Source: an optimization exercise on an open RTL-to-GDS flow (aim: small area). Production flows keep margins and buffers that such runs may drop.
Where RTL was checked, it was by simulation tests only, not by an equivalence proof against the original.
The series may have gaps, and a smaller design here may also do less where the tests do not look.
The RTL of runs 4 and 13 was laid out without a check of its function.

[design.v]
`timescale 1ns / 1ps
module one_bit_fa(A,B,Cin,S,Cout);
input A,B,Cin;
output S,Cout;
assign S=(A^B)^Cin;
assign Cout=(A&B)|((A^B)&Cin);
endmodule
`timescale 1ns / 1ps
module four_bit_fa(A1,B1,S1_f);
input [3:0] A1,B1;
output [7:0] S1_f;
wire Cin1;
wire cout0, cout1, cout2, cout3;
wire [3:0] S1;
assign Cin1=1'b0;
one_bit_fa FA0(.A(A1[0]),.B(B1[0]),.Cin(Cin1),.S(S1[0]),.Cout(cout0));
one_bit_fa FA1(.A(A1[1]),.B(B1[1]),.Cin(cout0),.S(S1[1]),.Cout(cout1));
one_bit_fa FA2(.A(A1[2]),.B(B1[2]),.Cin(cout1),.S(S1[2]),.Cout(cout2));
one_bit_fa FA3(.A(A1[3]),.B(B1[3]),.Cin(cout2),.S(S1[3]),.Cout(cout3));
assign S1_f = {3'b0, cout3, S1};
endmodule
`timescale 1ns / 1ps
module sub_mod(
    input [3:0] a,
    input [3:0] b,
    output [7:0] result
);
    wire [3:0] b_complement;
    wire [3:0] difference; 
    assign b_complement = ~b + 1;
    four_bit_fa subtractor_adder(
        .A1(a),
        .B1(b_complement),
        .S1_f(difference)  
    );
    assign result = {4'b0, difference};  
endmodule
`timescale 1ns / 1ps
module combinational_mult(
    input [3:0] a,
    input [3:0] b,
    output [7:0] p
);
    wire [3:0] m0;
    wire [3:0] m1;
    wire [3:0] m2;
    wire [3:0] m3;
    wire [7:0] s1, s2, s3;
    assign m0 = {4{b[0]}} & a;
    assign m1 = {4{b[1]}} & a;
    assign m2 = {4{b[2]}} & a;
    assign m3 = {4{b[3]}} & a;
    assign s1 = m0 + (m1 << 1);
    assign s2 = s1 + (m2 << 2);
    assign s3 = s2 + (m3 << 3);
    assign p = s3;
endmodule
`timescale 1ns / 1ps
module divider_mod(
    input [3:0] dividend,
    input [3:0] divisor,
    output [7:0] quotient
);
    assign quotient = (divisor == 4'd0) ? 8'd0 : {4'b0, dividend / divisor};
endmodule
`timescale 1ns / 1ps
module and_mod(
    input [3:0] a,
    input [3:0] b,
    output [7:0] result
);
    assign result = {4'b0, a & b};
endmodule
`timescale 1ns / 1ps
module or_mod(
    input [3:0] a,
    input [3:0] b,
    output [7:0] result
);
    assign result = {4'b0, a | b};
endmodule
`timescale 1ns / 1ps
module xor_mod(
    input [3:0] a,
    input [3:0] b,
    output [7:0] result
);
    assign result = {4'b0, a ^ b};
endmodule
`timescale 1ns / 1ps
module not_mod(
    input [3:0] a,
    output [7:0] result
);
    assign result = {4'b0, ~a};
endmodule
`timescale 1ns / 1ps
module calculator(
    input clk,
    input rst,
    input [3:0] a,
    input [3:0] b,
    input [2:0] op,
    input button_press,              
    output reg [7:0] output_val,
    output reg done
);
    wire [7:0] add_val, sub_val, mult_val, div_val, and_val, or_val, xor_val, not_val;
    four_bit_fa add(.A1(a), .B1(b),.S1_f(add_val));
    sub_mod sub(.a(a), .b(b),.result(sub_val));
    combinational_mult mult(.a(a), .b(b),.p(mult_val));
    divider_mod div(.dividend(a), .divisor(b), .quotient(div_val));
    and_mod and_op(.a(a), .b(b), .result(and_val));
    or_mod or_op(.a(a), .b(b), .result(or_val));
    xor_mod xor_op(.a(a), .b(b), .result(xor_val));
    not_mod not_op(.a(a), .result(not_val));
    reg [2:0] state;
    parameter IDLE = 3'b000;
    parameter SETUP = 3'b001;
    parameter DONE = 3'b010;
    always @(posedge clk) begin
        if (rst) begin
            state <= IDLE;
            output_val <= 8'b0;
            done <= 0;
        end else begin
            case (state)
                IDLE: begin
                    done <= 0;
                    if (button_press) begin
                        state <= SETUP;
                    end
                end
                SETUP: begin
                    case (op)
                        3'b000: output_val <= add_val;      
                        3'b001: output_val <= sub_val;     
                        3'b010: output_val <= mult_val;    
                        3'b011: output_val <= div_val;  
                        3'b100: output_val <= and_val;
                        3'b101: output_val <= or_val;     
                        3'b110: output_val <= xor_val;   
                        3'b111: output_val <= not_val;    
                    endcase
                    done <= 1;
                    state <= DONE;
                end
                DONE: begin
                    if (!button_press) begin
                        state <= IDLE;
                        done <= 0;
                    end
                end
            endcase
        end
    end
endmodule
`timescale 1ns / 1ps
module debouncer(
    input wire RAW,
    input wire clk, input wire rst, output reg CLEAN
);
reg RAW_sync;
reg RAW_pipe;
reg[2:0] counter;
wire TC;
always @(posedge clk) begin
    if (rst) begin
        {RAW_sync, RAW_pipe} <= 2'b00;
        counter <= 3'b000;
    end else begin
    {RAW_sync, RAW_pipe} <= {RAW_pipe, RAW};
    if(~RAW_sync) 
        counter <= 3'b000;
    else
        counter <= counter + 3'b001;
    end
end
assign TC = (counter == 3'b111);
always @ (posedge clk) begin
    if(rst | ~RAW_sync)
        CLEAN <= 1'b0;
    else if (TC)
        CLEAN <= 1'b1;
    end
 endmodule
`timescale 1ns / 1ps
module double_dabble(
input clk,
input rst,
input en,
input [11:0] bin_d_in,
output [15:0] bcd_d_out,
output rdy
    );
    parameter IDLE=3'b000;
    parameter SETUP=3'b001;
    parameter ADD=3'b010;
    parameter SHIFT=3'b011;
    parameter DONE=3'b100;
    reg [27:0] bcd_data;
    reg [2:0] state;
    reg busy;
    reg [3:0] sh_counter;
    reg [1:0] add_counter;
    reg result_rdy;
    always @(posedge clk)
        begin
        if (rst) begin
            bcd_data <= 0;
            state <= 0;
            busy <= 0;
            sh_counter <= 0;
            add_counter <= 0;
            result_rdy <= 0;
        end else
        case(state)
            IDLE:
                begin
                    result_rdy<=0;
                    busy<=0;
                    if(en == 1)
                        state<= SETUP;
                end
            SETUP:
                begin
                busy<=1;
                bcd_data <= {16'b0, bin_d_in};  
                sh_counter <= 0;
                add_counter <= 0;
                state<=ADD;
                end
            ADD:
                begin
                case(add_counter)
                    0:
                        begin
                            if(bcd_data[15:12] >= 5)
                                bcd_data[15:12] <= bcd_data[15:12] + 3;
                            add_counter <= add_counter + 1;
                        end
                    1:
                        begin
                            if(bcd_data[19:16] >= 5)
                                bcd_data[19:16] <= bcd_data[19:16] + 3;
                            add_counter <= add_counter + 1;
                        end
                    2:
                        begin
                            if(bcd_data[23:20] >= 5)
                                bcd_data[23:20] <= bcd_data[23:20] + 3;
                            add_counter <= add_counter + 1;
                        end
                    3:
                        begin
                            if(bcd_data[27:24] >= 5)
                                bcd_data[27:24] <= bcd_data[27:24] + 3;
                            add_counter <= 0;
                            state <= SHIFT;
                        end
                    endcase
                end
            SHIFT:
                begin
                sh_counter<=sh_counter+1;
                bcd_data<=bcd_data<<1;
                if(sh_counter >= 11)
                    begin
                        state<=DONE;
                        result_rdy<=1;
                    end
                else
                    begin
                        state<=ADD;
                    end
                end
            DONE:
                begin
                result_rdy<=1;
                state<=IDLE;
                end
            default:
                begin
                state<=IDLE;
                end
            endcase
        end
    assign bcd_d_out=bcd_data[27:12];
    assign rdy=result_rdy;
endmodule
`timescale 1ns / 1ps
module seven_seg_decoder(
input [3:0] data_in,
output reg [6:0] seg
    );
always @*
    begin
        case (data_in)
            0:seg=7'b1000000;
            1:seg=7'b1111001;
            2:seg=7'b0100100;
            3:seg=7'b0110000;
            4:seg=7'b0011001;
            5:seg=7'b0010010;
            6:seg=7'b0000010;
            7:seg=7'b1111000;
            8:seg=7'b0000000;
            9:seg=7'b0010000;
            default: seg=7'b1111111;
        endcase
    end
endmodule
`timescale 1ns / 1ps
module anode_generator(clk,rst,bcd_in,seg_anode,bcd_out
);
    input clk;
    input rst;
    input [15:0] bcd_in;
    output reg [3:0] seg_anode;
    output reg [6:0] bcd_out;
    reg [9:0] g_count;
    reg [3:0] anode;
    always @(posedge clk)
        begin
        if (rst) begin
            g_count <= 0;
            anode <= 4'b1110;
            seg_anode <= 4'b1110;
            bcd_out <= 0;
        end else begin
        g_count <= g_count + 1;
        if (g_count == 1023) begin
            g_count <= 0;
            anode <= {anode[0], anode[3:1]};
        end
        seg_anode <= anode;
        case(anode)
            4'b1110: bcd_out <= bcd_in[3:0];
            4'b1101: bcd_out <= bcd_in[7:4];
            4'b1011: bcd_out <= bcd_in[11:8];
            4'b0111: bcd_out <= bcd_in[15:12];
            default: bcd_out <= 4'b1111;
        endcase
        end
    end
endmodule
`timescale 1ns / 1ps
module multiseg_driver(
input clk,
input rst,
input [15:0] bcd_in,
output [3:0] seg_anode,
output [6:0] seg_cathode
);
wire [3:0] bcd_val;
anode_generator AG(.clk(clk),.rst(rst),.bcd_in(bcd_in),.seg_anode(seg_anode),.bcd_out(bcd_val));
seven_seg_decoder SSD(.data_in(bcd_val),.seg(seg_cathode));
endmodule
`timescale 1ns / 1ps
module top_module(
    input mclk,            
    input [15:0] sw,        
    input rst,               
    input press,               
    output [6:0] seg,           
    output [3:0] an 
);
    wire [3:0] a = sw[3:0];  
    wire [3:0] b = sw[7:4];   
    wire [2:0] op = sw[15:13];     
    wire clean;
    reg press_status;
    debouncer button_debouncer(
        .RAW(press),
        .clk(mclk),
        .rst(rst),
        .CLEAN(clean)
    );
    always @(posedge mclk) begin
        if (rst)
            press_status <= 0;
        else
            press_status <= clean;
    end
    wire [7:0] calc_result;
    wire calc_done;
    reg [3:0] a_val, b_val;
    reg [2:0] op_val;
    always @(posedge mclk) begin
        if (rst) begin
            a_val <= 4'b0;
            b_val <= 4'b0;
            op_val <= 3'b0;
        end else if (clean && !press_status) begin
            a_val <= a;
            b_val <= b;
            op_val <= op;
        end 
    end
    calculator calculator(
        .clk(mclk),
        .rst(rst),
        .a(a_val),
        .b(b_val),
        .op(op_val),
        .button_press(clean && !press_status),
        .output_val(calc_result),
        .done(calc_done)
    );
    wire [15:0] bcd_result;
    wire bcd_ready;
    reg enable;
    reg [15:0] bcd_d_out;
    reg [2:0] state;
    parameter IDLE = 3'b000;
    parameter SETUP = 3'b001;
    parameter DONE = 3'b010;
    always @(posedge mclk) begin
        if (rst) begin
            enable <= 0;
            state <= IDLE;
            bcd_d_out <= 16'b0;
        end else begin
            case (state)
                IDLE: begin
                    if (calc_done) begin
                        enable <= 1;
                        state <= SETUP;
                    end
                end
                SETUP: begin
                    enable <= 0;
                    if (bcd_ready) begin
                        bcd_d_out <= bcd_result;
                        state <= DONE;
                    end
                end
                DONE: begin
                    if (clean && !press_status) begin
                        state <= IDLE;
                    end
                end
            endcase
        end
    end
    double_dabble dd(
        .clk(mclk),
        .rst(rst),
        .en(enable),
        .bin_d_in({4'b0, calc_result}),
        .bcd_d_out(bcd_result),
        .rdy(bcd_ready)
    );
    multiseg_driver ssd(
        .clk(mclk),
        .rst(rst),
        .bcd_in(bcd_d_out),
        .seg_anode(an),
        .seg_cathode(seg)
    );
endmodule
[run.sh]
#!/bin/bash
# synth_recipe.tcl (not shown) runs the flow's synth.tcl, then flattens the netlist and writes it again
# the make line also repeats each setting of config.mk as NAME=value (left out here)
make -C /OpenROAD-flow-scripts/flow DESIGN_CONFIG=/design/flow/config.mk WORK_HOME=/design/flow/orfs CLKGATE_MAP_FILE= SYNTH_SCRIPT=/design/flow/synth_recipe.tcl finish
[config.mk]
export PLATFORM = sky130hd
export DESIGN_NAME = top_module
export DESIGN_NICKNAME = top_module
export VERILOG_FILES = /design/flow/design.v
export SDC_FILE = /design/flow/constraint.sdc
export NUM_CORES = 4
export LEC_CHECK = 0
export CAP_MARGIN = 20
export CORE_MARGIN = 2
export CORE_UTILIZATION = 40
export SLEW_MARGIN = 20
[constraint.sdc]
create_clock -name core_clock -period 10.0 [get_ports {mclk}]
set_input_delay 2.0000 -clock core_clock [delete_from_list [all_inputs] [get_ports {mclk}]]
set_output_delay 2.0000 -clock core_clock [all_outputs]
set_load 0.01 [all_outputs]
==> notes.md, run 1 <==
- Fill cells: around 1600
- Worst-path clk slew: ~0.070 ns
- Most frequent cells in the layout: dfxtp_1 (111), nand2_1 (104), a21oi_1 (81)
- CP endpoint: calculator.output_val[0]
- Die X: 133 microns
- Root Driver: clkbuf_16
- Cts hold-fix bufs: 0
- Worst Hold End: button_debouncer.counter[0]
- Final net count: a little under 900
- Post-Syn Area per Cell: roughly 8.3 sq um
- Fin worst setup slack: approximately 5.4 ns
- Post-synth EDFFs: 0
- Number of flip-flops in the largest register: 28
- Most used routing layer: met2
- DP Wirelength: between 9000 and 10000 microns
- Final antenna-violating net count: 0
- Clk_skew: 0.00746 ns
- GRT Resource Usage Total: 0.157
- Number of max-cap violations: 0
- Worst r2r path cells: 17
- Core area: 16400 sq um
- Synth Flop Type: dfxtp_1
- Remaining DRCs: 0
- Largest family of logic cells by synthesized area: simple AND/OR/NAND/NOR gates
- Synthesized flop and latch total: around 110
- Kind of critical path: flop to flop
- Synth top area share: 0.335
- RSZ-0062 raised after global routing: false
- Worst hold start: button_debouncer.counter[0]
- Fin crit period: approximately 4.6 ns
- Placed Area: about 7000 sq um
- Post-Synth Simple-Gate Area: 0.198
- Biggest regs: dd.bcd_data x28, bcd_d_out x16, ssd.AG.g_count x10
- # setup viols final: 0
- First-pass GRT wire length: ~23000 microns
- Met2 GRT Util: 0.235
- Most common cell after layout, fill and taps aside: dfxtp_1
- Largest net degree at the start of global routing: 53
- Adder-cell share of the synthesized area: 0.142
- CTS tree: done
- Met3 WL: 397 microns
- Critical Path Source: b_val[0]
- Most flop-heavy register: dd.bcd_data
- Max layer used: met4
- Status: no timing/DRC/antenna violations
- Clock latency (worst-skew pair): about 0.35 ns
- R2R setup slack: between 5 and 6 ns
- Hold depth: 1
- Top post-synthesis cells by count: dfxtp_1 (111), nand2_1 (104), a21oi_1 (81), nor2_1 (71), ha_1 (61)
- Overall die height: 133 microns
- Crit path launch type: flop
- Worst hold path type: flop to flop
- Count leader, synth: dfxtp_1
- Max frequency: roughly 220 MHz
- Fin area: 7250 sq um
- Met2 Routed Length: a little under 6000 microns
- GPL Wtd Cong: a little over 0.8
- Port Buf Inserts: 24
- DIE AREA: roughly 18000 sq um
- Synth Cell Area: 6630 sq um
- Reg2reg end: calculator.output_val[0]
- Relative slew slack: 0.463
- Share of layout cells above drive strength 1: 0.0490
- Synth warn: 8
- Critical Path RT: between 10 and 15 ns
- I/O Pins: 30
- GR Util met3: 0.0310
- Final wirelength: ~13000 microns
- Clock sinks: about 110
- Synth Net Count: 885
- Hold Fails Final Rpt: 0
- Worst setup EP type: flop
- Crit path max fanout: 9
- Clk buf depth: 2
- CP Data Arrival Time: ~4.8 ns
- Cell taking the most area after synthesis: dfxtp_1
- Sequential-to-total area share from yosys stat: 0.335
- 1st-iter DRT viols: 303
- Post-Syn Instances: approximately 800
- CTS resizes: 0
- Share of flip-flops with an asynchronous set or reset: 0
- Starting Density: 0.404
- Dpl ws: 5.38 ns
- TritonCTS buffer count: 9
## run 1: critical path: stages (launching register included)
cell      delay, ns
dfxtp_1        0.57
inv_1          0.21
ha_1           0.36
a21oi_1        0.19
ha_1           0.27
o21a_1         0.12
o21ai_1        0.27
or3_1          0.15
a21bo_2        0.22
ha_1           0.29
o21ai_0        0.08
a21oi_1        0.41
mux2_2         0.39
ha_1           0.27
o21a_1         0.10
o21a_1         0.16
o21ai_0        0.26
a211oi_1       0.12
## run 1: per-stage QoR
stage          hold slack (ns)   util  cells
6_report                 0.429  0.442   1016
5_1_grt                  0.445  0.442   1016
4_1_cts                  0.432  0.442   1016
3_5_place_dp             0.421  0.425   1001
3_3_place_gp             0.412  0.425   1001
2_1_floorplan            0.398      -    796
## run 1: final cells by class
class | count | area [sq um] | share of cell area
sequential | 111 | 2220 | 0.307
multi-input combinational | 588 | 4000 | 0.552
inverter | 54 | 203 | 0.0280
timing repair buffer | 28 | 268 | 0.0370
clock buffer | 12 | 256 | 0.0354
clock inverter | 3 | 18.8 | 0.00259
tap | 220 | 275 | 0.0380
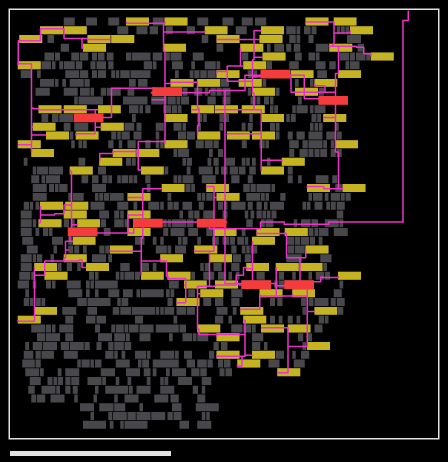
run_1/clk_routes.png
Scale bar: 50 microns.
[clock drivers] red | count: 9
[clock wires] magenta | length: 1360 microns
[flip-flops] yellow | count: 111
routed clock nets: 10

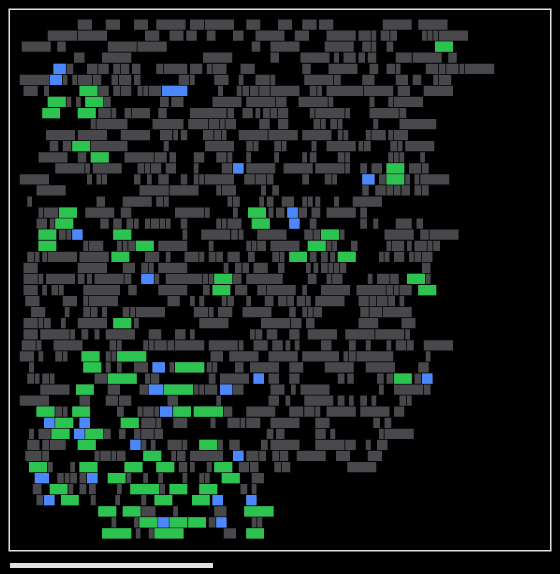
run_1/logic_types.png
Scale bar: 50 microns.
| family | colour | cells | most used |
|---|---|---|---|
| fa/ha/maj cells | green | 70 | ha_1 |
| non-inverting ao/oa cells | blue | 27 | a21o_1 |

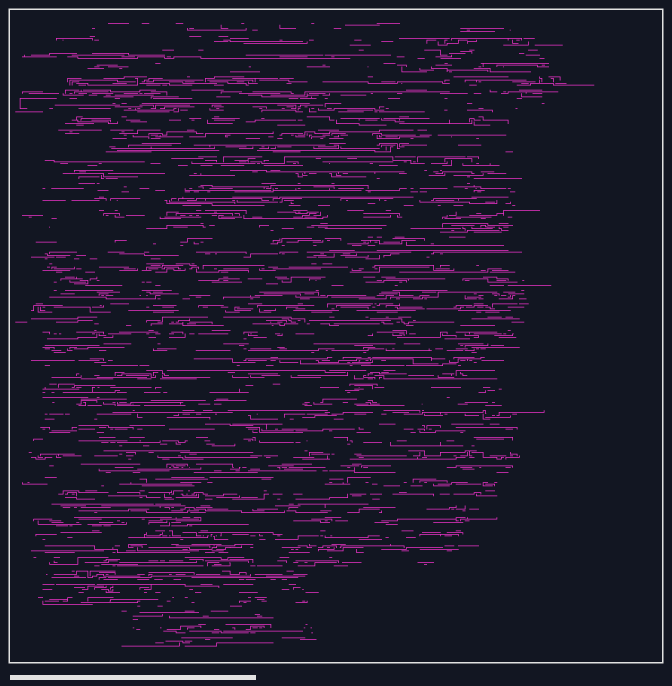
run_1/layer_met1.png
Scale bar: 50 microns.
longest straight run: 34.0 microns
main direction: horizontal

==> run 2: changes to the inputs <==
==> design.v (replaced) <==
`timescale 1ns / 1ps
`timescale 1ns / 1ps
`timescale 1ns / 1ps
`timescale 1ns / 1ps
`timescale 1ns / 1ps
`timescale 1ns / 1ps
`timescale 1ns / 1ps
`timescale 1ns / 1ps
`timescale 1ns / 1ps
`timescale 1ns / 1ps
`timescale 1ns / 1ps
`timescale 1ns / 1ps
`timescale 1ns / 1ps
`timescale 1ns / 1ps
`timescale 1ns / 1ps
`timescale 1ns / 1ps
module top_module(
    input mclk,
    input [15:0] sw,
    input rst,
    input press,
    output [6:0] seg,
    output [3:0] an
);
    reg [3:0] ds;
    localparam N0=4'd0, N1=4'd1, N2=4'd2, N3=4'd3, N4=4'd4, N5=4'd5, N6=4'd6, N7=4'd7,
               N8=4'd8, N9=4'd9, Q0=4'd10, Q9=4'd11, R0=4'd12, R1=4'd13, R9=4'd14;
    always @(posedge mclk) begin
        if (rst) ds <= N0;
        else case (ds)
            N0: ds <= press ? N1 : N0;
            N1: ds <= press ? N2 : N0;
            N2: ds <= press ? N3 : N0;
            N3: ds <= press ? N4 : N0;
            N4: ds <= press ? N5 : N0;
            N5: ds <= press ? N6 : N0;
            N6: ds <= press ? N7 : N0;
            N7: ds <= press ? N8 : N0;
            N8: ds <= press ? Q9 : Q0;
            N9: ds <= press ? N9 : N0;
            Q0: ds <= press ? R1 : R0;
            Q9: ds <= press ? R9 : R0;
            R0: ds <= press ? N1 : N0;
            R1: ds <= press ? N2 : N0;
            R9: ds <= press ? N9 : N0;
            default: ds <= N0;
        endcase
    end
    wire pe = (ds == R0) | (ds == R1) | (ds == R9);
    reg [6:0] t;
    wire tz = (t[5:0] == 6'd0);
    wire last = t[6] & tz;
    wire start = pe & tz;
    always @(posedge mclk) begin
        if (rst) t <= 7'd0;
        else if (start) t <= 7'b1100010;
        else t <= {t[5:0], (t[6] ^ t[5]) & ~tz};
    end
    wire [3:0] a = sw[3:0];
    wire [3:0] b = sw[7:4];
    wire [2:0] op = sw[15:13];
    reg [3:0] ra, rb;
    reg [4:0] ones;
    reg [3:0] tens;
    reg [1:0] hund;
    reg mdiv;
    reg [3:0] ones0;
    always @* case (op)
        3'd0: ones0 = a;
        3'd1: ones0 = a - b;
        3'd4: ones0 = a & b;
        3'd5: ones0 = a | b;
        3'd6: ones0 = a ^ b;
        3'd7: ones0 = ~a;
        default: ones0 = 4'd0;
    endcase
    wire [3:0] sub_s = mdiv ? ra : 4'd1;
    wire [3:0] add_s = mdiv ? 4'd1 : ra;
    wire [4:0] diff = {1'b0, rb} - {1'b0, sub_s};
    wire step = ~diff[4] & ~(mdiv & (ra == 4'd0));
    wire fold = (ones >= 5'd10);
    wire [4:0] sum = ones + (fold ? 5'b10110 : {1'b0, add_s});
    always @(posedge mclk) begin
        if (start) begin
            ra <= (op == 3'd0) ? 4'd1 : (op == 3'd3) ? b : a;
            rb <= (op == 3'd0 || op == 3'd2) ? b : (op == 3'd3) ? a : 4'd0;
            mdiv <= (op == 3'd3);
            ones <= {1'b0, ones0};
            tens <= 4'd0;
            hund <= 2'd0;
        end else begin
            if (fold | step) ones <= sum;
            if (fold) begin
                if (tens == 4'd9) begin tens <= 4'd0; hund <= hund + 2'd1; end
                else tens <= tens + 4'd1;
            end else if (step)
                rb <= diff[3:0];
        end
    end
    reg [9:0] d;
    always @(posedge mclk) begin
        if (rst) d <= 10'd0;
        else if (last) d <= {hund, tens, ones[3:0]};
    end
    reg [9:0] g;
    wire gz = (g[8:0] == 9'd0);
    reg fl;
    reg [1:0] sa;
    always @(posedge mclk) begin
        if (rst) begin g <= 10'd0; fl <= 1'b0; sa <= 2'd0; end
        else begin
            g <= {g[8:0], g[9] ^ g[6] ^ gz};
            fl <= 1'b1;
            if (gz & ~g[9] & fl) sa <= sa + 2'd1;
        end
    end
    reg [3:0] an_r;
    reg [3:0] dig;
    always @* case (sa)
        2'd0: begin an_r = 4'b1110; dig = d[3:0]; end
        2'd1: begin an_r = 4'b0111; dig = 4'd0; end
        2'd2: begin an_r = 4'b1011; dig = {2'b00, d[9:8]}; end
        default: begin an_r = 4'b1101; dig = d[7:4]; end
    endcase
    assign an = an_r;
    reg [6:0] s;
    always @* case (dig)
        4'd0: s = 7'b1000000;
        4'd1: s = 7'b1111001;
        4'd2: s = 7'b0100100;
        4'd3: s = 7'b0110000;
        4'd4: s = 7'b0011001;
        4'd5: s = 7'b0010010;
        4'd6: s = 7'b0000010;
        4'd7: s = 7'b1111000;
        4'd8: s = 7'b0000000;
        default: s = 7'b0010000;
    endcase
    assign seg = s;
endmodule
--- a/config.mk
+++ b/config.mk
@@ -5,6 +5,7 @@
 export SDC_FILE = /design/flow/constraint.sdc
 export NUM_CORES = 4
 export LEC_CHECK = 0
+export ABC_AREA = 1
 export CAP_MARGIN = 20
 export CORE_MARGIN = 2
 export CORE_UTILIZATION = 40
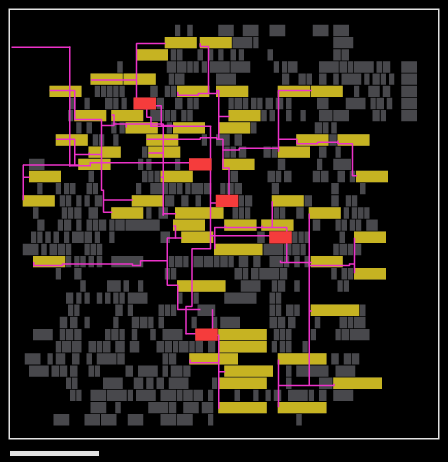
run_2/clk_routes.png
Scale bar: 20 microns.
clock latency (worst-skew pair): 0.32 ns
clk_skew: 0.0112 ns

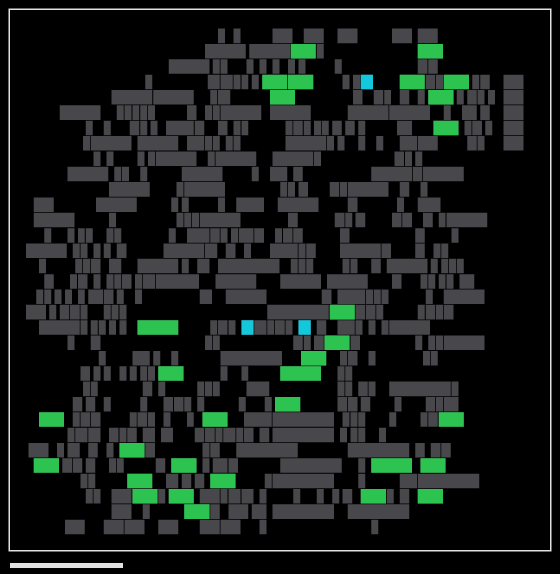
run_2/logic_types.png
Scale bar: 20 microns.
| family | colour | cells | most used |
|---|---|---|---|
| and/or cells | cyan | 3 | or2_2 |
| fa/ha/maj cells | green | 31 | ha_1 |

==> run 2 against run 1 <==
  * Still clean
  * Routed wire length is 50% lower
  * Critical path depth is 8 lower
  * Clock skew is 0.0038 ns higher
  * Die area is 48% lower
  * Flip-flop and latch count is 57 lower
  * Fmax is 2.1% lower
  * Register-to-register slack better by 2.2 ns
  * Cell count is 41% lower
  * Synthesized area is 49% lower
  * Highest routed layer unchanged
==> notes.md, run 2 <==
- Status: no timing/DRC/antenna violations
- Cell taking the most area after synthesis: dfxtp_1
- CP endpoint: seg[1]
- Overall die height: 95.7 microns (-28%)
- Count leader, synth: nand2_1
- Worst r2r path cells: 10 (-7)
- Clk buf depth: 2 (unchanged)
- CP Data Arrival Time: 2.68 ns (-2.11 ns)
- Synth Net Count: 522 (-41%)
- Port Buf Inserts: 24 (unchanged)
- DIE AREA: 9160 sq um (-48%)
- R2R setup slack: 7.57 ns (+2.16 ns)
- Worst-path cell chain: inv_1 > ha_1 > nand2_1 > nand3_1 > o21ai_0 > inv_1 > ha_1 > nor3_1 > clkdlybuf4s50_1
- DP Wirelength: 5010 microns (-47%)
- Worst setup EP type: output pin
- Dpl ws: 5.68 ns (+0.301 ns)
- Post-Syn Area per Cell: 7.13 sq um (-14%)
- Crit path buffers/inverters: 3 (+2)
- I/O Pins: 30 (unchanged)
- Placed Cells incl. Taps: 589 (-41%)
- Biggest regs: d x10, g x10, t x7
- Crit path launch type: flop
- Largest net degree at the start of global routing: 20 (-62%)
- Top post-synthesis cells by count: nand2_1 (100), inv_1 (75), nor2_1 (60), dfxtp_1 (41), o21ai_0 (33)
- Hold Fails Final Rpt: 0 (unchanged)
- Crit path depth: 9 (-8)
- Number of max-cap violations: 0 (unchanged)
- Crit path max fanout: 5 (-4)
- Final antenna-violating net count: 0 (unchanged)
- Final net count: 541 (-39%)
- Cts hold-fix bufs: 0 (unchanged)
- Post-Syn Instances: 472 (-41%)
- Utilization after layout: 0.460 (+0.0183)
- Relative slew slack: 0.547 (+0.0844)
- Max frequency: 213 MHz (-2.1%)
- Share of layout cells above drive strength 1: 0.0467 (-0.00225)
- Reg2reg end: ones[3]
- Fin crit period: 4.68 ns (+0.0977 ns)
- Post-Synth Simple-Gate Area: 0.283 (+0.0849)
- Final wirelength: 6650 microns (-50%)
- Largest family of logic cells by synthesized area: simple AND/OR/NAND/NOR gates
- Most frequent cells in the layout: nand2_1 (100), inv_1 (75), nor2_1 (60)
- Remaining DRCs: 0 (unchanged)
- First-pass GRT wire length: 11700 microns (-49%)
- 1st-iter DRT viols: 112 (-63%)
- Die X: 95.7 microns (-28%)
- CP top delay family: buffers and inverters
- Synth Cell Area: 3360 sq um (-49%)
[run 2: changes by cell type after synthesis, moves of 14 or more]
cell,before,now
mux2i_1,28,0
clkbuf_1,25,1
nand2b_1,15,0
a21oi_1,81,22
inv_1,54,75
ha_1,61,28
nand3b_1,17,0
dfxtp_1,111,41
xnor2_1,16,2
nand3_1,12,29
[run 2: metal layers]
| metal | part of all wire | track usage | wire length [microns] | vias up |
|---|---|---|---|---|
| met3 | 0.030 | 0.0211 | 198 | 2 |
| met2 | 0.46 | 0.268 | 3060 | 33 |
| met4 | 0.0039 | 0.0393 | 26 | 0 |
| met5 | 0 | 0 | 0 | - |
| met1 | 0.51 | 0.211 | 3360 | 1287 |
| li1 | - | - | - | 1546 |
[run 2: worst register-to-register path, stage by stage, from the launching register on]
cell	delay (ns)
edfxtp_1	0.49
o21ai_1	0.24
nand2_1	0.28
inv_2	0.17
nand2_1	0.07
ha_1	0.33
a21oi_1	0.16
nand2_1	0.07
or2_2	0.27
nand3_1	0.07
nand2_1	0.06
[run 2: final cells by class]
cell class,count,area share
tap,105,0.0349
clock inverter,3,0.00765
sequential,54,0.322
multi-input combinational,326,0.472
clock buffer,5,0.0183
inverter,80,0.0809
timing repair buffer,24,0.0639
==> run 3: changes to the inputs <==
==> flow/run.sh (new file) <==
#!/bin/bash
# Layout flow: the standard ORFS flow, with three changes to how the
# layout is made:
#  - synthesis maps with an area-oriented ABC script (abc_area.script here)
#    and leaves adders to ABC instead of the full/half-adder cells;
#  - the port buffers are sky130_fd_sc_hd__buf_1.
# Everything else (registers, floorplan, power grid, CTS, routing) is the
# standard flow. Each step's full output goes to a log file in this folder.
set -euo pipefail
here=$(pwd)
mkdir -p "$here/synth_scripts"
cp -r "$FLOW_HOME/scripts/." "$here/synth_scripts/"
cp "$here/flow/abc_area.script" "$here/synth_scripts/abc_area.script"
bash standard.sh synth SCRIPTS_DIR="$here/synth_scripts" ADDER_MAP_FILE= > "$here/synth.log" 2>&1
bash standard.sh finish BUFFER_PORTS_ARGS="-buffer_cell sky130_fd_sc_hd__buf_1" > "$here/layout.log" 2>&1
test -f "$here/out/final.def"
==> flow/abc_area.script (new file) <==
strash
&get -n
&fraig -x
&put
scorr
dc2
strash
&get -n
&dch -f
&nf -R 1000
&put
==> standard.sh (new file) <==
#!/bin/bash
# synth_recipe.tcl (not shown) runs the flow's synth.tcl, then flattens the netlist and writes it again
# the make line also repeats each setting of config.mk as NAME=value (left out here)
make -C /OpenROAD-flow-scripts/flow DESIGN_CONFIG=/design/flow/config.mk WORK_HOME=/design/flow/orfs CLKGATE_MAP_FILE= SYNTH_SCRIPT=/design/flow/synth_recipe.tcl "${@:-finish}"
removed: run.sh
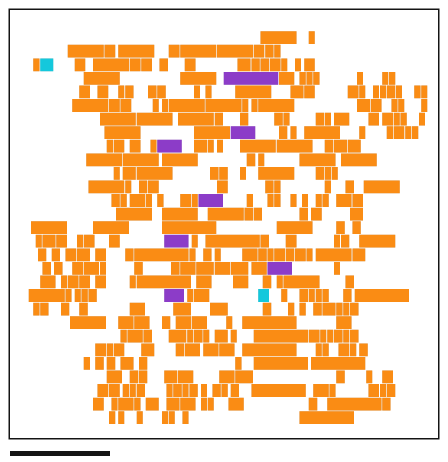
run_3/sizes.png
Scale bar: 20 microns.
| size | colour | cells | share |
|---|---|---|---|
| _6 and larger | purple | 7 | 2.0% |
| _3 and _4 cells | cyan | 2 | 0.56% |
| _0 and _1 cells | orange | 345 | 97% |

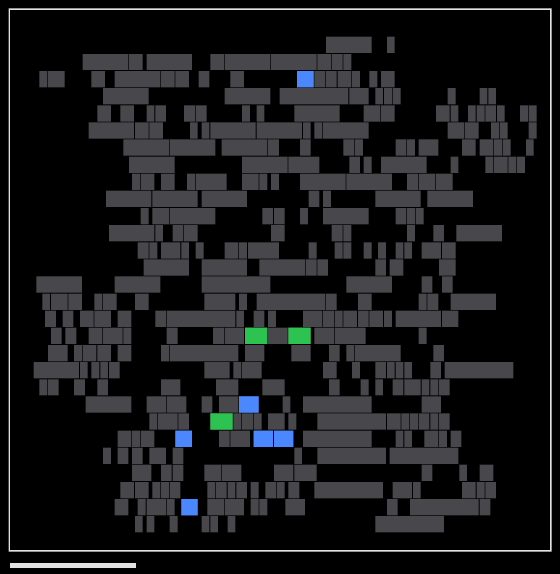
run_3/logic_types.png
Scale bar: 20 microns.
most common cell after layout, fill and taps aside: nand2_1
fraction of area in multi-input gates: 0.477
Final Non-Filler Cells: 431

==> run 3 against run 2 <==
  * Via count shrank 21%
  * Largest cell class unchanged
  * Highest routed layer unchanged
  * Clock skew shrank 0.0032 ns
  * Design area is 21% lower
  * Still clean
==> notes.md, run 3 <==
- Final antenna-violating net count: 0 (unchanged)
- Post-CTS Setup Inserts: 0
- CTS tree: done
- P&R area growth vs syn: 11.6%
- Crit path launch type: flop
- DR vias/cell: ~5.3
- Largest net degree at the start of global routing: 33 (+65%)
- CTS resizes: 0
- Worst hold path type: flop to flop
- Synth Cell Area: 2680 sq um (-20%)
- Root Driver: clkbuf_8
- Critical Path RT: approximately 8 ns
- Share of layout cells above drive strength 1: 0.0254 (-0.0213)
- Largest cells by area after synthesis: dfxtp_1 (31%), edfxtp_1 (15%), nand2_1 (6.9%), a21oi_1 (5.1%), nor2_1 (4.9%)
- CP Data Arrival Time: 2.09 ns (-0.59 ns)
- Synth top area share: 0.307
- Via Count: between 2000 and 2500
- Worst setup EP type: output pin
- Total iterations of the first detailed-routing run: 6
- Synthesized flop and latch total: 54
- RSZ-0062 raised after global routing: false
- Worst-path clk slew: 0.10 ns
- Dpl ws: 5.99 ns (+0.303 ns)
- Final net count: 372 (-31%)
- Core area: around 6400 sq um
- Share of flip-flops with an asynchronous set or reset: 0
- Max layer used: met4
- N_diodes: 0
- Fin crit share: 0.409
- Most frequent cells in the layout: nand2_1 (49), dfxtp_1 (41), nor2_1 (35)
- Relative slew slack: 0.431 (-0.116)
- I/O Pins: 30 (unchanged)
- Starting Density: 0.417
- Wl on met1: 2710 microns (-20%)
- GPL Wtd Cong: 0.811
- Utilization after layout: 0.465 (+0.00493)
- Vias in the first global route: 2012
- Grt met1 use: 0.217 (+0.00577)
- Die X: 85.8 microns (-10%)
- Placed Area: approximately 2900 sq um
- Met2 Routed Length: 2360 microns (-23%)
- Biggest regs: d x10, g x10, t x7
- DIE AREA: 7360 sq um (-20%)
- TritonCTS buffer count: 5
- Count leader, synth: nand2_1
- Synth unique cells: 38
- Clock sinks: 54
- GR Util met3: 0.0289 (+0.00773)
- Max frequency: 244 MHz (+14%)
- Cts hold-fix bufs: 0 (unchanged)
- Final Max Slew Viols: 0
- DP Wirelength: 3930 microns (-22%)
- Crit path max fanout: 8 (+3)
- Synth Net Count: 340 (-35%)
- Number of max-cap violations: 0 (unchanged)
- Hold Fails Final Rpt: 0 (unchanged)
- Port Buf Inserts: 24 (unchanged)
- Overflow after GRT: 0
- Detailed-route wire length per cell: around 12 microns
- Std-Cell Rows: 29
- Post-Syn Area per Cell: 8.33 sq um (+17%)
- Final hold slack: 0.459 ns
- Synth Flop Type: dfxtp_1
- Post-Syn Instances: 321 (-32%)
- Clk buf depth: 2 (unchanged)
- Synth warn: 1
- Placed Cells incl. Taps: 423 (-28%)
- Most used routing layer: met2
- Status: no timing/DRC/antenna violations
- Top post-synthesis cells by count: nand2_1 (49), dfxtp_1 (41), nor2_1 (35), a21oi_1 (27), o21ai_0 (24)
- Fin Setup TNS: 0 ns
- Slew at the pin with the worst max-slew slack: 0.846 ns
- Initial antenna violation count: 0
- GRT Resource Usage Total: 0.152
- Overall die height: 85.8 microns (-10%)
- First-pass GRT wire length: 9110 microns (-22%)
- Clock latency (worst-skew pair): 0.30 ns (-0.02 ns)
- Cell taking the most area after synthesis: dfxtp_1
- Fill cells: ~630
- Post-synth EDFFs: 13
- Met3 WL: 162 microns (-18%)
- Met2 GRT Util: 0.238 (-0.0301)
- Fin worst setup slack: slightly below 6 ns
- Final wirelength: 5280 microns (-21%)
- Remaining DRCs: 0 (unchanged)
- Fin crit period: 4.09 ns (-0.592 ns)
- # setup viols final: 0
- Kind of critical path: flop to output pin
- 1st-iter DRT viols: 110 (-1.8%)
- Clk_skew: 0.00799 ns (-0.00322 ns)
- H-tree levels: 2
==> run 3: kinds of logic after synthesis <==
| kind of cell | after synthesis | share of synthesized area |
|---|---|---|
| and+or+nand+nor | 154 | 0.278 |
| xor gates and xnor gates | 17 | 0.0557 |
| AOI/OAI and AO/OA | 79 | 0.176 |
| buffers and inverters | 11 | 0.0154 |
| DFF | 54 | 0.453 |
| adders and majority gates | 3 | 0.0112 |
| muxes | 3 | 0.0112 |
==> run 3: cell type report <==
class	count	area, sq um	share of cell area
clock buffers	5	68.8	0.0231
clock inverters	3	47.5	0.0159
inverters	11	41.3	0.0138
multi-input cells	256	1420	0.477
flip-flops and latches	54	1210	0.406
well taps	77	96.3	0.0323
repair buffers	25	97.6	0.0327
==> run 3: path summary, 6_finish.rpt <==
kind,start,end,slack [ns],cells after the start
setup / recovery,sa[0],seg[1],5.91,7
hold / removal,d[5],d[5],0.46,2
setup reg to reg,t[1],ones[2],6.67,7
hold reg to reg,d[5],d[5],0.46,2
==> run 3: critical path, stage by stage (launching register included) <==
cell and delay (ns):
dfxtp_1 0.45, clkinv_1 0.11, and3_1 0.19, a221oi_1 0.44, and2_0 0.26, nor2_1 0.08
and2_0 0.15, buf_1 0.12
==> run 4: changes to the inputs <==
--- a/design.v
+++ b/design.v
@@ -56,6 +56,7 @@
         else if (start) t <= 7'b1100010;
         else t <= {t[5:0], (t[6] ^ t[5]) & ~tz};
     end
+    localparam CNT = 2'd0, SUB = 2'd1, MUL = 2'd2, DIV = 2'd3;
     wire [3:0] a = sw[3:0];
     wire [3:0] b = sw[7:4];
     wire [2:0] op = sw[15:13];
@@ -63,29 +64,28 @@
     reg [4:0] ones;
     reg [3:0] tens;
     reg [1:0] hund;
-    reg mdiv;
-    reg [3:0] ones0;
-    always @* case (op)
-        3'd0: ones0 = a;
-        3'd1: ones0 = a - b;
-        3'd4: ones0 = a & b;
-        3'd5: ones0 = a | b;
-        3'd6: ones0 = a ^ b;
-        3'd7: ones0 = ~a;
-        default: ones0 = 4'd0;
+    reg [1:0] mode;
+    reg [3:0] lg;
+    always @* case (op[1:0])
+        2'd0: lg = a & b;
+        2'd1: lg = a | b;
+        2'd2: lg = a ^ b;
+        default: lg = ~a;
     endcase
-    wire [3:0] sub_s = mdiv ? ra : 4'd1;
-    wire [3:0] add_s = mdiv ? 4'd1 : ra;
+    wire use_ra = mode[0];                
+    wire [3:0] sub_s = use_ra ? ra : 4'd1;
+    wire [3:0] add_s = (mode == MUL) ? ra : 4'd1;
     wire [4:0] diff = {1'b0, rb} - {1'b0, sub_s};
-    wire step = ~diff[4] & ~(mdiv & (ra == 4'd0));
     wire fold = (ones >= 5'd10);
+    wire ok = ~diff[4] & ~((mode == DIV) & (ra == 4'd0));
+    wire step = ~fold & ok & (mode != SUB);
     wire [4:0] sum = ones + (fold ? 5'b10110 : {1'b0, add_s});
     always @(posedge mclk) begin
         if (start) begin
-            ra <= (op == 3'd0) ? 4'd1 : (op == 3'd3) ? b : a;
-            rb <= (op == 3'd0 || op == 3'd2) ? b : (op == 3'd3) ? a : 4'd0;
-            mdiv <= (op == 3'd3);
-            ones <= {1'b0, ones0};
+            ra <= b;
+            rb <= op[2] ? lg : a;
+            mode <= op[2] ? CNT : op[1:0];
+            ones <= (op == 3'd0) ? {1'b0, b} : 5'd0;
             tens <= 4'd0;
             hund <= 2'd0;
         end else begin
@@ -93,8 +93,9 @@
             if (fold) begin
                 if (tens == 4'd9) begin tens <= 4'd0; hund <= hund + 2'd1; end
                 else tens <= tens + 4'd1;
-            end else if (step)
-                rb <= diff[3:0];
+            end
+            if (step | (mode == SUB)) rb <= diff[3:0];
+            if (mode == SUB) mode <= CNT;
         end
     end
     reg [9:0] d;
==> flow/run.sh (replaced) <==
#!/bin/bash
# Layout flow: the standard ORFS flow, with three changes to how the
# layout is made:
#  - synthesis maps with an area-oriented ABC script (abc_area.script here)
#    and leaves adders to ABC instead of the full/half-adder cells;
#  - the port buffers are sky130_fd_sc_hd__buf_1;
#  - clock tree synthesis clusters all sinks under few buffers and adds no
#    dummy loads.
# Everything else (registers, floorplan, power grid, CTS, routing) is the
# standard flow. Each step's full output goes to a log file in this folder.
set -euo pipefail
here=$(pwd)
mkdir -p "$here/synth_scripts"
cp -r "$FLOW_HOME/scripts/." "$here/synth_scripts/"
cp "$here/flow/abc_area.script" "$here/synth_scripts/abc_area.script"
bash standard.sh synth SCRIPTS_DIR="$here/synth_scripts" ADDER_MAP_FILE= > "$here/synth.log" 2>&1
bash standard.sh finish BUFFER_PORTS_ARGS="-buffer_cell sky130_fd_sc_hd__buf_1" \
  CTS_ARGS="-sink_clustering_enable -repair_clock_nets -dont_use_dummy_load -sink_clustering_size 64 -sink_clustering_max_diameter 300 -buf_list sky130_fd_sc_hd__clkbuf_16" > "$here/layout.log" 2>&1
test -f "$here/out/final.def"
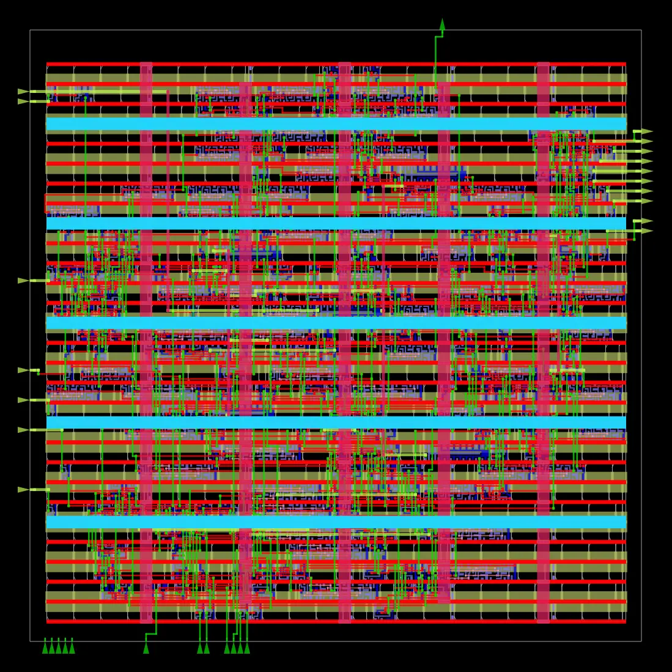
run_4/chip.png
DIE AREA: 6980 sq um
final wirelength: 5010 microns
utilization after layout: 0.473
overall die height: 83.6 microns

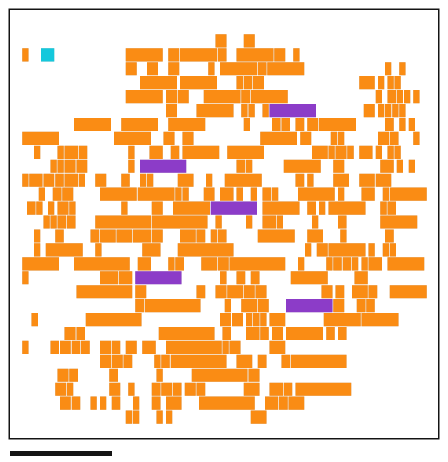
run_4/sizes.png
Scale bar: 20 microns.
| size | colour | cells | share |
|---|---|---|---|
| _6 and larger | purple | 5 | 1.6% |
| _0 and _1 cells | orange | 313 | 98% |
| _3 and _4 cells | cyan | 1 | 0.31% |

==> run 4 against run 3 <==
  * Still clean on timing, DRC and antenna
  * Fmax decreased by 0.74%
  * First-iteration DRC count is 24% lower
  * Die area shrank 5.1%
  * Synthesized cell count decreased by 10%
  * Hold slack lost 0.0031 ns
  * Cell count shrank 8.6%
  * Via count down 6.3%
  * Utilization rose by 0.78 points
  * Routed wire length decreased by 5.0%
  * Register-to-register slack better by 0.15 ns
==> notes.md, run 4 <==
- Inverters: 10 (-1)
- Status: no timing/DRC/antenna violations
- Starting Density: 0.420 (+0.00354)
- Most frequent cells in the layout: dfxtp_1 (40), nand2_1 (38), a21oi_1 (30)
- TritonCTS buffer count: 5 (unchanged)
- Fin crit share: 0.412 (+0.00304)
- CP Data Arrival Time: 2.12 ns (+0.03 ns)
- Final Max Slew Viols: 0 (unchanged)
- Fin worst setup slack: 5.88 ns (-0.0304 ns)
- Wl on met1: 2590 microns (-4.4%)
- Kind of critical path: flop to output pin
- Clock buf/inv share: 0.0439 (+0.00496)
- Synth top area share: 0.316 (+0.00953)
- Met3 WL: 228 microns (+41%)
- Post-Syn Area per Cell: 8.76 sq um (+5.1%)
- Remaining DRCs: 0 (unchanged)
- Largest net degree at the start of global routing: 30 (-9.1%)
- Reg2reg end: ones[3]
- Buffer share of cell area: 0.0343 (+0.00158)
- Hold Fails Final Rpt: 0 (unchanged)
- Placed Cells incl. Taps: 389 (-8.0%)
- Most common cell after layout, fill and taps aside: dfxtp_1
- Biggest regs: d x10, g x10, t x7
- Final antenna-violating net count: 0 (unchanged)
- Top post-synthesis cells by count: dfxtp_1 (40), nand2_1 (38), a21oi_1 (30), nor2_1 (28), o21ai_0 (24)
- # setup viols final: 0 (unchanged)
- Area occupied by multi-input gates: 1240 sq um (-13%)
- Vias in the first global route: 1928 (-4.2%)
- Met2 Routed Length: 2090 microns (-11%)
- Cts hold-fix bufs: 0 (unchanged)
- Worst r2r path cells: 6 (-1)
- Area occupied by registers: 1250 sq um (+3.3%)
- Number of max-cap violations: 0 (unchanged)
- Slowest cell delay on critical path: 0.42 ns (-0.03 ns)
- Port Buf Inserts: 24 (unchanged)
- Cell taking the most area after synthesis: dfxtp_1
- H-tree levels: 2 (unchanged)
- Clock sinks: 55 (+1.9%)
- Buffers, non-clock: 25 (unchanged)
- GPL Wtd Cong: 0.811 (about the same)
- Share of flip-flops with an asynchronous set or reset: 0 (unchanged)
- Root Driver: clkbuf_16
- DR vias/cell: 5.38 (+2.5%)
- Reg2reg start: t[1]
- Slew at the pin with the worst max-slew slack: 0.879 ns (+0.0331 ns)
- Synth Flop Type: dfxtp_1
- Worst setup EP type: output pin
- Synthesized flop and latch total: 55 (+1.9%)
- Placed Area: 2720 sq um (-5.1%)
- Synth warn: 1 (unchanged)
- Fill cells: 601 (-4.9%)
- Worst-path cell chain: and2_0 > clkinv_1 > o221ai_1 > o21bai_1 > o21ai_0 > nor3_1 > buf_1
- Clk buf depth: 2 (unchanged)
- Sequential share of cell area: 0.439 (+0.0337)
- GRT Resource Usage Total: 0.151 (-0.00136)
- Hold depth: 2 (unchanged)
- Max frequency: 243 MHz (-0.74%)
- Dpl ws: 6.18 ns (+0.193 ns)
- RSZ-0062 raised after global routing: false
- Clock latency (worst-skew pair): 0.29 ns (about the same)
- Crit path launch type: flop
- Critical-path top delay cell: dfxtp_1
- Grt met1 use: 0.211 (-0.00594)
- R2R setup slack: 6.82 ns (+0.15 ns)
- CTS resizes: 0 (unchanged)
- I/O Pins: 30 (unchanged)
- Worst Hold End: d[4]
- FFs & Latches: 55 (+1.9%)
- Core area: 6030 sq um (-6.2%)
- Synth Cell Area: 2530 sq um (-5.4%)
- GR Util met3: 0.0267 (-0.00217)
- P&R area growth vs syn: 12.5%
- Most used routing layer: met2
- Num tapcells: 75 (-2.6%)
- Die X: 83.6 microns (-2.6%)
- Detailed-route wire length per cell: 12.7 microns (+3.9%)
- Crit path max fanout: 7 (-1)
- Post-synth EDFFs: 15 (+2)
- Clk_skew: 0.00826 ns (+0.000267 ns)
- Clock Buffer Count: 5 (unchanged)
- Met2 GRT Util: 0.229 (-0.00845)
- Critical Path RT: 8.00 ns (about the same)
- N_diodes: 0 (unchanged)
- Synth unique cells: 36 (-5.3%)
- Std-Cell Rows: 28 (-3.4%)
- Count leader, synth: dfxtp_1
- CTS tree: done
- Fraction of area in multi-input gates: 0.436 (-0.0402)
- Initial antenna violation count: 0 (unchanged)
- Area-dominant class: sequential cells
## run 4: cell types whose count changed after synthesis, moves of 5 or more
cell | previous run | this run
nand2_1 | 49 | 38
nor2_1 | 35 | 28
nor3_1 | 15 | 8
a31oi_1 | 3 | 8
## run 4: worst max-delay path by stage
stage	start	end	slack, ns
detailed placement	sa[1]	seg[3]	6.18
finish	sa[1]	seg[1]	5.88
CTS	sa[1]	seg[3]	5.87
global placement	sa[1]	seg[0]	6.19
global route	sa[1]	seg[1]	5.60
floorplan	sa[1]	seg[1]	6.33
## run 4: kinds of logic (layout without fill, tap and decap cells)
group / after synthesis / after routing / share of synthesized area
and+or+nand+nor: 121 / 121 / 0.233
AOI/OAI and AO/OA: 89 / 89 / 0.209
DFF: 55 / 55 / 0.494
xor gates and xnor gates: 13 / 13 / 0.0450
buffers and inverters: 10 / 40 / 0.0148
adders and majority gates: 1 / 1 / 0.00395
## run 4: critical path: cells and delay by family (launching register included)
kind,cells,cell delay (ns)
buffers and inverters,2,0.32
AO/OA/AOI/OAI,3,0.59
AND/OR/NAND/NOR,2,0.52
flip-flops,1,0.42
==> run 5: changes to the inputs <==
--- a/design.v
+++ b/design.v
@@ -22,31 +22,19 @@
     output [6:0] seg,
     output [3:0] an
 );
-    reg [3:0] ds;
-    localparam N0=4'd0, N1=4'd1, N2=4'd2, N3=4'd3, N4=4'd4, N5=4'd5, N6=4'd6, N7=4'd7,
-               N8=4'd8, N9=4'd9, Q0=4'd10, Q9=4'd11, R0=4'd12, R1=4'd13, R9=4'd14;
+    reg p1, p2;
+    reg [3:0] dc;
     always @(posedge mclk) begin
-        if (rst) ds <= N0;
-        else case (ds)
-            N0: ds <= press ? N1 : N0;
-            N1: ds <= press ? N2 : N0;
-            N2: ds <= press ? N3 : N0;
-            N3: ds <= press ? N4 : N0;
-            N4: ds <= press ? N5 : N0;
-            N5: ds <= press ? N6 : N0;
-            N6: ds <= press ? N7 : N0;
-            N7: ds <= press ? N8 : N0;
-            N8: ds <= press ? Q9 : Q0;
-            N9: ds <= press ? N9 : N0;
-            Q0: ds <= press ? R1 : R0;
-            Q9: ds <= press ? R9 : R0;
-            R0: ds <= press ? N1 : N0;
-            R1: ds <= press ? N2 : N0;
-            R9: ds <= press ? N9 : N0;
-            default: ds <= N0;
-        endcase
+        if (rst) begin p1 <= 1'b0; p2 <= 1'b0; dc <= 4'd0; end
+        else begin
+            p1 <= press;
+            p2 <= p1;
+            if (!p2) dc <= 4'd0;
+            else if (dc[3]) dc <= 4'b1001;
+            else dc <= dc + 4'd1;
+        end
     end
-    wire pe = (ds == R0) | (ds == R1) | (ds == R9);
+    wire pe = dc[3] & ~dc[0];
     reg [6:0] t;
     wire tz = (t[5:0] == 6'd0);
     wire last = t[6] & tz;
--- a/flow/run.sh
+++ b/flow/run.sh
@@ -15,5 +15,5 @@
 cp "$here/flow/abc_area.script" "$here/synth_scripts/abc_area.script"
 bash standard.sh synth SCRIPTS_DIR="$here/synth_scripts" ADDER_MAP_FILE= > "$here/synth.log" 2>&1
 bash standard.sh finish BUFFER_PORTS_ARGS="-buffer_cell sky130_fd_sc_hd__buf_1" \
-  CTS_ARGS="-sink_clustering_enable -repair_clock_nets -dont_use_dummy_load -sink_clustering_size 64 -sink_clustering_max_diameter 300 -buf_list sky130_fd_sc_hd__clkbuf_16" > "$here/layout.log" 2>&1
+  CTS_ARGS="-sink_clustering_enable -repair_clock_nets -dont_use_dummy_load -sink_clustering_size 64 -sink_clustering_max_diameter 300 -buf_list {sky130_fd_sc_hd__clkbuf_2 sky130_fd_sc_hd__clkbuf_4}" > "$here/layout.log" 2>&1
 test -f "$here/out/final.def"
--- a/config.mk
+++ b/config.mk
@@ -8,5 +8,5 @@
 export ABC_AREA = 1
 export CAP_MARGIN = 20
 export CORE_MARGIN = 2
-export CORE_UTILIZATION = 40
+export CORE_UTILIZATION = 70
 export SLEW_MARGIN = 20
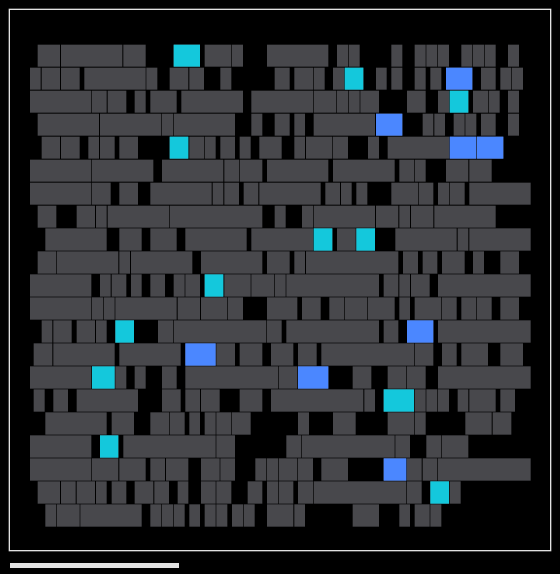
run_5/logic_types.png
Scale bar: 20 microns.
| family | colour | cells |
|---|---|---|
| non-inverting ao/oa cells | blue | 8 |
| and/or cells | cyan | 12 |

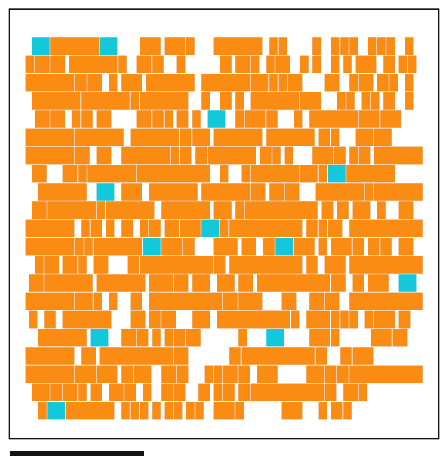
run_5/sizes.png
Scale bar: 20 microns.
fin worst setup slack: 5.69 ns
P&R area growth vs syn: 9.47%
Buffers, non-clock: 27
fin area: 2750 sq um

==> run 5 against run 4 <==
  * Still clean
  * Hold slack improved by 0.0024 ns
  * Clock skew grew 0.014 ns
  * Sequential share of layout area is 3.1 points higher
  * Cell count decreased by 9.1%
  * Worst setup slack lost 0.19 ns
  * Design area shrank 3.5%
  * First-iteration DRC count grew 150%
  * Critical path depth up 1
  * Clock-buffer cell count rose by 4
==> notes.md, run 5 <==
- Synth top area share: 0.335 (+0.0186)
- Remaining DRCs: 0 (unchanged)
- Slew at the pin with the worst max-slew slack: 1.03 ns (+0.153 ns)
- Root Driver: clkbuf_4
- N_diodes: 0 (unchanged)
- CP top delay family: simple AND/OR/NAND/NOR gates
- Max frequency: 232 MHz (-4.3%)
- Final antenna-violating net count: 0 (unchanged)
- CP Data Arrival Time: 2.31 ns (+0.19 ns)
- Most used routing layer: met2
- Critical Path RT: 8.00 ns (about the same)
- Vias in the first global route: 1951 (+1.2%)
- Synth warn: 1 (unchanged)
- Overall die height: 63.9 microns (-24%)
- Placed Area: 2680 sq um (-1.6%)
- Clock latency (worst-skew pair): 0.39 ns (+0.10 ns)
- CTS resizes: 0 (unchanged)
- Most common cell after layout, fill and taps aside: dfxtp_1
- Cell taking the most area after synthesis: dfxtp_1
- Initial antenna violation count: 0 (unchanged)
- DR vias/cell: 5.94 (+10%)
- Post-synth EDFFs: 15 (unchanged)
- Crit path launch type: flop
- Detailed-route wire length per cell: 14.0 microns (+9.9%)
- Post-Syn Area per Cell: 9.09 sq um (+3.8%)
- Std-Cell Rows: 21 (-25%)
- CTS tree: done
- Status: no timing/DRC/antenna violations
- CP endpoint: seg[3]
- Clk buf depth: 2 (unchanged)
- Critical-path top delay cell: dfxtp_1
- # setup viols final: 0 (unchanged)
- Utilization after layout: 0.811 (+0.338)
- Met2 GRT Util: 0.444 (+0.215)
- Crit path buffers/inverters: 2 (unchanged)
- Fill cells: 239 (-60%)
- Final wirelength: 5010 microns (-0.14%)
- Crit path depth: 8 (+1)
- Critical Path Source: sa[1]
- Cts hold-fix bufs: 0 (unchanged)
- Synthesized flop and latch total: 57 (+3.6%)
- Slowest cell delay on critical path: 0.46 ns (+0.04 ns)
- GPL Wtd Cong: 0.812 (+0.11%)
- Synth Cell Area: 2510 sq um (-0.84%)
- Most frequent cells in the layout: dfxtp_1 (42), nand2_1 (33), nor2_1 (26)
- Die X: 63.9 microns (-24%)
- Reg2reg start: mode[0]
- Synth Flop Type: dfxtp_1
- Core area: 3390 sq um (-44%)
- Clk_skew: 0.0218 ns (+0.0136 ns)
[run 5: routing by layer]
metal  wire length (microns)  vias up
met5                       0        -
met4                      82        0
met3                     302        8
met2                    2390       70
met1                    2230      979
li1                        -     1070
[run 5: worst min path at each step]
stage,start,depth (start not counted),end,slack [ns]
CTS,t[2],1,t[3],0.46
detailed placement,d[0],2,d[0],0.45
global route,p1,1,p2,0.47
finish,p1,1,p2,0.46
global placement,p1,1,p2,0.42
floorplan,p1,1,p2,0.41
[run 5: per-stage QoR]
step | hold slack, ns
after floorplan | 0.414
after global placement | 0.418
after detailed placement | 0.447
after CTS | 0.461
after global routing | 0.470
final | 0.458
[run 5: area by class of cell]
cell class              instances  area, sq um  area share
clock buffers                   9         67.6      0.0246
inverters                      11         41.3      0.0150
multi-input cells             208         1180       0.429
flip-flops and latches         57         1290       0.470
well taps                      46         57.6      0.0209
repair buffers                 27          113      0.0410
==> run 6: changes to the inputs <==
--- a/flow/run.sh
+++ b/flow/run.sh
@@ -15,5 +15,5 @@
 cp "$here/flow/abc_area.script" "$here/synth_scripts/abc_area.script"
 bash standard.sh synth SCRIPTS_DIR="$here/synth_scripts" ADDER_MAP_FILE= > "$here/synth.log" 2>&1
 bash standard.sh finish BUFFER_PORTS_ARGS="-buffer_cell sky130_fd_sc_hd__buf_1" \
-  CTS_ARGS="-sink_clustering_enable -repair_clock_nets -dont_use_dummy_load -sink_clustering_size 64 -sink_clustering_max_diameter 300 -buf_list {sky130_fd_sc_hd__clkbuf_2 sky130_fd_sc_hd__clkbuf_4}" > "$here/layout.log" 2>&1
+  CTS_ARGS="-sink_clustering_enable -repair_clock_nets -dont_use_dummy_load -sink_clustering_size 64 -sink_clustering_max_diameter 300 -buf_list sky130_fd_sc_hd__clkbuf_4" > "$here/layout.log" 2>&1
 test -f "$here/out/final.def"
==> flow/abc_area.script (replaced) <==
strash
&get -n
&fraig -x
&put
scorr
dc2
strash
&get -n
&deepsyn -T 60
&put
strash
&get -n
&dch -f
&nf -R 1000
&put
--- a/config.mk
+++ b/config.mk
@@ -8,5 +8,5 @@
 export ABC_AREA = 1
 export CAP_MARGIN = 20
 export CORE_MARGIN = 2
-export CORE_UTILIZATION = 70
+export CORE_UTILIZATION = 40
 export SLEW_MARGIN = 20
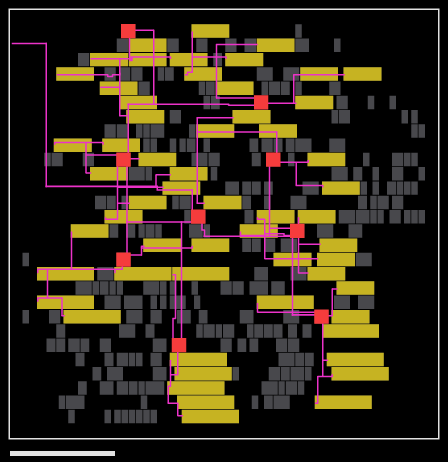
run_6/clk_routes.png
Scale bar: 20 microns.
[clock drivers] red | count: 9
[flip-flops] yellow | count: 57
[clock wires] magenta | length: 653 microns
routed clock nets: 10

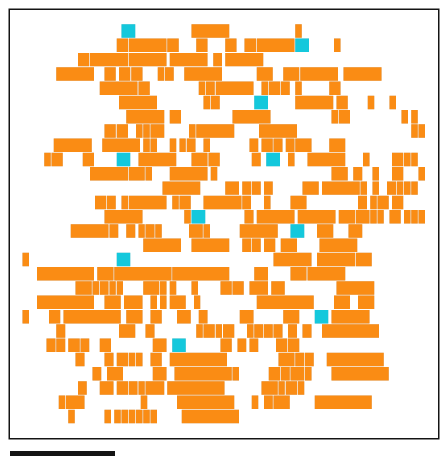
run_6/sizes.png
Scale bar: 20 microns.
P&R area growth vs syn: 10.8%
Buffers, non-clock: 25
fin area: 2660 sq um

==> run 6 against run 5 <==
  * Highest routed layer unchanged
  * Utilization fell by 36 points
  * Synthesized cell count decreased by 9.1%
  * Fmax decreased by 0.99%
  * Non-clock buffer count fell by 2
  * Still clean
  * Register-to-register slack got worse by 0.14 ns
  * Routed wire length shrank 11%
  * Cell count increased by 0.56%
  * Flip-flop and latch count stayed put
==> notes.md, run 6 <==
- Most common cell after layout, fill and taps aside: dfxtp_1
- Crit path launch type: flop
- N_diodes: 0 (unchanged)
- Cts hold-fix bufs: 0 (unchanged)
- Cell taking the most area after synthesis: dfxtp_1
- Met2 Routed Length: 1870 microns (-22%)
- Slew at the pin with the worst max-slew slack: 0.849 ns (-0.184 ns)
- Max layer used: met4
- Most used routing layer: met2
- Status: no timing/DRC/antenna violations
- Remaining DRCs: 0 (unchanged)
- Synthesized flop and latch total: 57 (unchanged)
- Synth Flop Type: dfxtp_1
- CTS tree: done
- Clk_skew: 0.0148 ns (-0.00705 ns)
- GPL Wtd Cong: 0.780 (-4.0%)
- Root Driver: clkbuf_4
- Initial antenna violation count: 0 (unchanged)
- Std-Cell Rows: 28 (+33%)
- Post-Syn Area per Cell: 9.58 sq um (+5.4%)
- Detailed-route wire length per cell: 12.4 microns (-11%)
- Final antenna-violating net count: 0 (unchanged)
- Core area: 5850 sq um (+73%)
- Vias in the first global route: 1685 (-14%)
- Adder-cell share of the synthesized area: 0.00416
- CP Data Arrival Time: 2.35 ns (+0.04 ns)
- Die X: 81.5 microns (+28%)
- DR vias/cell: 5.05 (-15%)
- Synth Cell Area: 2400 sq um (-4.2%)
- Post-synth EDFFs: 15 (unchanged)
- Met2 GRT Util: 0.218 (-0.226)
- Compound-Gate Fraction of Synth Area: 0.173
- Max frequency: 230 MHz (-0.99%)
- Clock sinks: 57
- Most frequent cells in the layout: dfxtp_1 (42), nand2_1 (27), buf_1 (24)
- # setup viols final: 0 (unchanged)
- CTS resizes: 0 (unchanged)
- Final Non-Filler Cells: 360
- Placed Area: 2600 sq um (-3.1%)
- Fin worst setup slack: 5.65 ns (-0.0430 ns)
- Clock latency (worst-skew pair): 0.38 ns (about the same)
- Utilization after layout: 0.455 (-0.355)
- Synth warn: 1 (unchanged)
- Wl on met1: 2380 microns (+6.4%)
- Clk buf depth: 2 (unchanged)
- Final hold slack: 0.449 ns (-0.00917 ns)
- Grt met1 use: 0.215
==> run 6: changes by cell type after synthesis, sizes merged, moves of 3 or more <==
cell | previous run | this run
nand2 | 33 | 27
nand3 | 1 | 4
a22o | 3 | 13
a21oi | 25 | 14
nand2b | 7 | 4
clkinv | 11 | 8
nor2 | 26 | 22
nor2b | 19 | 23
a31oi | 7 | 1
nor3 | 13 | 9
==> run 6: layout make-up <==
class                      instances  area [sq um]
fill                             584          3190
sequential                        57          1290
multi-input combinational        186          1080
timing repair buffer              25          97.6
tap                               75          93.8
clock buffer                       9          67.6
inverter                           8          30.0
==> run 6: final timing paths <==
check | from | cells after the start | to
worst min-delay path | p1 | 1 | p2
worst max register to register | t[1] | 7 | rb[1]
worst min register to register | p1 | 1 | p2
worst max-delay path | sa[1] | 10 | seg[2]
==> run 6: critical path, stage by stage (launching register included) <==
cell      delay [ns]
dfxtp_1         0.35
nor2b_1         0.17
a22o_1          0.23
a21oi_1         0.29
nand3_1         0.14
o22ai_1         0.17
nand2b_1        0.15
nor2_1          0.05
nor2b_1         0.13
and2_0          0.13
buf_1           0.15
==> run 7: changes to the inputs <==
--- a/config.mk
+++ b/config.mk
@@ -8,5 +8,5 @@
 export ABC_AREA = 1
 export CAP_MARGIN = 20
 export CORE_MARGIN = 2
-export CORE_UTILIZATION = 40
+export CORE_UTILIZATION = 85
 export SLEW_MARGIN = 20
==> run 7 against run 6 <==
  * The run now fails in 3_3_place_gp
  * Synthesized area unchanged
  * Synthesized cell count unchanged
==> notes.md, run 7 <==
- Port Buf Inserts: 24
- Synthesized flop and latch total: 57 (unchanged)
- Sequential-to-total area share from yosys stat: 0.537
- Die X: 57.2 microns (-30%)
- Top post-synthesis cells by count: dfxtp_1 (42), nand2_1 (27), nor2b_1 (23), nor2_1 (22), o21ai_0 (20)
- Post-Syn Instances: roughly 250
- Synth Flop Type: dfxtp_1
- Count leader, synth: dfxtp_1
- Starting Density: 0.887
- Synth warn: 1 (unchanged)
- Largest cells by area after synthesis: dfxtp_1 (35%), edfxtp_1 (19%), nor2b_1 (6.0%), a22o_1 (4.7%), nand2_1 (4.2%)
- Std-Cell Rows: 19 (-32%)
- Synth top area share: 0.350
- Overall die height: between 50 and 60 microns
- Post-synth EDFFs: 15 (unchanged)
- I/O Pins: 30
- Status: aborted with a tool error
- Cell taking the most area after synthesis: dfxtp_1
- Stop err: [ERROR GPL-0301] Utilization 102.774 % exceeds 100%.
- Share of flip-flops with an asynchronous set or reset: 0
- Failed at: 3_3_place_gp
- Synth Cell Area: 2400 sq um (unchanged)
- Post-Syn Area per Cell: 9.58 sq um (unchanged)
- Synth Net Count: 270
- Synth unique cells: 34
## run 7: cell counts after synthesis
No cell type changed its count.
## run 7: cells by family after synthesis
family	Yosys count	synth area share
simple gates	106	0.221
xor+xnor	12	0.0437
flops	57	0.537
buf+inv	8	0.0125
mux	2	0.00832
compound gates	65	0.173
fa+ha+maj	1	0.00416
==> run 8: changes to the inputs <==
--- a/config.mk
+++ b/config.mk
@@ -8,5 +8,5 @@
 export ABC_AREA = 1
 export CAP_MARGIN = 20
 export CORE_MARGIN = 2
-export CORE_UTILIZATION = 85
+export CORE_UTILIZATION = 70
 export SLEW_MARGIN = 20
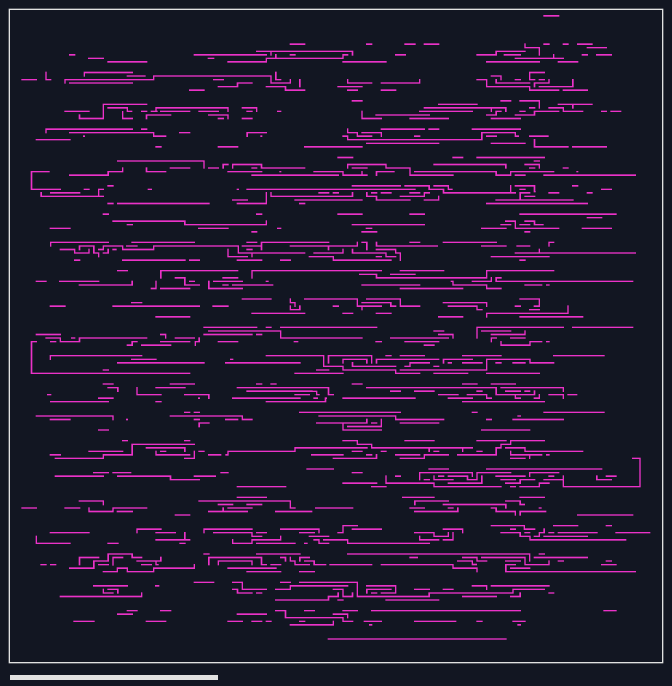
run_8/layer_met1.png
Scale bar: 20 microns.
wire length on this layer: 2050 microns
share of all routed wire: 45%
main direction: horizontal

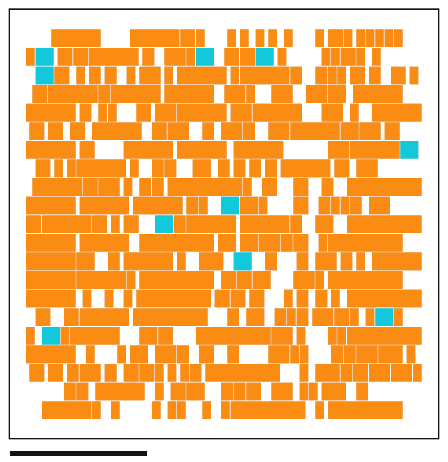
run_8/sizes.png
Scale bar: 20 microns.
fin worst setup slack: 5.64 ns
fin area: 2630 sq um
P&R area growth vs syn: 9.26%

==> run 8 against run 7 <==
  * Synthesized area stayed put
  * The run now finishes clean
  * Synthesized cell count unchanged
==> notes.md, run 8 <==
- Synth unique cells: 34 (unchanged)
- Overall die height: 62.6 microns (+9.5%)
- DP Wirelength: ~3300 microns
- Root Driver: clkbuf_4
- Worst hold path type: flop to flop
- Clk_skew: ~0.035 ns
- Clk buf depth: 2
- Detailed-route wire length per cell: 13.7 microns
- Fin crit period: 4.36 ns
- Utilization after layout: 0.794
- Status: no timing/DRC/antenna violations
- Most common cell after layout, fill and taps aside: dfxtp_1
- Die X: 62.6 microns (+9.5%)
- CTS resizes: 0
- Post-CTS Setup Inserts: 0
- Critical Path RT: 8.00 ns
- Core area: 3310 sq um
- DR vias/cell: 5.81
- Final hold slack: approximately 0.45 ns
- Share of layout cells above drive strength 1: 0.0351
- RSZ-0062 raised after global routing: false
- Synth Flop Type: dfxtp_1
- N_diodes: 0
- Cell taking the most area after synthesis: dfxtp_1
- Overflow after GRT: 0
- Hold Fails Final Rpt: 0
- Worst r2r path cells: 10
- DIE AREA: roughly 3900 sq um
- Sequential-to-total area share from yosys stat: 0.537 (unchanged)
- Crit path launch type: flop
- Share of flip-flops with an asynchronous set or reset: 0 (unchanged)
- Fin crit share: 0.436
- First-pass GRT wire length: a little over 8000 microns
- TritonCTS buffer count: 9
- CP Data Arrival Time: 2.36 ns
- Top post-synthesis cells by count: dfxtp_1 (42), nand2_1 (27), nor2b_1 (23), nor2_1 (22), o21ai_0 (20)
- Synth Cell Area: 2400 sq um (unchanged)
- Synth top area share: 0.350 (unchanged)
- Post-synth EDFFs: 15 (unchanged)
- GRT Resource Usage Total: 0.271
- Remaining DRCs: 0
- I/O Pins: 30 (unchanged)
- Largest cells by area after synthesis: dfxtp_1 (35%), edfxtp_1 (19%), nor2b_1 (6.0%), a22o_1 (4.7%), nand2_1 (4.2%)
- Placed Cells incl. Taps: ~320
- Worst-path clk slew: approximately 0.09 ns
- # setup viols final: 0
- Final Non-Filler Cells: 331
- Initial antenna violation count: 0
- Final net count: about 310
- Starting Density: 0.726 (-0.161)
- Synthesized flop and latch total: 57 (unchanged)
- Final Max Slew Viols: 0
- 1st-iter DRT viols: 230
- Worst hold start: p1
- Synth Net Count: 270 (unchanged)
- Number of max-cap violations: 0
- Largest net degree at the start of global routing: 22
- Hold depth: 1
- Via Count: around 1900
- Post-Syn Instances: 251 (unchanged)
- GPL Wtd Cong: 0.825
- Port Buf Inserts: 24 (unchanged)
- Post-Syn Area per Cell: 9.58 sq um (unchanged)
- Std-Cell Rows: 21 (+2)
- Synth warn: 1 (unchanged)
- Reg2reg start: mode[0]
- CTS tree: done
- Kind of critical path: flop to output pin
- Clock sinks: 57
- CP endpoint: seg[2]
- Final wirelength: 4530 microns
- Most frequent cells in the layout: dfxtp_1 (42), nand2_1 (27), buf_1 (24)
- Biggest regs: d x10, g x10, t x7
- Critical Path Source: sa[0]
- R2R setup slack: roughly 7.0 ns
- Fin Setup TNS: 0 ns
- Count leader, synth: dfxtp_1
## run 8: critical path: stages (launching register included)
cell and delay [ns]:
dfxtp_1 0.42, nor2b_1 0.10, a22o_1 0.24, a21oi_1 0.27, nand3_1 0.14, o22ai_1 0.17, nand2b_1 0.15, nor2_1 0.06
nor2b_1 0.14, and2_0 0.13, buf_1 0.14
## run 8: cell families (layout without fill, tap and decap cells)
group           count (synthesis)  count (layout)  synth area share
xor+xnor                       12              12            0.0437
fa+ha+maj                       1               1           0.00416
compound gates                 65              65             0.173
simple gates                  106             106             0.221
mux                             2               2           0.00832
buf+inv                         8              42            0.0125
flops                          57              57             0.537
## run 8: cell type report
cell class	count	area (sq um)	share of cell area
clock buffer	9	67.6	0.0257
inverter	8	30.0	0.0114
tap	46	57.6	0.0219
sequential	57	1290	0.491
timing repair buffer	25	97.6	0.0371
multi-input combinational	186	1080	0.412
## run 8: metal layers
metal	vias to the layer above	GRT usage	share of wire
li1	969	-	-
met2	57	0.430	0.49
met1	894	0.335	0.45
met4	0	0.0889	0.0051
met3	4	0.114	0.057
met5	-	0	0
==> run 9: changes to the inputs <==
==> flow/abc_area.script (replaced) <==
strash
&get -n
&fraig -x
&put
scorr
dc2
strash
&get -n
&dch -f
&nf -R 1000
&put
--- a/config.mk
+++ b/config.mk
@@ -8,5 +8,5 @@
 export ABC_AREA = 1
 export CAP_MARGIN = 20
 export CORE_MARGIN = 2
-export CORE_UTILIZATION = 70
+export CORE_UTILIZATION = 40
 export SLEW_MARGIN = 20
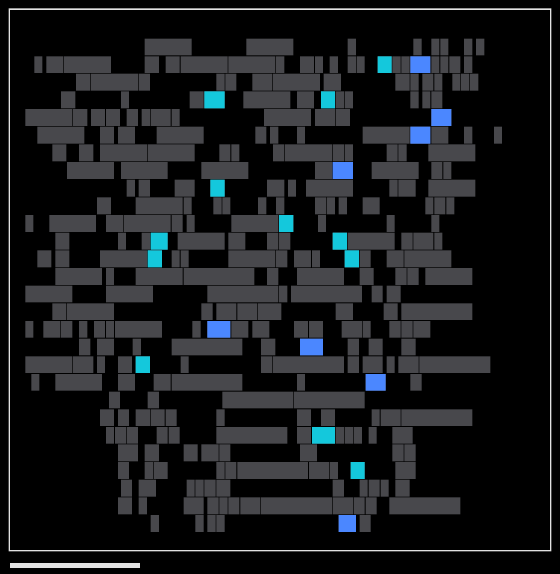
run_9/logic_types.png
Scale bar: 20 microns.
| family | colour | cells |
|---|---|---|
| and/or cells | cyan | 12 |
| non-inverting ao/oa cells | blue | 8 |

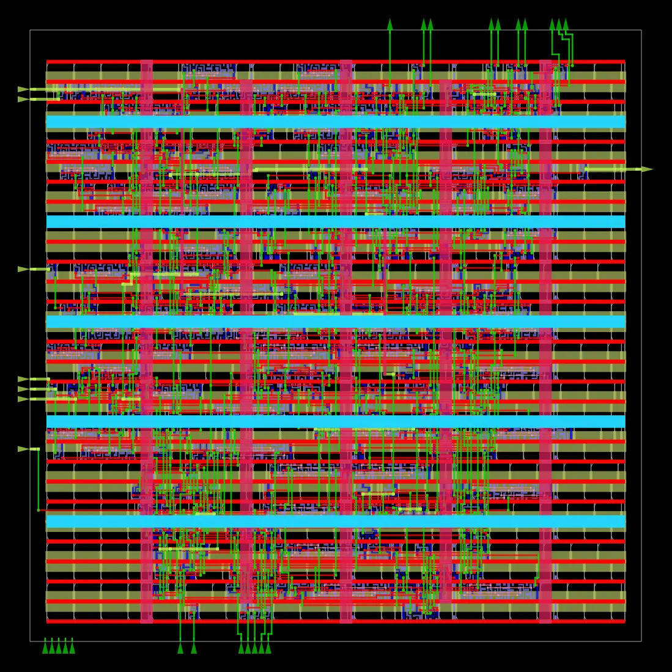
run_9/chip.png
utilization after layout: 0.465
Final Non-Filler Cells: 387

==> run 9 against run 8 <==
  * Still clean on timing, DRC and antenna
  * Synthesized cell count increased by 10%
  * Largest cell class unchanged
  * Cell count rose by 17%
  * Design area increased by 6.0%
  * Die area is 77% higher
  * Clock skew is 0.0062 ns lower
  * Global-route usage decreased by 11 points
  * Non-clock buffer count grew 2
  * Utilization decreased by 33 points
==> notes.md, run 9 <==
- Initial antenna violation count: 0 (unchanged)
- Post-synth EDFFs: 15 (unchanged)
- Post-Syn Instances: 276 (+10%)
- Placed Cells incl. Taps: 378 (+17%)
- Final net count: 333 (+8.8%)
- N_diodes: 0 (unchanged)
- Crit path launch type: flop
- Critical-path top delay cell: dfxtp_1
- Clk buf depth: 2 (unchanged)
- Largest net degree at the start of global routing: 32 (+45%)
- Std-Cell Rows: 28 (+33%)
- Worst r2r path cells: 8 (-2)
- Core area: 5990 sq um (+81%)
- Cell taking the most area after synthesis: dfxtp_1
- Status: no timing/DRC/antenna violations
- Most common cell after layout, fill and taps aside: dfxtp_1
- Biggest regs: d x10, g x10, t x7
- Area occupied by multi-input gates: 1180 sq um (+8.7%)
- Worst-path clk slew: 0.11 ns (+0.02 ns)
- Die X: 83.2 microns (+33%)
- Grt met1 use: 0.213 (-0.122)
- Largest cells by area after synthesis: dfxtp_1 (33%), edfxtp_1 (18%), a21oi_1 (5.0%), nand2_1 (4.9%), nor2b_1 (4.7%)
- Fin worst setup slack: 5.67 ns (+0.0259 ns)
- DIE AREA: 6920 sq um (+77%)
- RSZ-0062 raised after global routing: false
- GPL Wtd Cong: 0.766 (-7.1%)
- CP top delay family: simple AND/OR/NAND/NOR gates
- DR vias/cell: 5.34 (-8.1%)
- Hold Fails Final Rpt: 0 (unchanged)
- Port Buf Inserts: 24 (unchanged)
- TritonCTS buffer count: 9 (unchanged)
- Post-CTS Setup Inserts: 0 (unchanged)
- DP Wirelength: 3730 microns (+13%)
- Via Count: 2067 (+7.4%)
- Final hold slack: 0.452 ns (-0.00224 ns)
- Fin area: 2780 sq um (+6.0%)
- Clk_skew: 0.0286 ns (-0.00619 ns)
- Crit path depth: 8 (-2)
- Post-Syn Area per Cell: 9.09 sq um (-5.1%)
- Most used routing layer: met2
- Remaining DRCs: 0 (unchanged)
- Wl on met1: 2660 microns (+30%)
- Fin crit period: 4.33 ns (-0.0259 ns)
## run 9: changes by cell type in the layout (fill, tap and decap cells not counted), moves of 3 or more
cell and change:
a21oi_1 +11, a22o_1 -10, a31oi_1 +6, clkinv_1 +3, nand2_1 +6, nand2b_1 +3, nand3_1 -3, nor2_1 +4
nor2b_1 -4, nor3_1 +4
## run 9: final timing paths
kind,from,to
max,sa[1],seg[0]
min,p1,p2
max reg2reg,t[1],rb[1]
min reg2reg,p1,p2
## run 9: kinds of logic after synthesis
logic type,synth area share
and+or+nand+nor,0.236
AOI/OAI and AO/OA,0.180
DFF,0.514
xor gates and xnor gates,0.0489
buffers and inverters,0.0165
adders and majority gates,0.00399
## run 9: final cells by class
type                    instances  share of cell area
repair buffers                 27              0.0404
multi-input cells             208               0.423
inverters                      11              0.0148
clock buffers                   9              0.0243
flip-flops and latches         57               0.464
well taps                      75              0.0337
==> run 10: changes to the inputs <==
--- a/flow/run.sh
+++ b/flow/run.sh
@@ -14,6 +14,7 @@
 cp -r "$FLOW_HOME/scripts/." "$here/synth_scripts/"
 cp "$here/flow/abc_area.script" "$here/synth_scripts/abc_area.script"
 bash standard.sh synth SCRIPTS_DIR="$here/synth_scripts" ADDER_MAP_FILE= > "$here/synth.log" 2>&1
-bash standard.sh finish BUFFER_PORTS_ARGS="-buffer_cell sky130_fd_sc_hd__buf_1" \
+{ cat constraint.sdc; echo 'set_max_transition 0.10 -clock_path [all_clocks]'; } > "$here/layout.sdc"
+bash standard.sh finish SDC_FILE="$here/layout.sdc" BUFFER_PORTS_ARGS="-buffer_cell sky130_fd_sc_hd__buf_1" \
   CTS_ARGS="-sink_clustering_enable -repair_clock_nets -dont_use_dummy_load -sink_clustering_size 64 -sink_clustering_max_diameter 300 -buf_list sky130_fd_sc_hd__clkbuf_4" > "$here/layout.log" 2>&1
 test -f "$here/out/final.def"
==> flow/abc_area.script (replaced) <==
strash
&get -n
&fraig -x
&put
scorr
dc2
strash
&get -n
&deepsyn -T 60
&put
strash
&get -n
&dch -f
&nf -R 1000
&put
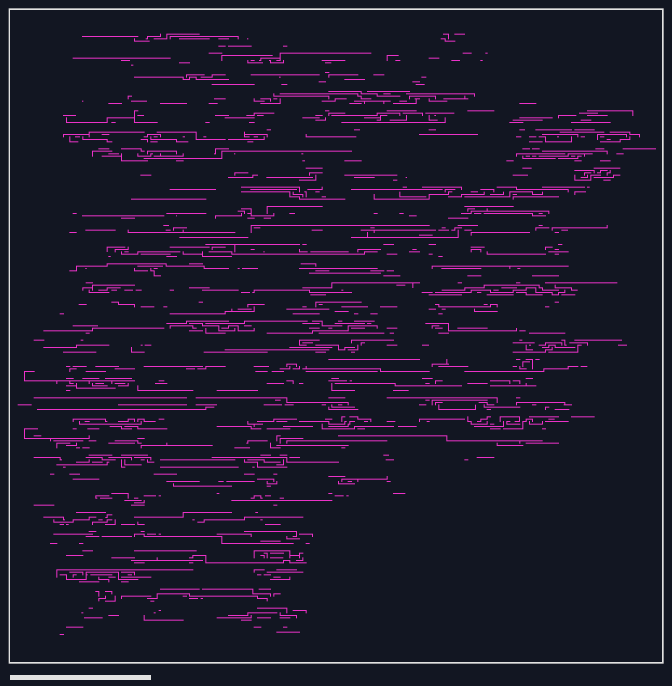
run_10/layer_met1.png
Scale bar: 20 microns.
share of all routed wire: 51%
longest straight run: 25.3 microns
nets with wire on the layer: 427
main direction: horizontal

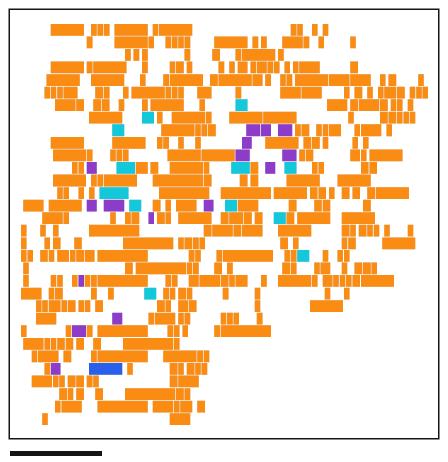
run_10/sizes.png
Scale bar: 20 microns.
| size | colour | cells | share |
|---|---|---|---|
| _3 and _4 cells | cyan | 12 | 2.8% |
| _2 cells | purple | 16 | 3.8% |
| _0 and _1 cells | orange | 395 | 93% |
| _6 and larger | blue | 1 | 0.24% |

==> run 10 against run 9 <==
  * Critical endpoint is now seg[1]
  * Critical path type unchanged
  * Non-clock buffer count down 3
  * First-iteration DRC count up 4.8%
  * Synthesized area rose by 25%
==> notes.md, run 10 <==
- Worst-path clk slew: 0.11 ns (about the same)
- Final net count: 474 (+42%)
- Post-synth EDFFs: 15 (unchanged)
- GPL Wtd Cong: 0.774 (+1.0%)
- Port Buf Inserts: 24 (unchanged)
- Final Non-Filler Cells: 526 (+36%)
- Die X: 92.7 microns (+11%)
- CP top delay family: adder cells
- Post-CTS Setup Inserts: 0 (unchanged)
- Post-Synth Simple-Gate Area: 0.251 (+0.0156)
- Kind of critical path: flop to output pin
- Crit path launch type: flop
- FFs & Latches: 57 (unchanged)
- Root Driver: clkbuf_4
- Hold Fails Final Rpt: 0 (unchanged)
- Slowest cell delay on critical path: 0.51 ns
- Synth top area share: 0.267
- I/O Pins: 30
- Clock Buffer Count: 9 (unchanged)
- Total iterations of the first detailed-routing run: 4
- Biggest regs: d x10, g x10, t x7
- GR Util met3: 0.0325
- Post-Syn Area per Cell: 7.84 sq um (-14%)
- Vias in the first global route: 2299
- Sequential share of cell area: 0.384 (-0.0800)
- Largest cells by area after synthesis: dfxtp_1 (27%), edfxtp_1 (14%), ha_1 (11%), inv_1 (8.1%), nand2_1 (7.8%)
- Synth Cell Area: about 3100 sq um
- DP Wirelength: 4300 microns (+15%)
- XOR/XNOR share of the synthesized area: 0.00835 (-0.0405)
- Overflow after GRT: 0
- Met2 GRT Util: 0.233
- Largest family of logic cells by synthesized area: simple AND/OR/NAND/NOR gates
- Fin crit period: 4.44 ns (+0.111 ns)
- Core area: 7690 sq um (+28%)
- Relative slew slack: 0.486
- CTS tree: done
- Fin worst setup slack: 5.56 ns (-0.111 ns)
- N_diodes: 0 (unchanged)
- Status: no timing/DRC/antenna violations
- Most common cell after layout, fill and taps aside: inv_1
- Multiplexer area fraction after synthesis: 0 (unchanged)
- Remaining DRCs: 0 (unchanged)
- Adder-cell share of the synthesized area: 0.120 (+0.116)
- Overall die height: about 93 microns
- Met3 WL: 174 microns
- Largest net degree at the start of global routing: 22 (-31%)
- Critical-path top delay cell: o21ai_0
- Grt met1 use: 0.185 (-0.0278)
- Post-Syn Instances: 401 (+45%)
- Compound-Gate Fraction of Synth Area: 0.105 (-0.0754)
- Cell taking the most area after synthesis: dfxtp_1
- Wl on met1: 2850 microns (+7.1%)
- Starting Density: 0.409
- Via Count: 2427 (+17%)
- Count leader, synth: inv_1
- Buffer share of cell area: 0.0268 (-0.0137)
- Synth Net Count: roughly 450
- DR vias/cell: 4.61 (-14%)
- Inverters: 70 (+59)
- 1st-iter DRT viols: 110
- Met2 Routed Length: 2480 microns
- Fin area: 3360 sq um (+21%)
- Clk buf depth: 2 (unchanged)
- TritonCTS buffer count: 9 (unchanged)
- H-tree levels: 3
- Multi-input logic cell count: 264 (+27%)
- GRT Resource Usage Total: 0.144
- Area occupied by multi-input gates: 1530 sq um (+30%)
- Initial antenna violation count: 0 (unchanged)
- Share of layout cells above drive strength 1: 0.0684
- Number of max-cap violations: 0
- Clock sinks: 57
- Clock buf/inv share: 0.0201 (-0.00419)
- Synth warn: 1
- RSZ-0062 raised after global routing: false
- Area-dominant class: multi-input gates
- Std-Cell Rows: 32 (+14%)
- Buffers, non-clock: 24 (-11%)
- Most used routing layer: met2
- Synth unique cells: 35
- Synth Flop Type: dfxtp_1
- Placed Cells incl. Taps: 517 (+37%)
- DIE AREA: 8590 sq um (+24%)
- Final wirelength: ~5600 microns
- Fraction of area in multi-input gates: 0.453 (+0.0304)
- CP Data Arrival Time: 2.44 ns
- Sequential-to-total area share from yosys stat: 0.411
- Clk_skew: 0.0367 ns (+0.00814 ns)
- First-pass GRT wire length: between 9000 and 10000 microns
- Num tapcells: 102 (+36%)
## run 10: cell count changes in the layout (fill, tap and decap cells not counted), sizes merged, moves of 7 or more
cell    before  now
ha           0   27
o21ai       18   29
nand3        1   29
nand2       33   65
nand2b       7    0
inv          0   70
nor2b       19    0
clkinv      11    0
nor2        26   60
## run 10: cell families (layout without fill, tap and decap cells)
family	count (synthesis)	in the layout
fa+ha+maj	29	29
buf+inv	80	103
flops	57	57
xor+xnor	3	3
simple gates	173	173
compound gates	59	59
## run 10: final timing paths
kind,cells after the start,to,slack (ns),from
worst max register to register,10,ones[1],7.47,mode[0]
worst min register to register,2,g[1],0.41,g[0]
worst max-delay path,7,seg[1],5.56,sa[0]
worst min-delay path,2,g[1],0.41,g[0]
## run 10: metrics by stage
| stage | util | hold slack, ns |
|---|---|---|
| 4_1_cts | 0.438 | 0.402 |
| 6_report | 0.438 | 0.408 |
| 2_1_floorplan | - | 0.388 |
| 5_1_grt | 0.438 | 0.423 |
| 3_3_place_gp | 0.429 | 0.397 |
| 3_5_place_dp | 0.429 | 0.403 |
==> run 11: changes to the inputs <==
--- a/flow/run.sh
+++ b/flow/run.sh
@@ -14,7 +14,6 @@
 cp -r "$FLOW_HOME/scripts/." "$here/synth_scripts/"
 cp "$here/flow/abc_area.script" "$here/synth_scripts/abc_area.script"
 bash standard.sh synth SCRIPTS_DIR="$here/synth_scripts" ADDER_MAP_FILE= > "$here/synth.log" 2>&1
-{ cat constraint.sdc; echo 'set_max_transition 0.10 -clock_path [all_clocks]'; } > "$here/layout.sdc"
-bash standard.sh finish SDC_FILE="$here/layout.sdc" BUFFER_PORTS_ARGS="-buffer_cell sky130_fd_sc_hd__buf_1" \
-  CTS_ARGS="-sink_clustering_enable -repair_clock_nets -dont_use_dummy_load -sink_clustering_size 64 -sink_clustering_max_diameter 300 -buf_list sky130_fd_sc_hd__clkbuf_4" > "$here/layout.log" 2>&1
+bash standard.sh finish BUFFER_PORTS_ARGS="-buffer_cell sky130_fd_sc_hd__buf_1" \
+  CTS_ARGS="-sink_clustering_enable -repair_clock_nets -dont_use_dummy_load -sink_clustering_size 64 -sink_clustering_max_diameter 300 -buf_list sky130_fd_sc_hd__clkbuf_8" > "$here/layout.log" 2>&1
 test -f "$here/out/final.def"
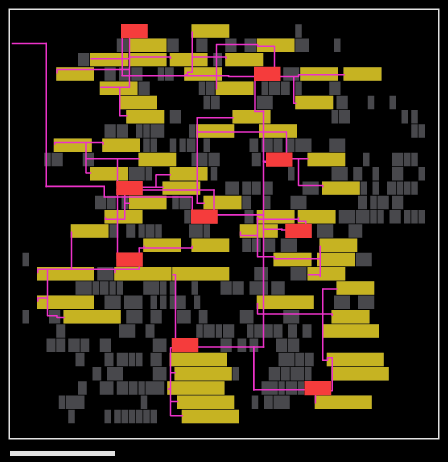
run_11/clk_routes.png
Scale bar: 20 microns.
[flip-flops] yellow | count: 57
[clock wires] magenta | length: 664 microns
[clock drivers] red | count: 9
routed clock nets: 10

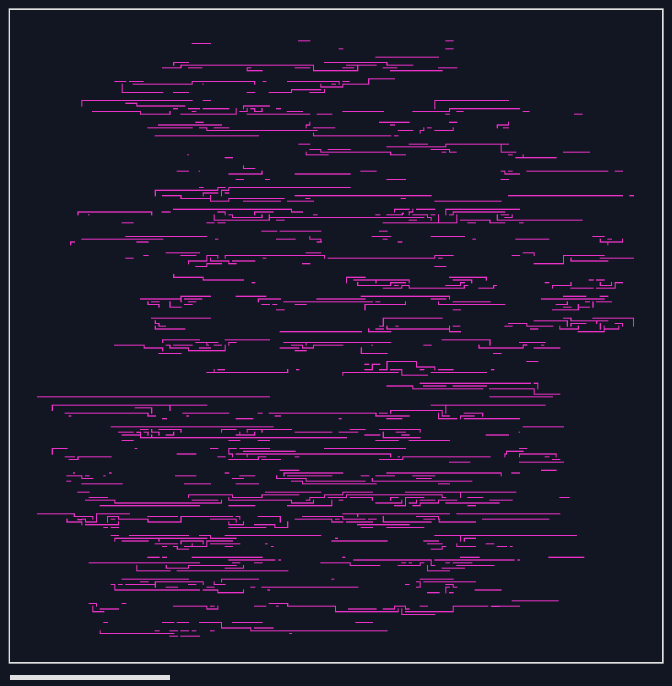
run_11/layer_met1.png
Scale bar: 20 microns.
share of all routed wire: 52%
longest straight run: 29.0 microns
main direction: horizontal
wire length on this layer: 2340 microns
nets with wire on the layer: 275

==> run 11 against run 10 <==
  * Utilization up 2.7 points
  * First-iteration DRC count up 6.4%
  * Cell count down 32%
  * Global-route usage up 1.4 points
  * Synthesized area down 24%
  * Clock-buffer cell count unchanged
==> notes.md, run 11 <==
- Status: no timing/DRC/antenna violations
- Std-Cell Rows: 28 (-13%)
- DP Wirelength: 3250 microns (-24%)
- Hold Fails Final Rpt: 0 (unchanged)
- Count leader, synth: dfxtp_1
- GRT Resource Usage Total: 0.158 (+0.0141)
- Synth Flop Type: dfxtp_1
- Placed Cells incl. Taps: 351 (-32%)
- Die X: 81.5 microns (-12%)
- Overall die height: 81.5 microns (-12%)
- CTS tree: done
- CP top delay family: simple AND/OR/NAND/NOR gates
- Post-synth EDFFs: 15 (unchanged)
- Final net count: 306 (-35%)
- Relative slew slack: 0.486 (about the same)
- Synth Cell Area: 2400 sq um (-24%)
- Slowest cell delay on critical path: 0.34 ns (-0.17 ns)
- Starting Density: 0.411 (+0.00186)
- Root Driver: clkbuf_8
- Post-CTS Setup Inserts: 0 (unchanged)
- Biggest regs: d x10, g x10, t x7
- Synth unique cells: 34 (-2.9%)
- 1st-iter DRT viols: 117 (+6.4%)
- Critical-path top delay cell: dfxtp_1
- Number of max-cap violations: 0 (unchanged)
- Most common cell after layout, fill and taps aside: dfxtp_1
- Synth warn: 1 (unchanged)
- H-tree levels: 3 (unchanged)
- Met2 Routed Length: 1860 microns (-25%)
- Clock sinks: 57 (unchanged)
- Final Non-Filler Cells: 360 (-32%)
- Cell taking the most area after synthesis: dfxtp_1
- Clk_skew: 0.00970 ns (-0.0270 ns)
- DR vias/cell: 5.08 (+10%)
- DIE AREA: 6650 sq um (-23%)
- Worst-path clk slew: 0.06 ns (-0.05 ns)
- Clk buf depth: 2 (unchanged)
- First-pass GRT wire length: 7790 microns (-21%)
- Sequential-to-total area share from yosys stat: 0.537 (+0.126)
- Crit path launch type: flop
- Met3 WL: 208 microns (+20%)
run 11: cell type report:
cell class	count	area, sq um
multi-input cells	186	1080
flip-flops and latches	57	1290
clock buffers	9	124
repair buffers	25	97.6
fillers	572	3130
well taps	75	93.8
inverters	8	30.0
run 11: layer usage:
layer  up-vias  GRT usage
li1        967          -
met1       819      0.214
met2        35      0.218
met3         9     0.0593
met4         0     0.0780
met5         -          0
run 11: cells by family (layout without fill, tap and decap cells):
group                    Yosys count  count (layout)  synth area share
AND/OR/NAND/NOR                  106             106             0.221
AO/OA/AOI/OAI                     65              65             0.173
flip-flops                        57              57             0.537
XOR/XNOR                          12              12            0.0437
buffers and inverters              8              42            0.0125
multiplexers                       2               2           0.00832
adder cells (fa/ha/maj)            1               1           0.00416
run 11: final timing paths:
kind,cells past startpoint,to
max,10,seg[2]
min reg2reg,1,p2
min,1,p2
max reg2reg,7,rb[1]
run 11: through the flow:
step                instance area [sq um]   util  setup WS, ns
global placement                     2600  0.444          6.12
detailed placement                   2600  0.444          6.07
finish                               2720  0.465          5.72
CTS                                  2720  0.465          5.71
floorplan                            2400      -          5.94
global route                         2720  0.465          5.49
==> run 12: changes to the inputs <==
==> flow/run.sh (replaced) <==
#!/bin/bash
# Layout flow: the standard ORFS flow (standard.sh), with these changes to
# how the layout is made:
#  - synthesis maps with an area-oriented ABC script (abc_area.script here)
#    and leaves adders to ABC instead of the full/half-adder cells; the
#    registers are the standard synthesis's;
#  - the port buffers are sky130_fd_sc_hd__buf_1;
#  - clock tree synthesis uses clkbuf_4 and no dummy loads; if the routed
#    layout then has a flip-flop clock-pin slew over 115 ps, the clock tree
#    and everything after it are redone with clkbuf_8.
# Each step's full output goes to a log file in this folder.
set -euo pipefail
here=$(pwd)
res="$here/orfs/results/sky130hd/top_module/base"
mkdir -p "$here/synth_scripts"
cp -r "$FLOW_HOME/scripts/." "$here/synth_scripts/"
cp "$here/flow/abc_area.script" "$here/synth_scripts/abc_area.script"
bash standard.sh synth SCRIPTS_DIR="$here/synth_scripts" ADDER_MAP_FILE= > "$here/synth.log" 2>&1

CTS_COMMON="-sink_clustering_enable -repair_clock_nets -dont_use_dummy_load -sink_clustering_size 64 -sink_clustering_max_diameter 300"
PORTS="-buffer_cell sky130_fd_sc_hd__buf_1"
bash standard.sh finish BUFFER_PORTS_ARGS="$PORTS" \
  CTS_ARGS="$CTS_COMMON -buf_list sky130_fd_sc_hd__clkbuf_4" > "$here/layout.log" 2>&1
RES="$res" openroad -no_init -exit "$here/flow/clkslew.tcl" > "$here/clkslew.log" 2>&1
slew=$(awk '/^CLKSLEW/ {print $2}' "$here/clkslew.log")
if [[ -z "$slew" ]] || awk -v s="$slew" 'BEGIN { exit !(s > 115) }'; then
  bash standard.sh clean_cts clean_route clean_finish > "$here/clean.log" 2>&1
  bash standard.sh finish BUFFER_PORTS_ARGS="$PORTS" \
    CTS_ARGS="$CTS_COMMON -buf_list sky130_fd_sc_hd__clkbuf_8" > "$here/layout2.log" 2>&1
  RES="$res" openroad -no_init -exit "$here/flow/clkslew.tcl" > "$here/clkslew2.log" 2>&1
fi
test -f "$here/out/final.def"
==> flow/clkslew.tcl (new file) <==
# Prints the largest slew at a flip-flop clock pin of the routed layout, in ps.
read_liberty $::env(FLOW_HOME)/platforms/sky130hd/lib/sky130_fd_sc_hd__tt_025C_1v80.lib
read_db $::env(RES)/6_final.odb
read_sdc $::env(RES)/6_final.sdc
read_spef $::env(RES)/6_final.spef
set_propagated_clock [all_clocks]
set worst 0
foreach pin [all_registers -clock_pins -edge_triggered] {
  foreach edge {rise fall} {
    foreach analysis {min max} {
      set s [sta::time_ui_sta [get_property $pin slew_${analysis}_$edge]]
      set worst [expr {max($worst, $s * 1e12)}]
    }
  }
}
puts "CLKSLEW [format %.1f $worst]"
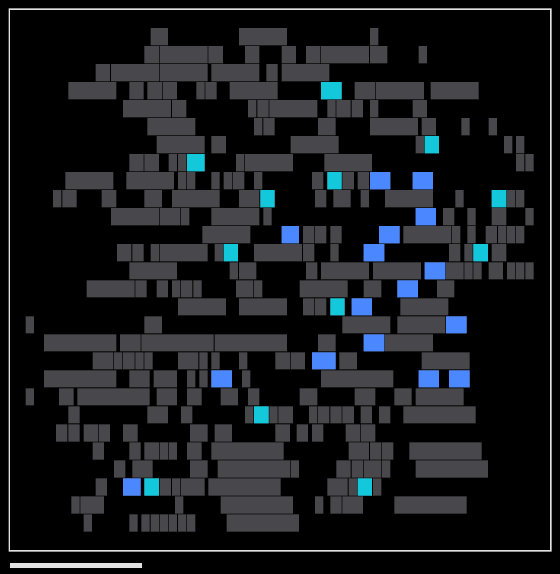
run_12/logic_types.png
Scale bar: 20 microns.
fraction of area in multi-input gates: 0.407
most common cell after layout, fill and taps aside: dfxtp_1

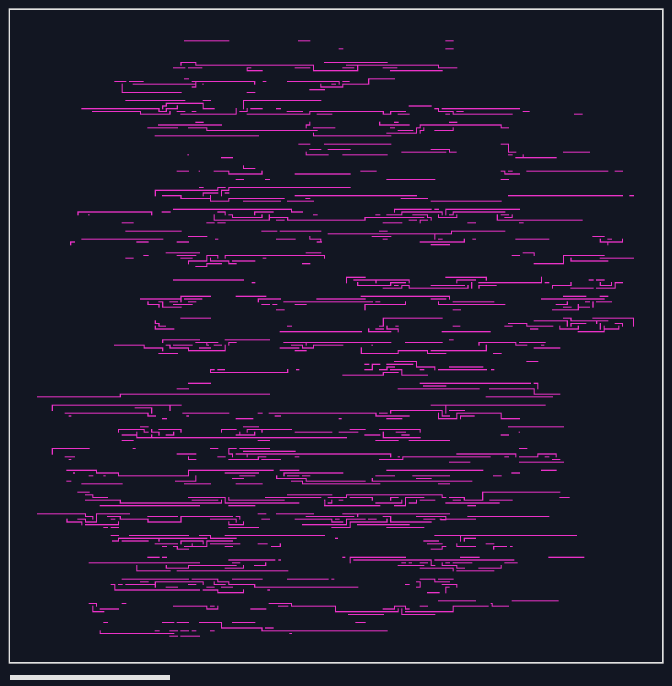
run_12/layer_met1.png
Scale bar: 20 microns.
grt met1 use: 0.215
final wirelength: 4480 microns
Via Count: 1819

==> run 12 against run 11 <==
  * Worst setup slack worse by 0.069 ns
  * Routed wire length decreased by 0.20%
  * Cell count unchanged
  * Synthesized cell count is the same
  * Hold slack improved by 0.0063 ns
  * Still clean
==> notes.md, run 12 <==
- Status: no timing/DRC/antenna violations
- Fin Setup TNS: 0 ns
- Synth warn: 1 (unchanged)
- Remaining DRCs: 0
- Post-Syn Instances: 251
- Placed Cells incl. Taps: 351 (unchanged)
- R2R setup slack: 7.12 ns
- Reg2reg end: rb[1]
- H-tree levels: 3 (unchanged)
- Slowest cell delay on critical path: 0.35 ns (about the same)
- Crit path depth: 10 (unchanged)
- Area occupied by multi-input gates: 1080 sq um (unchanged)
- Starting Density: 0.411 (unchanged)
- Buffers, non-clock: 25 (unchanged)
- Biggest regs: d x10, g x10, t x7
- Synth top area share: 0.350
- GPL Wtd Cong: about 0.78
- Final Max Slew Viols: 0
- Inverters: 8 (unchanged)
- FFs & Latches: 57 (unchanged)
- Post-CTS Setup Inserts: 0 (unchanged)
- Final net count: 306 (unchanged)
- Total iterations of the first detailed-routing run: 4
- CTS resizes: 0
- Count leader, synth: dfxtp_1
- CTS tree: done
- Core area: just under 6000 sq um
- Fin area: 2660 sq um (-2.1%)
- Worst hold start: p1
- Hold depth: 1 (unchanged)
- P&R area growth vs syn: 10.8%
- Synth Cell Area: 2400 sq um (unchanged)
- Met2 Routed Length: 1870 microns (+0.38%)
- Worst Hold End: p2
- Share of layout cells above drive strength 1: 0.0351
- Met2 GRT Util: 0.218 (unchanged)
- Area-dominant class: sequential cells
- Worst-path cell chain: nor2b_1 > a22o_1 > a21oi_1 > nand3_1 > o22ai_1 > nand2b_1 > nor2_1 > nor2b_1 > and2_0 > buf_1
- Placed Area: 2600 sq um (unchanged)
- Fin crit period: around 4.4 ns
- Worst r2r path cells: 7 (unchanged)
- Std-Cell Rows: 28 (unchanged)
- Cell taking the most area after synthesis: dfxtp_1
- Top post-synthesis cells by count: dfxtp_1 (42), nand2_1 (27), nor2b_1 (23), nor2_1 (22), o21ai_0 (20)
- Fill cells: 584 (+2.1%)
- DP Wirelength: 3250 microns (unchanged)
- Synth Net Count: 270
- DIE AREA: 6650 sq um (unchanged)
- Crit path launch type: flop
- Clock Buffer Count: 9 (unchanged)
- Port Buf Inserts: 24
- Overall die height: 81.5 microns (unchanged)
- TritonCTS buffer count: 9
- # setup viols final: 0
- Critical Path Source: sa[1]
- DR vias/cell: 5.05 (-0.60%)
- Critical-path top delay cell: dfxtp_1
- 1st-iter DRT viols: 108 (-7.7%)
- CP top delay family: simple AND/OR/NAND/NOR gates
- Wl on met1: roughly 2400 microns
- Critical path's most frequent cell: nor2b_1
- Crit path buffers/inverters: 1
- Hold Fails Final Rpt: 0 (unchanged)
- Root Driver: clkbuf_4
- Most used routing layer: met2
- GRT Resource Usage Total: 0.156 (-0.00210)
- CP Data Arrival Time: approximately 2.4 ns
- Met3 WL: 163 microns (-22%)
- N_diodes: 0
- Clock sinks: 57 (unchanged)
- Post-synth EDFFs: 15 (unchanged)
- Clk_skew: 0.0148 ns (+0.00509 ns)
- Multi-input logic cell count: 186 (unchanged)
- Synth unique cells: 34 (unchanged)
- Detailed-route wire length per cell: between 10 and 15 microns
- Fin worst setup slack: 5.65 ns (-0.0691 ns)
- Clock buf/inv share: 0.0254 (-0.0202)
- Most frequent cells in the layout: dfxtp_1 (42), nand2_1 (27), buf_1 (24)
- Buffer share of cell area: 0.0366 (+0.000758)
- Area occupied by registers: 1290 sq um (unchanged)
- GR Util met3: 0.0462 (-0.0132)
- Reg2reg start: t[1]
- Clk buf depth: 2 (unchanged)
- Num tapcells: 75 (unchanged)
- Number of max-cap violations: 0 (unchanged)
- Initial antenna violation count: 0
- Relative slew slack: 0.429 (-0.0575)
- Worst setup EP type: output pin
- I/O Pins: 30
- Vias in the first global route: 1685
- Dpl ws: 6.07 ns (unchanged)
- First-pass GRT wire length: 7760 microns (-0.36%)
- Crit path max fanout: 5
- Largest cells by area after synthesis: dfxtp_1 (35%), edfxtp_1 (19%), nor2b_1 (6.0%), a22o_1 (4.7%), nand2_1 (4.2%)
- Worst-path clk slew: 0.08 ns (+0.02 ns)
- Sequential share of cell area: 0.485 (+0.0100)
- Synth Flop Type: dfxtp_1
- Slew at the pin with the worst max-slew slack: between 0.8 and 0.9 ns
- Die X: 81.5 microns (unchanged)
- Sequential-to-total area share from yosys stat: 0.537 (unchanged)
- Final Non-Filler Cells: 360 (unchanged)
- Synthesized flop and latch total: 57
- Critical Path RT: around 8.0 ns
[run 12: per-stage QoR]
step                      hold WS (ns)   util
final                            0.449  0.455
after detailed placement         0.432  0.444
after CTS                        0.451  0.455
after global routing             0.463  0.455
after floorplan                  0.414      -
after global placement           0.418  0.444
[run 12: how the worst max path moves through the flow]
stage	end	slack (ns)
after floorplan	seg[2]	5.94
after global placement	seg[2]	6.12
after CTS	seg[2]	5.63
after global routing	seg[2]	5.41
final	seg[2]	5.65
after detailed placement	seg[2]	6.07
[run 12: logic make-up (layout without fill, tap and decap cells)]
family | after synthesis | in the layout | synth area share
AO/OA/AOI/OAI | 65 | 65 | 0.173
XOR/XNOR | 12 | 12 | 0.0437
adder cells (fa/ha/maj) | 1 | 1 | 0.00416
buffers and inverters | 8 | 42 | 0.0125
flip-flops | 57 | 57 | 0.537
multiplexers | 2 | 2 | 0.00832
AND/OR/NAND/NOR | 106 | 106 | 0.221
==> run 13: changes to the inputs <==
--- a/design.v
+++ b/design.v
@@ -50,8 +50,7 @@
     wire [2:0] op = sw[15:13];
     reg [3:0] ra, rb;
     reg [4:0] ones;
-    reg [3:0] tens;
-    reg [1:0] hund;
+    reg [4:0] tc;                         
     reg [1:0] mode;
     reg [3:0] lg;
     always @* case (op[1:0])
@@ -74,23 +73,22 @@
             rb <= op[2] ? lg : a;
             mode <= op[2] ? CNT : op[1:0];
             ones <= (op == 3'd0) ? {1'b0, b} : 5'd0;
-            tens <= 4'd0;
-            hund <= 2'd0;
+            tc <= 5'd0;
         end else begin
             if (fold | step) ones <= sum;
-            if (fold) begin
-                if (tens == 4'd9) begin tens <= 4'd0; hund <= hund + 2'd1; end
-                else tens <= tens + 4'd1;
-            end
+            if (fold) tc <= tc + 5'd1;
             if (step | (mode == SUB)) rb <= diff[3:0];
             if (mode == SUB) mode <= CNT;
         end
     end
-    reg [9:0] d;
+    reg [8:0] d;
     always @(posedge mclk) begin
-        if (rst) d <= 10'd0;
-        else if (last) d <= {hund, tens, ones[3:0]};
+        if (rst) d <= 9'd0;
+        else if (last) d <= {tc, ones[3:0]};
     end
+    wire [4:0] dt = d[8:4];
+    wire [1:0] dh = (dt >= 5'd20) ? 2'd2 : (dt >= 5'd10) ? 2'd1 : 2'd0;
+    wire [3:0] dtens = (dt >= 5'd20) ? dt - 5'd20 : (dt >= 5'd10) ? dt - 5'd10 : dt;
     reg [9:0] g;
     wire gz = (g[8:0] == 9'd0);
     reg fl;
@@ -108,8 +106,8 @@
     always @* case (sa)
         2'd0: begin an_r = 4'b1110; dig = d[3:0]; end
         2'd1: begin an_r = 4'b0111; dig = 4'd0; end
-        2'd2: begin an_r = 4'b1011; dig = {2'b00, d[9:8]}; end
-        default: begin an_r = 4'b1101; dig = d[7:4]; end
+        2'd2: begin an_r = 4'b1011; dig = {2'b00, dh}; end
+        default: begin an_r = 4'b1101; dig = dtens; end
     endcase
     assign an = an_r;
     reg [6:0] s;
--- a/config.mk
+++ b/config.mk
@@ -8,5 +8,5 @@
 export ABC_AREA = 1
 export CAP_MARGIN = 20
 export CORE_MARGIN = 2
-export CORE_UTILIZATION = 40
+export CORE_UTILIZATION = 70
 export SLEW_MARGIN = 20
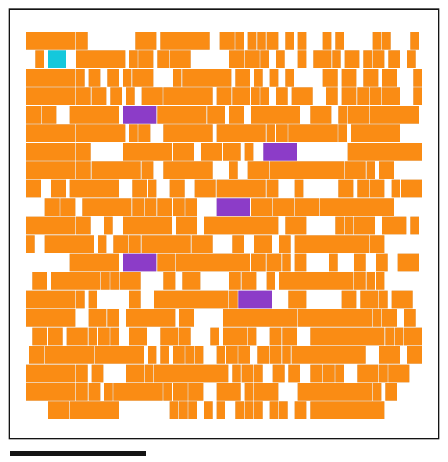
run_13/sizes.png
Scale bar: 20 microns.
| size | colour | cells | share |
|---|---|---|---|
| _0 and _1 cells | orange | 288 | 98% |
| _3 and _4 cells | cyan | 1 | 0.34% |
| _6 and larger | purple | 5 | 1.7% |

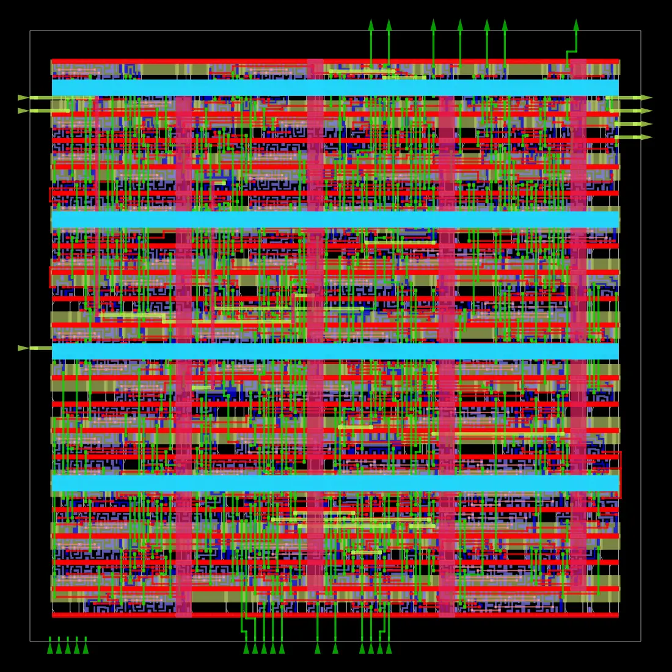
run_13/chip.png
Die X: 63.0 microns
DIE AREA: 3970 sq um
utilization after layout: 0.798
Final Non-Filler Cells: 340
I/O Pins: 30

==> run 13 against run 12 <==
  * Synthesized area increased by 1.4%
  * Design area barely moved
  * Critical path depth is 1 higher
  * Register-to-register slack better by 0.29 ns
  * Cell count shrank 5.6%
  * Clock-buffer cell count is 4 lower
  * Flip-flop and latch count decreased by 2
  * Critical path type unchanged
  * Largest cell class unchanged
  * Highest routed layer unchanged
==> notes.md, run 13 <==
- Status: no timing/DRC/antenna violations
- Crit path max fanout: 5 (unchanged)
- XOR/XNOR share of the synthesized area: 0.0467 (+0.00299)
- Fin Setup TNS: 0 ns (unchanged)
- Most common cell after layout, fill and taps aside: dfxtp_1
- Final net count: 315 (+2.9%)
- Final wirelength: 4500 microns (+0.38%)
- Synth Flop Type: dfxtp_1
- Hold depth: 1 (unchanged)
- Post-Syn Instances: 264 (+5.2%)
- DP Wirelength: 3310 microns (+1.8%)
- Crit path buffers/inverters: 1 (unchanged)
- # setup viols final: 0 (unchanged)
- Remaining DRCs: 0 (unchanged)
- Post-Synth Simple-Gate Area: 0.254 (+0.0334)
- First-pass GRT wire length: 8010 microns (+3.2%)
- Initial antenna violation count: 0 (unchanged)
- Clock sinks: 55 (-3.5%)
- Number of max-cap violations: 0 (unchanged)
- Core area: 3340 sq um (-43%)
- Worst hold start: p1
- Share of layout cells above drive strength 1: 0.0204 (-0.0147)
- Clk_skew: 0.0269 ns (+0.0121 ns)
- Fin worst setup slack: 5.14 ns (-0.509 ns)
- CTS resizes: 0 (unchanged)
- Detailed-route wire length per cell: 13.2 microns (+6.3%)
- Area occupied by multi-input gates: 1160 sq um (+7.2%)
- Fin crit period: 4.86 ns (+0.509 ns)
- R2R setup slack: 7.41 ns (+0.29 ns)
- Most frequent cells in the layout: dfxtp_1 (40), nor2_1 (32), nand2_1 (25)
- Placed Area: 2590 sq um (about the same)
- GRT Resource Usage Total: 0.256 (+0.101)
- Starting Density: 0.731 (+0.320)
- Worst setup EP type: output pin
- Area occupied by registers: 1250 sq um (-3.1%)
- Critical Path RT: 8.00 ns (about the same)
- Vias in the first global route: 1851 (+9.9%)
- Biggest regs: g x10, d x9, t x7
- Placed Cells incl. Taps: 335 (-4.6%)
- Total iterations of the first detailed-routing run: 4 (unchanged)
- TritonCTS buffer count: 5 (-4)
- Synth warn: 1 (unchanged)
- Fin area: 2660 sq um (about the same)
- H-tree levels: 2 (-1)
- Worst r2r path cells: 6 (-1)
- Slew at the pin with the worst max-slew slack: 0.773 ns (-0.0756 ns)
- DR vias/cell: 5.64 (+12%)
- Critical-path top delay cell: a221oi_1
- Compound-Gate Fraction of Synth Area: 0.159 (-0.0147)
- Final Max Slew Viols: 0 (unchanged)
- Fill cells: 242 (-59%)
- CP top delay family: simple AND/OR/NAND/NOR gates
- Crit path launch type: flop
- Adder-cell share of the synthesized area: 0.00410 (-0.0000577)
- Worst Hold End: p2
- Relative slew slack: 0.484 (+0.0556)
- Post-synth EDFFs: 15 (unchanged)
==> run 13: cell count changes after synthesis, moves of 3 or more <==
cell,before,now
nor2_1,22,32
o22ai_1,5,2
xnor2_1,6,11
nand2b_1,4,7
nor2b_1,23,19
xor2_1,6,2
nor3_1,9,13
a21oi_1,14,19
o21ai_0,20,17
==> run 13: worst max path at each step <==
stage | start | end | slack, ns | cells after the start
floorplan | d[8] | seg[1] | 5.72 | 10
global placement | d[8] | seg[1] | 5.62 | 11
detailed placement | d[8] | seg[1] | 5.60 | 11
CTS | d[8] | seg[1] | 5.18 | 11
global route | d[8] | seg[1] | 4.77 | 11
finish | d[8] | seg[1] | 5.14 | 11
==> run 13: per-layer routing <==
metal,part of all wire,up-vias,GRT usage
met5,0,-,0
met2,0.48,31,0.435
met3,0.030,7,0.0486
met1,0.48,881,0.331
li1,-,999,-
met4,0.010,0,0.0806
==> run 13: cell type report <==
cell class	count	share of cell area
inverter	7	0.00987
timing repair buffer	25	0.0367
sequential	55	0.470
clock buffer	5	0.0258
tap	46	0.0216
multi-input combinational	202	0.436
==> run 14: changes to the inputs <==
--- a/design.v
+++ b/design.v
@@ -22,19 +22,20 @@
     output [6:0] seg,
     output [3:0] an
 );
-    reg p1, p2;
     reg [3:0] dc;
+    reg pe;
     always @(posedge mclk) begin
-        if (rst) begin p1 <= 1'b0; p2 <= 1'b0; dc <= 4'd0; end
+        if (rst) begin dc <= 4'd0; pe <= 1'b0; end
         else begin
-            p1 <= press;
-            p2 <= p1;
-            if (!p2) dc <= 4'd0;
-            else if (dc[3]) dc <= 4'b1001;
-            else dc <= dc + 4'd1;
+            pe <= dc[3] & dc[1];
+            case (dc)
+                4'd8:  dc <= press ? 4'd11 : 4'd10;
+                4'd9, 4'd11: dc <= press ? 4'd9 : 4'd0;
+                4'd10: dc <= press ? 4'd1 : 4'd0;
+                default: dc <= press ? dc + 4'd1 : 4'd0;
+            endcase
         end
     end
-    wire pe = dc[3] & ~dc[0];
     reg [6:0] t;
     wire tz = (t[5:0] == 6'd0);
     wire last = t[6] & tz;
@@ -50,7 +51,8 @@
     wire [2:0] op = sw[15:13];
     reg [3:0] ra, rb;
     reg [4:0] ones;
-    reg [4:0] tc;                         
+    reg [3:0] tens;
+    reg [1:0] hund;
     reg [1:0] mode;
     reg [3:0] lg;
     always @* case (op[1:0])
@@ -73,22 +75,24 @@
             rb <= op[2] ? lg : a;
             mode <= op[2] ? CNT : op[1:0];
             ones <= (op == 3'd0) ? {1'b0, b} : 5'd0;
-            tc <= 5'd0;
+            tens <= 4'd0;
+            hund <= 2'd0;
         end else begin
             if (fold | step) ones <= sum;
-            if (fold) tc <= tc + 5'd1;
+            if (fold) begin
+                if (tens[3] & tens[0]) begin    
+                    tens <= 4'd0; hund <= hund + 2'd1; end
+                else tens <= tens + 4'd1;
+            end
             if (step | (mode == SUB)) rb <= diff[3:0];
             if (mode == SUB) mode <= CNT;
         end
     end
-    reg [8:0] d;
+    reg [9:0] d;
     always @(posedge mclk) begin
-        if (rst) d <= 9'd0;
-        else if (last) d <= {tc, ones[3:0]};
+        if (rst) d <= 10'd0;
+        else if (last) d <= {hund, tens, ones[3:0]};
     end
-    wire [4:0] dt = d[8:4];
-    wire [1:0] dh = (dt >= 5'd20) ? 2'd2 : (dt >= 5'd10) ? 2'd1 : 2'd0;
-    wire [3:0] dtens = (dt >= 5'd20) ? dt - 5'd20 : (dt >= 5'd10) ? dt - 5'd10 : dt;
     reg [9:0] g;
     wire gz = (g[8:0] == 9'd0);
     reg fl;
@@ -98,16 +102,16 @@
         else begin
             g <= {g[8:0], g[9] ^ g[6] ^ gz};
             fl <= 1'b1;
-            if (gz & ~g[9] & fl) sa <= sa + 2'd1;
+            if (gz & ~g[9] & fl) sa <= {sa[0], ~sa[1]};    
         end
     end
     reg [3:0] an_r;
     reg [3:0] dig;
     always @* case (sa)
-        2'd0: begin an_r = 4'b1110; dig = d[3:0]; end
-        2'd1: begin an_r = 4'b0111; dig = 4'd0; end
-        2'd2: begin an_r = 4'b1011; dig = {2'b00, dh}; end
-        default: begin an_r = 4'b1101; dig = dtens; end
+        2'b00: begin an_r = 4'b1110; dig = d[3:0]; end
+        2'b01: begin an_r = 4'b0111; dig = 4'd0; end
+        2'b11: begin an_r = 4'b1011; dig = {2'b00, d[9:8]}; end
+        default: begin an_r = 4'b1101; dig = d[7:4]; end
     endcase
     assign an = an_r;
     reg [6:0] s;
@@ -121,7 +125,13 @@
         4'd6: s = 7'b0000010;
         4'd7: s = 7'b1111000;
         4'd8: s = 7'b0000000;
-        default: s = 7'b0010000;
+        4'd9: s = 7'b0010000;
+        4'd10: s = 7'b0100100;
+        4'd11: s = 7'b0110000;
+        4'd12: s = 7'b0011000;
+        4'd13: s = 7'b0010010;
+        4'd14: s = 7'b0000010;
+        default: s = 7'b1111000;
     endcase
     assign seg = s;
 endmodule
--- a/config.mk
+++ b/config.mk
@@ -8,5 +8,5 @@
 export ABC_AREA = 1
 export CAP_MARGIN = 20
 export CORE_MARGIN = 2
-export CORE_UTILIZATION = 70
+export CORE_UTILIZATION = 40
 export SLEW_MARGIN = 20
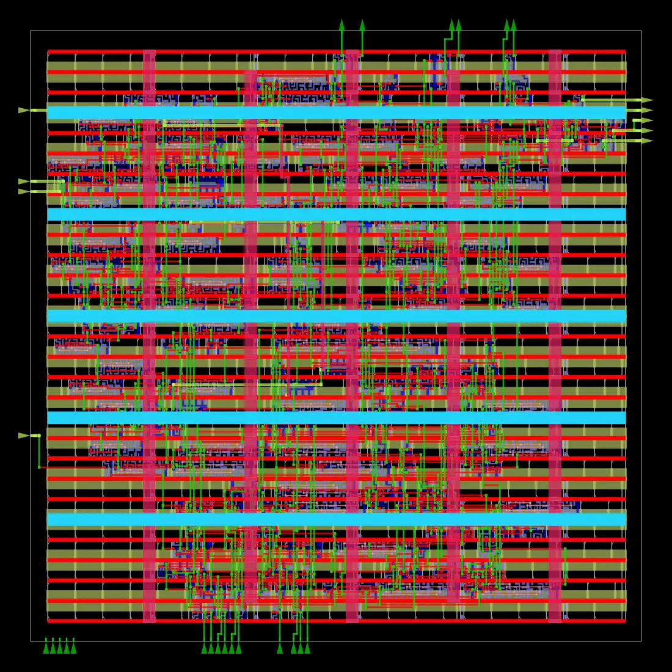
run_14/chip.png
overall die height: 81.7 microns
Die X: 81.7 microns
Std-Cell Rows: 28

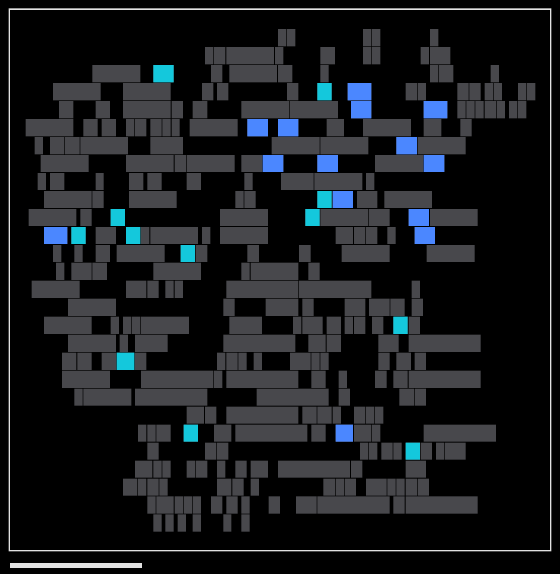
run_14/logic_types.png
Scale bar: 20 microns.
| family | colour | cells | most used |
|---|---|---|---|
| non-inverting ao/oa cells | blue | 14 | a22o_1 |
| and/or cells | cyan | 12 | and3_1 |

==> run 14 against run 13 <==
  * Routed wire length increased by 3.5%
  * Cell count increased by 7.4%
  * Utilization decreased by 34 points
  * Design area increased by 0.24%
  * Critical endpoint is now seg[0]
==> notes.md, run 14 <==
- Status: no timing/DRC/antenna violations
- Critical-path top delay cell: dfxtp_1
- Utilization after layout: 0.453 (-0.344)
- Final Non-Filler Cells: 365 (+7.4%)
- N_diodes: 0
- Synth Flop Type: dfxtp_1
- 1st-iter DRT viols: between 80 and 90
- Overflow after GRT: 0
- Hold Fails Final Rpt: 0
- Share of layout cells above drive strength 1: 0.0172 (-0.00317)
- Synthesized flop and latch total: 56
- Clk buf depth: 2
- Final Max Slew Viols: 0 (unchanged)
- GR Util met3: 0.0297 (-0.0190)
- Fin area: 2670 sq um (+0.24%)
- R2R setup slack: 7.38 ns (-0.03 ns)
- Final net count: 311 (-1.3%)
- Most common cell after layout, fill and taps aside: dfxtp_1
- Wl on met1: 2470 microns (+15%)
- Final hold slack: between 0.4 and 0.5 ns
- # setup viols final: 0 (unchanged)
- Post-CTS Setup Inserts: 0
- Crit path launch type: flop
- Kind of critical path: flop to output pin
- Initial antenna violation count: 0 (unchanged)
- Post-Syn Instances: 261 (-1.1%)
- Most frequent cells in the layout: dfxtp_1 (41), nand2_1 (35), buf_1 (24)
- Clk_skew: 0.0304 ns (+0.00357 ns)
- Cell taking the most area after synthesis: dfxtp_1
- Fin crit share: 0.416
- Hold depth: 1 (unchanged)
- Largest cells by area after synthesis: dfxtp_1 (34%), edfxtp_1 (19%), nand2_1 (5.4%), o21ai_0 (4.8%), nor2b_1 (4.7%)
- Synth warn: 1 (unchanged)
- Worst hold start: g[7]
- Fin worst setup slack: 5.84 ns (+0.705 ns)
- TritonCTS buffer count: 5 (unchanged)
- Crit path max fanout: 8 (+3)
- Critical path's most frequent cell: a221o_1
- Met3 WL: 106 microns (-20%)
- Port Buf Inserts: 24
- I/O Pins: 30 (unchanged)
- Placed Area: 2600 sq um (+0.24%)
- Reg2reg start: ones[1]
- Relative slew slack: 0.434 (-0.0500)
- Worst setup EP type: output pin
- Dpl ws: ~6 ns
- Top post-synthesis cells by count: dfxtp_1 (41), nand2_1 (35), o21ai_0 (23), nor2_1 (22), nor2b_1 (18)
- Worst-path cell chain: nor2_1 > a221o_1 > a221o_1 > clkinv_1 > nand3_1 > a21oi_1 > buf_1
- Max frequency: between 200 and 250 MHz
- Worst r2r path cells: 11 (+5)
- Sequential-to-total area share from yosys stat: 0.526
- DIE AREA: 6680 sq um (+68%)
- Met2 Routed Length: 2020 microns (-6.5%)
- Core area: 5890 sq um (+76%)
- Grt met1 use: 0.226 (-0.105)
- Fill cells: 594 (+150%)
- Most used routing layer: met1
- CP Data Arrival Time: roughly 2.2 ns
- First-pass GRT wire length: 7810 microns (-2.5%)
- Detailed-route wire length per cell: 12.8 microns (-3.6%)
- Placed Cells incl. Taps: 360 (+7.5%)
- Remaining DRCs: 0 (unchanged)
- H-tree levels: 2 (unchanged)
- Worst hold path type: flop to flop
- CTS resizes: 0 (unchanged)
- Critical Path Source: sa[0]
- Slew at the pin with the worst max-slew slack: 0.848 ns (+0.0750 ns)
- Fin Setup TNS: 0 ns (unchanged)
- Clock sinks: 56 (+1.8%)
- Post-Syn Area per Cell: ~9.3 sq um
- Vias in the first global route: 1683 (-9.1%)
- DR vias/cell: 5.16 (-8.5%)
- Final antenna-violating net count: 0
- Worst Hold End: g[8]
- Biggest regs: d x10, g x10, t x7
- Met2 GRT Util: 0.220 (-0.215)
- Count leader, synth: dfxtp_1
- Fin crit period: 4.16 ns (-0.705 ns)
- CTS tree: done
- Worst-path clk slew: approximately 0.11 ns
- Largest net degree at the start of global routing: 21
- Synth top area share: 0.340
- GPL Wtd Cong: about 0.84
- Critical Path RT: 8.00 ns (about the same)
- Clock latency (worst-skew pair): roughly 0.31 ns
- Final wirelength: 4660 microns (+3.5%)
- Number of max-cap violations: 0 (unchanged)
- GRT Resource Usage Total: 0.152 (-0.104)
- Total iterations of the first detailed-routing run: 4 (unchanged)
- Post-synth EDFFs: 15 (unchanged)
- P&R area growth vs syn: 10.5%
- Starting Density: 0.411 (-0.320)
- Max layer used: met4
- DP Wirelength: 3350 microns (+1.2%)
- Synth unique cells: 31
- Share of flip-flops with an asynchronous set or reset: 0
## run 14: layout make-up
cell class | count | area [sq um] | share of cell area
multi-input combinational | 198 | 1120 | 0.419
tap | 75 | 93.8 | 0.0352
inverter | 7 | 26.3 | 0.00985
sequential | 56 | 1270 | 0.476
timing repair buffer | 24 | 90.1 | 0.0338
clock buffer | 5 | 68.8 | 0.0258
## run 14: critical path: cells and delay by family, from the launching register on
kind / cells / cell delay, ns
AO/OA/AOI/OAI: 3 / 0.89
buffers and inverters: 2 / 0.23
flip-flops: 1 / 0.47
AND/OR/NAND/NOR: 2 / 0.26
## run 14: worst max path at each step
stage / cells past startpoint / end / slack [ns]
global route: 7 / seg[0] / 5.69
detailed placement: 4 / d[5] / 6.18
global placement: 4 / d[8] / 6.18
floorplan: 6 / seg[0] / 6.41
CTS: 7 / seg[0] / 5.84
finish: 7 / seg[0] / 5.84
## run 14: cell families (layout without fill, tap and decap cells)
family	Yosys count	count (layout)	share of synthesized area
flops	56	56	0.526
buf+inv	7	36	0.0109
xor+xnor	14	14	0.0508
compound gates	69	69	0.179
simple gates	115	115	0.233

[re-timing with driven ports]
No port has a modelled driver above. Below, the same layouts with a new extraction and two added sets of constraints.
Step 1, drivers: a clkbuf_16 drives mclk and a buf_2 each remaining input, both assumed.
Step 2 also shifts input and output timing later by t, the mid clock arrival at the registers, as if the neighbouring blocks saw the same clock.
Three values: ideal, step 1, step 2; two values: the first two.
| run | t, ns | slack for setup (ns) | latest minus earliest clock arrival (ns) |
|---|---|---|---|
| run 1 | 0.386 | 5.414 / 5.414 / 5.414 | 0.008 / 0.007 |
| run 2 | 0.337 | 5.316 / 5.289 / 5.626 | 0.011 / 0.011 |
| run 3 | 0.329 | 5.908 / 5.879 / 5.946 | 0.008 / 0.008 |
| run 4 | 0.316 | 5.878 / 5.846 / 6.161 | 0.009 / 0.009 |
| run 5 | 0.405 | 5.691 / 5.664 / 6.069 | 0.029 / 0.029 |
| run 6 | 0.401 | 5.648 / 5.624 / 6.026 | 0.017 / 0.017 |
| run 8 | 0.397 | 5.643 / 5.618 / 6.016 | 0.035 / 0.035 |
| run 9 | 0.405 | 5.669 / 5.644 / 6.049 | 0.040 / 0.040 |
| run 10 | 0.397 | 5.558 / 5.529 / 5.927 | 0.038 / 0.037 |
| run 11 | 0.349 | 5.717 / 5.691 / 6.040 | 0.009 / 0.010 |
| run 12 | 0.401 | 5.648 / 5.624 / 6.026 | 0.017 / 0.017 |
| run 13 | 0.319 | 5.139 / 5.110 / 5.429 | 0.027 / 0.027 |
| run 14 | 0.322 | 5.844 / 5.814 / 6.136 | 0.031 / 0.031 |
After both steps setup and hold are still met in every run listed.
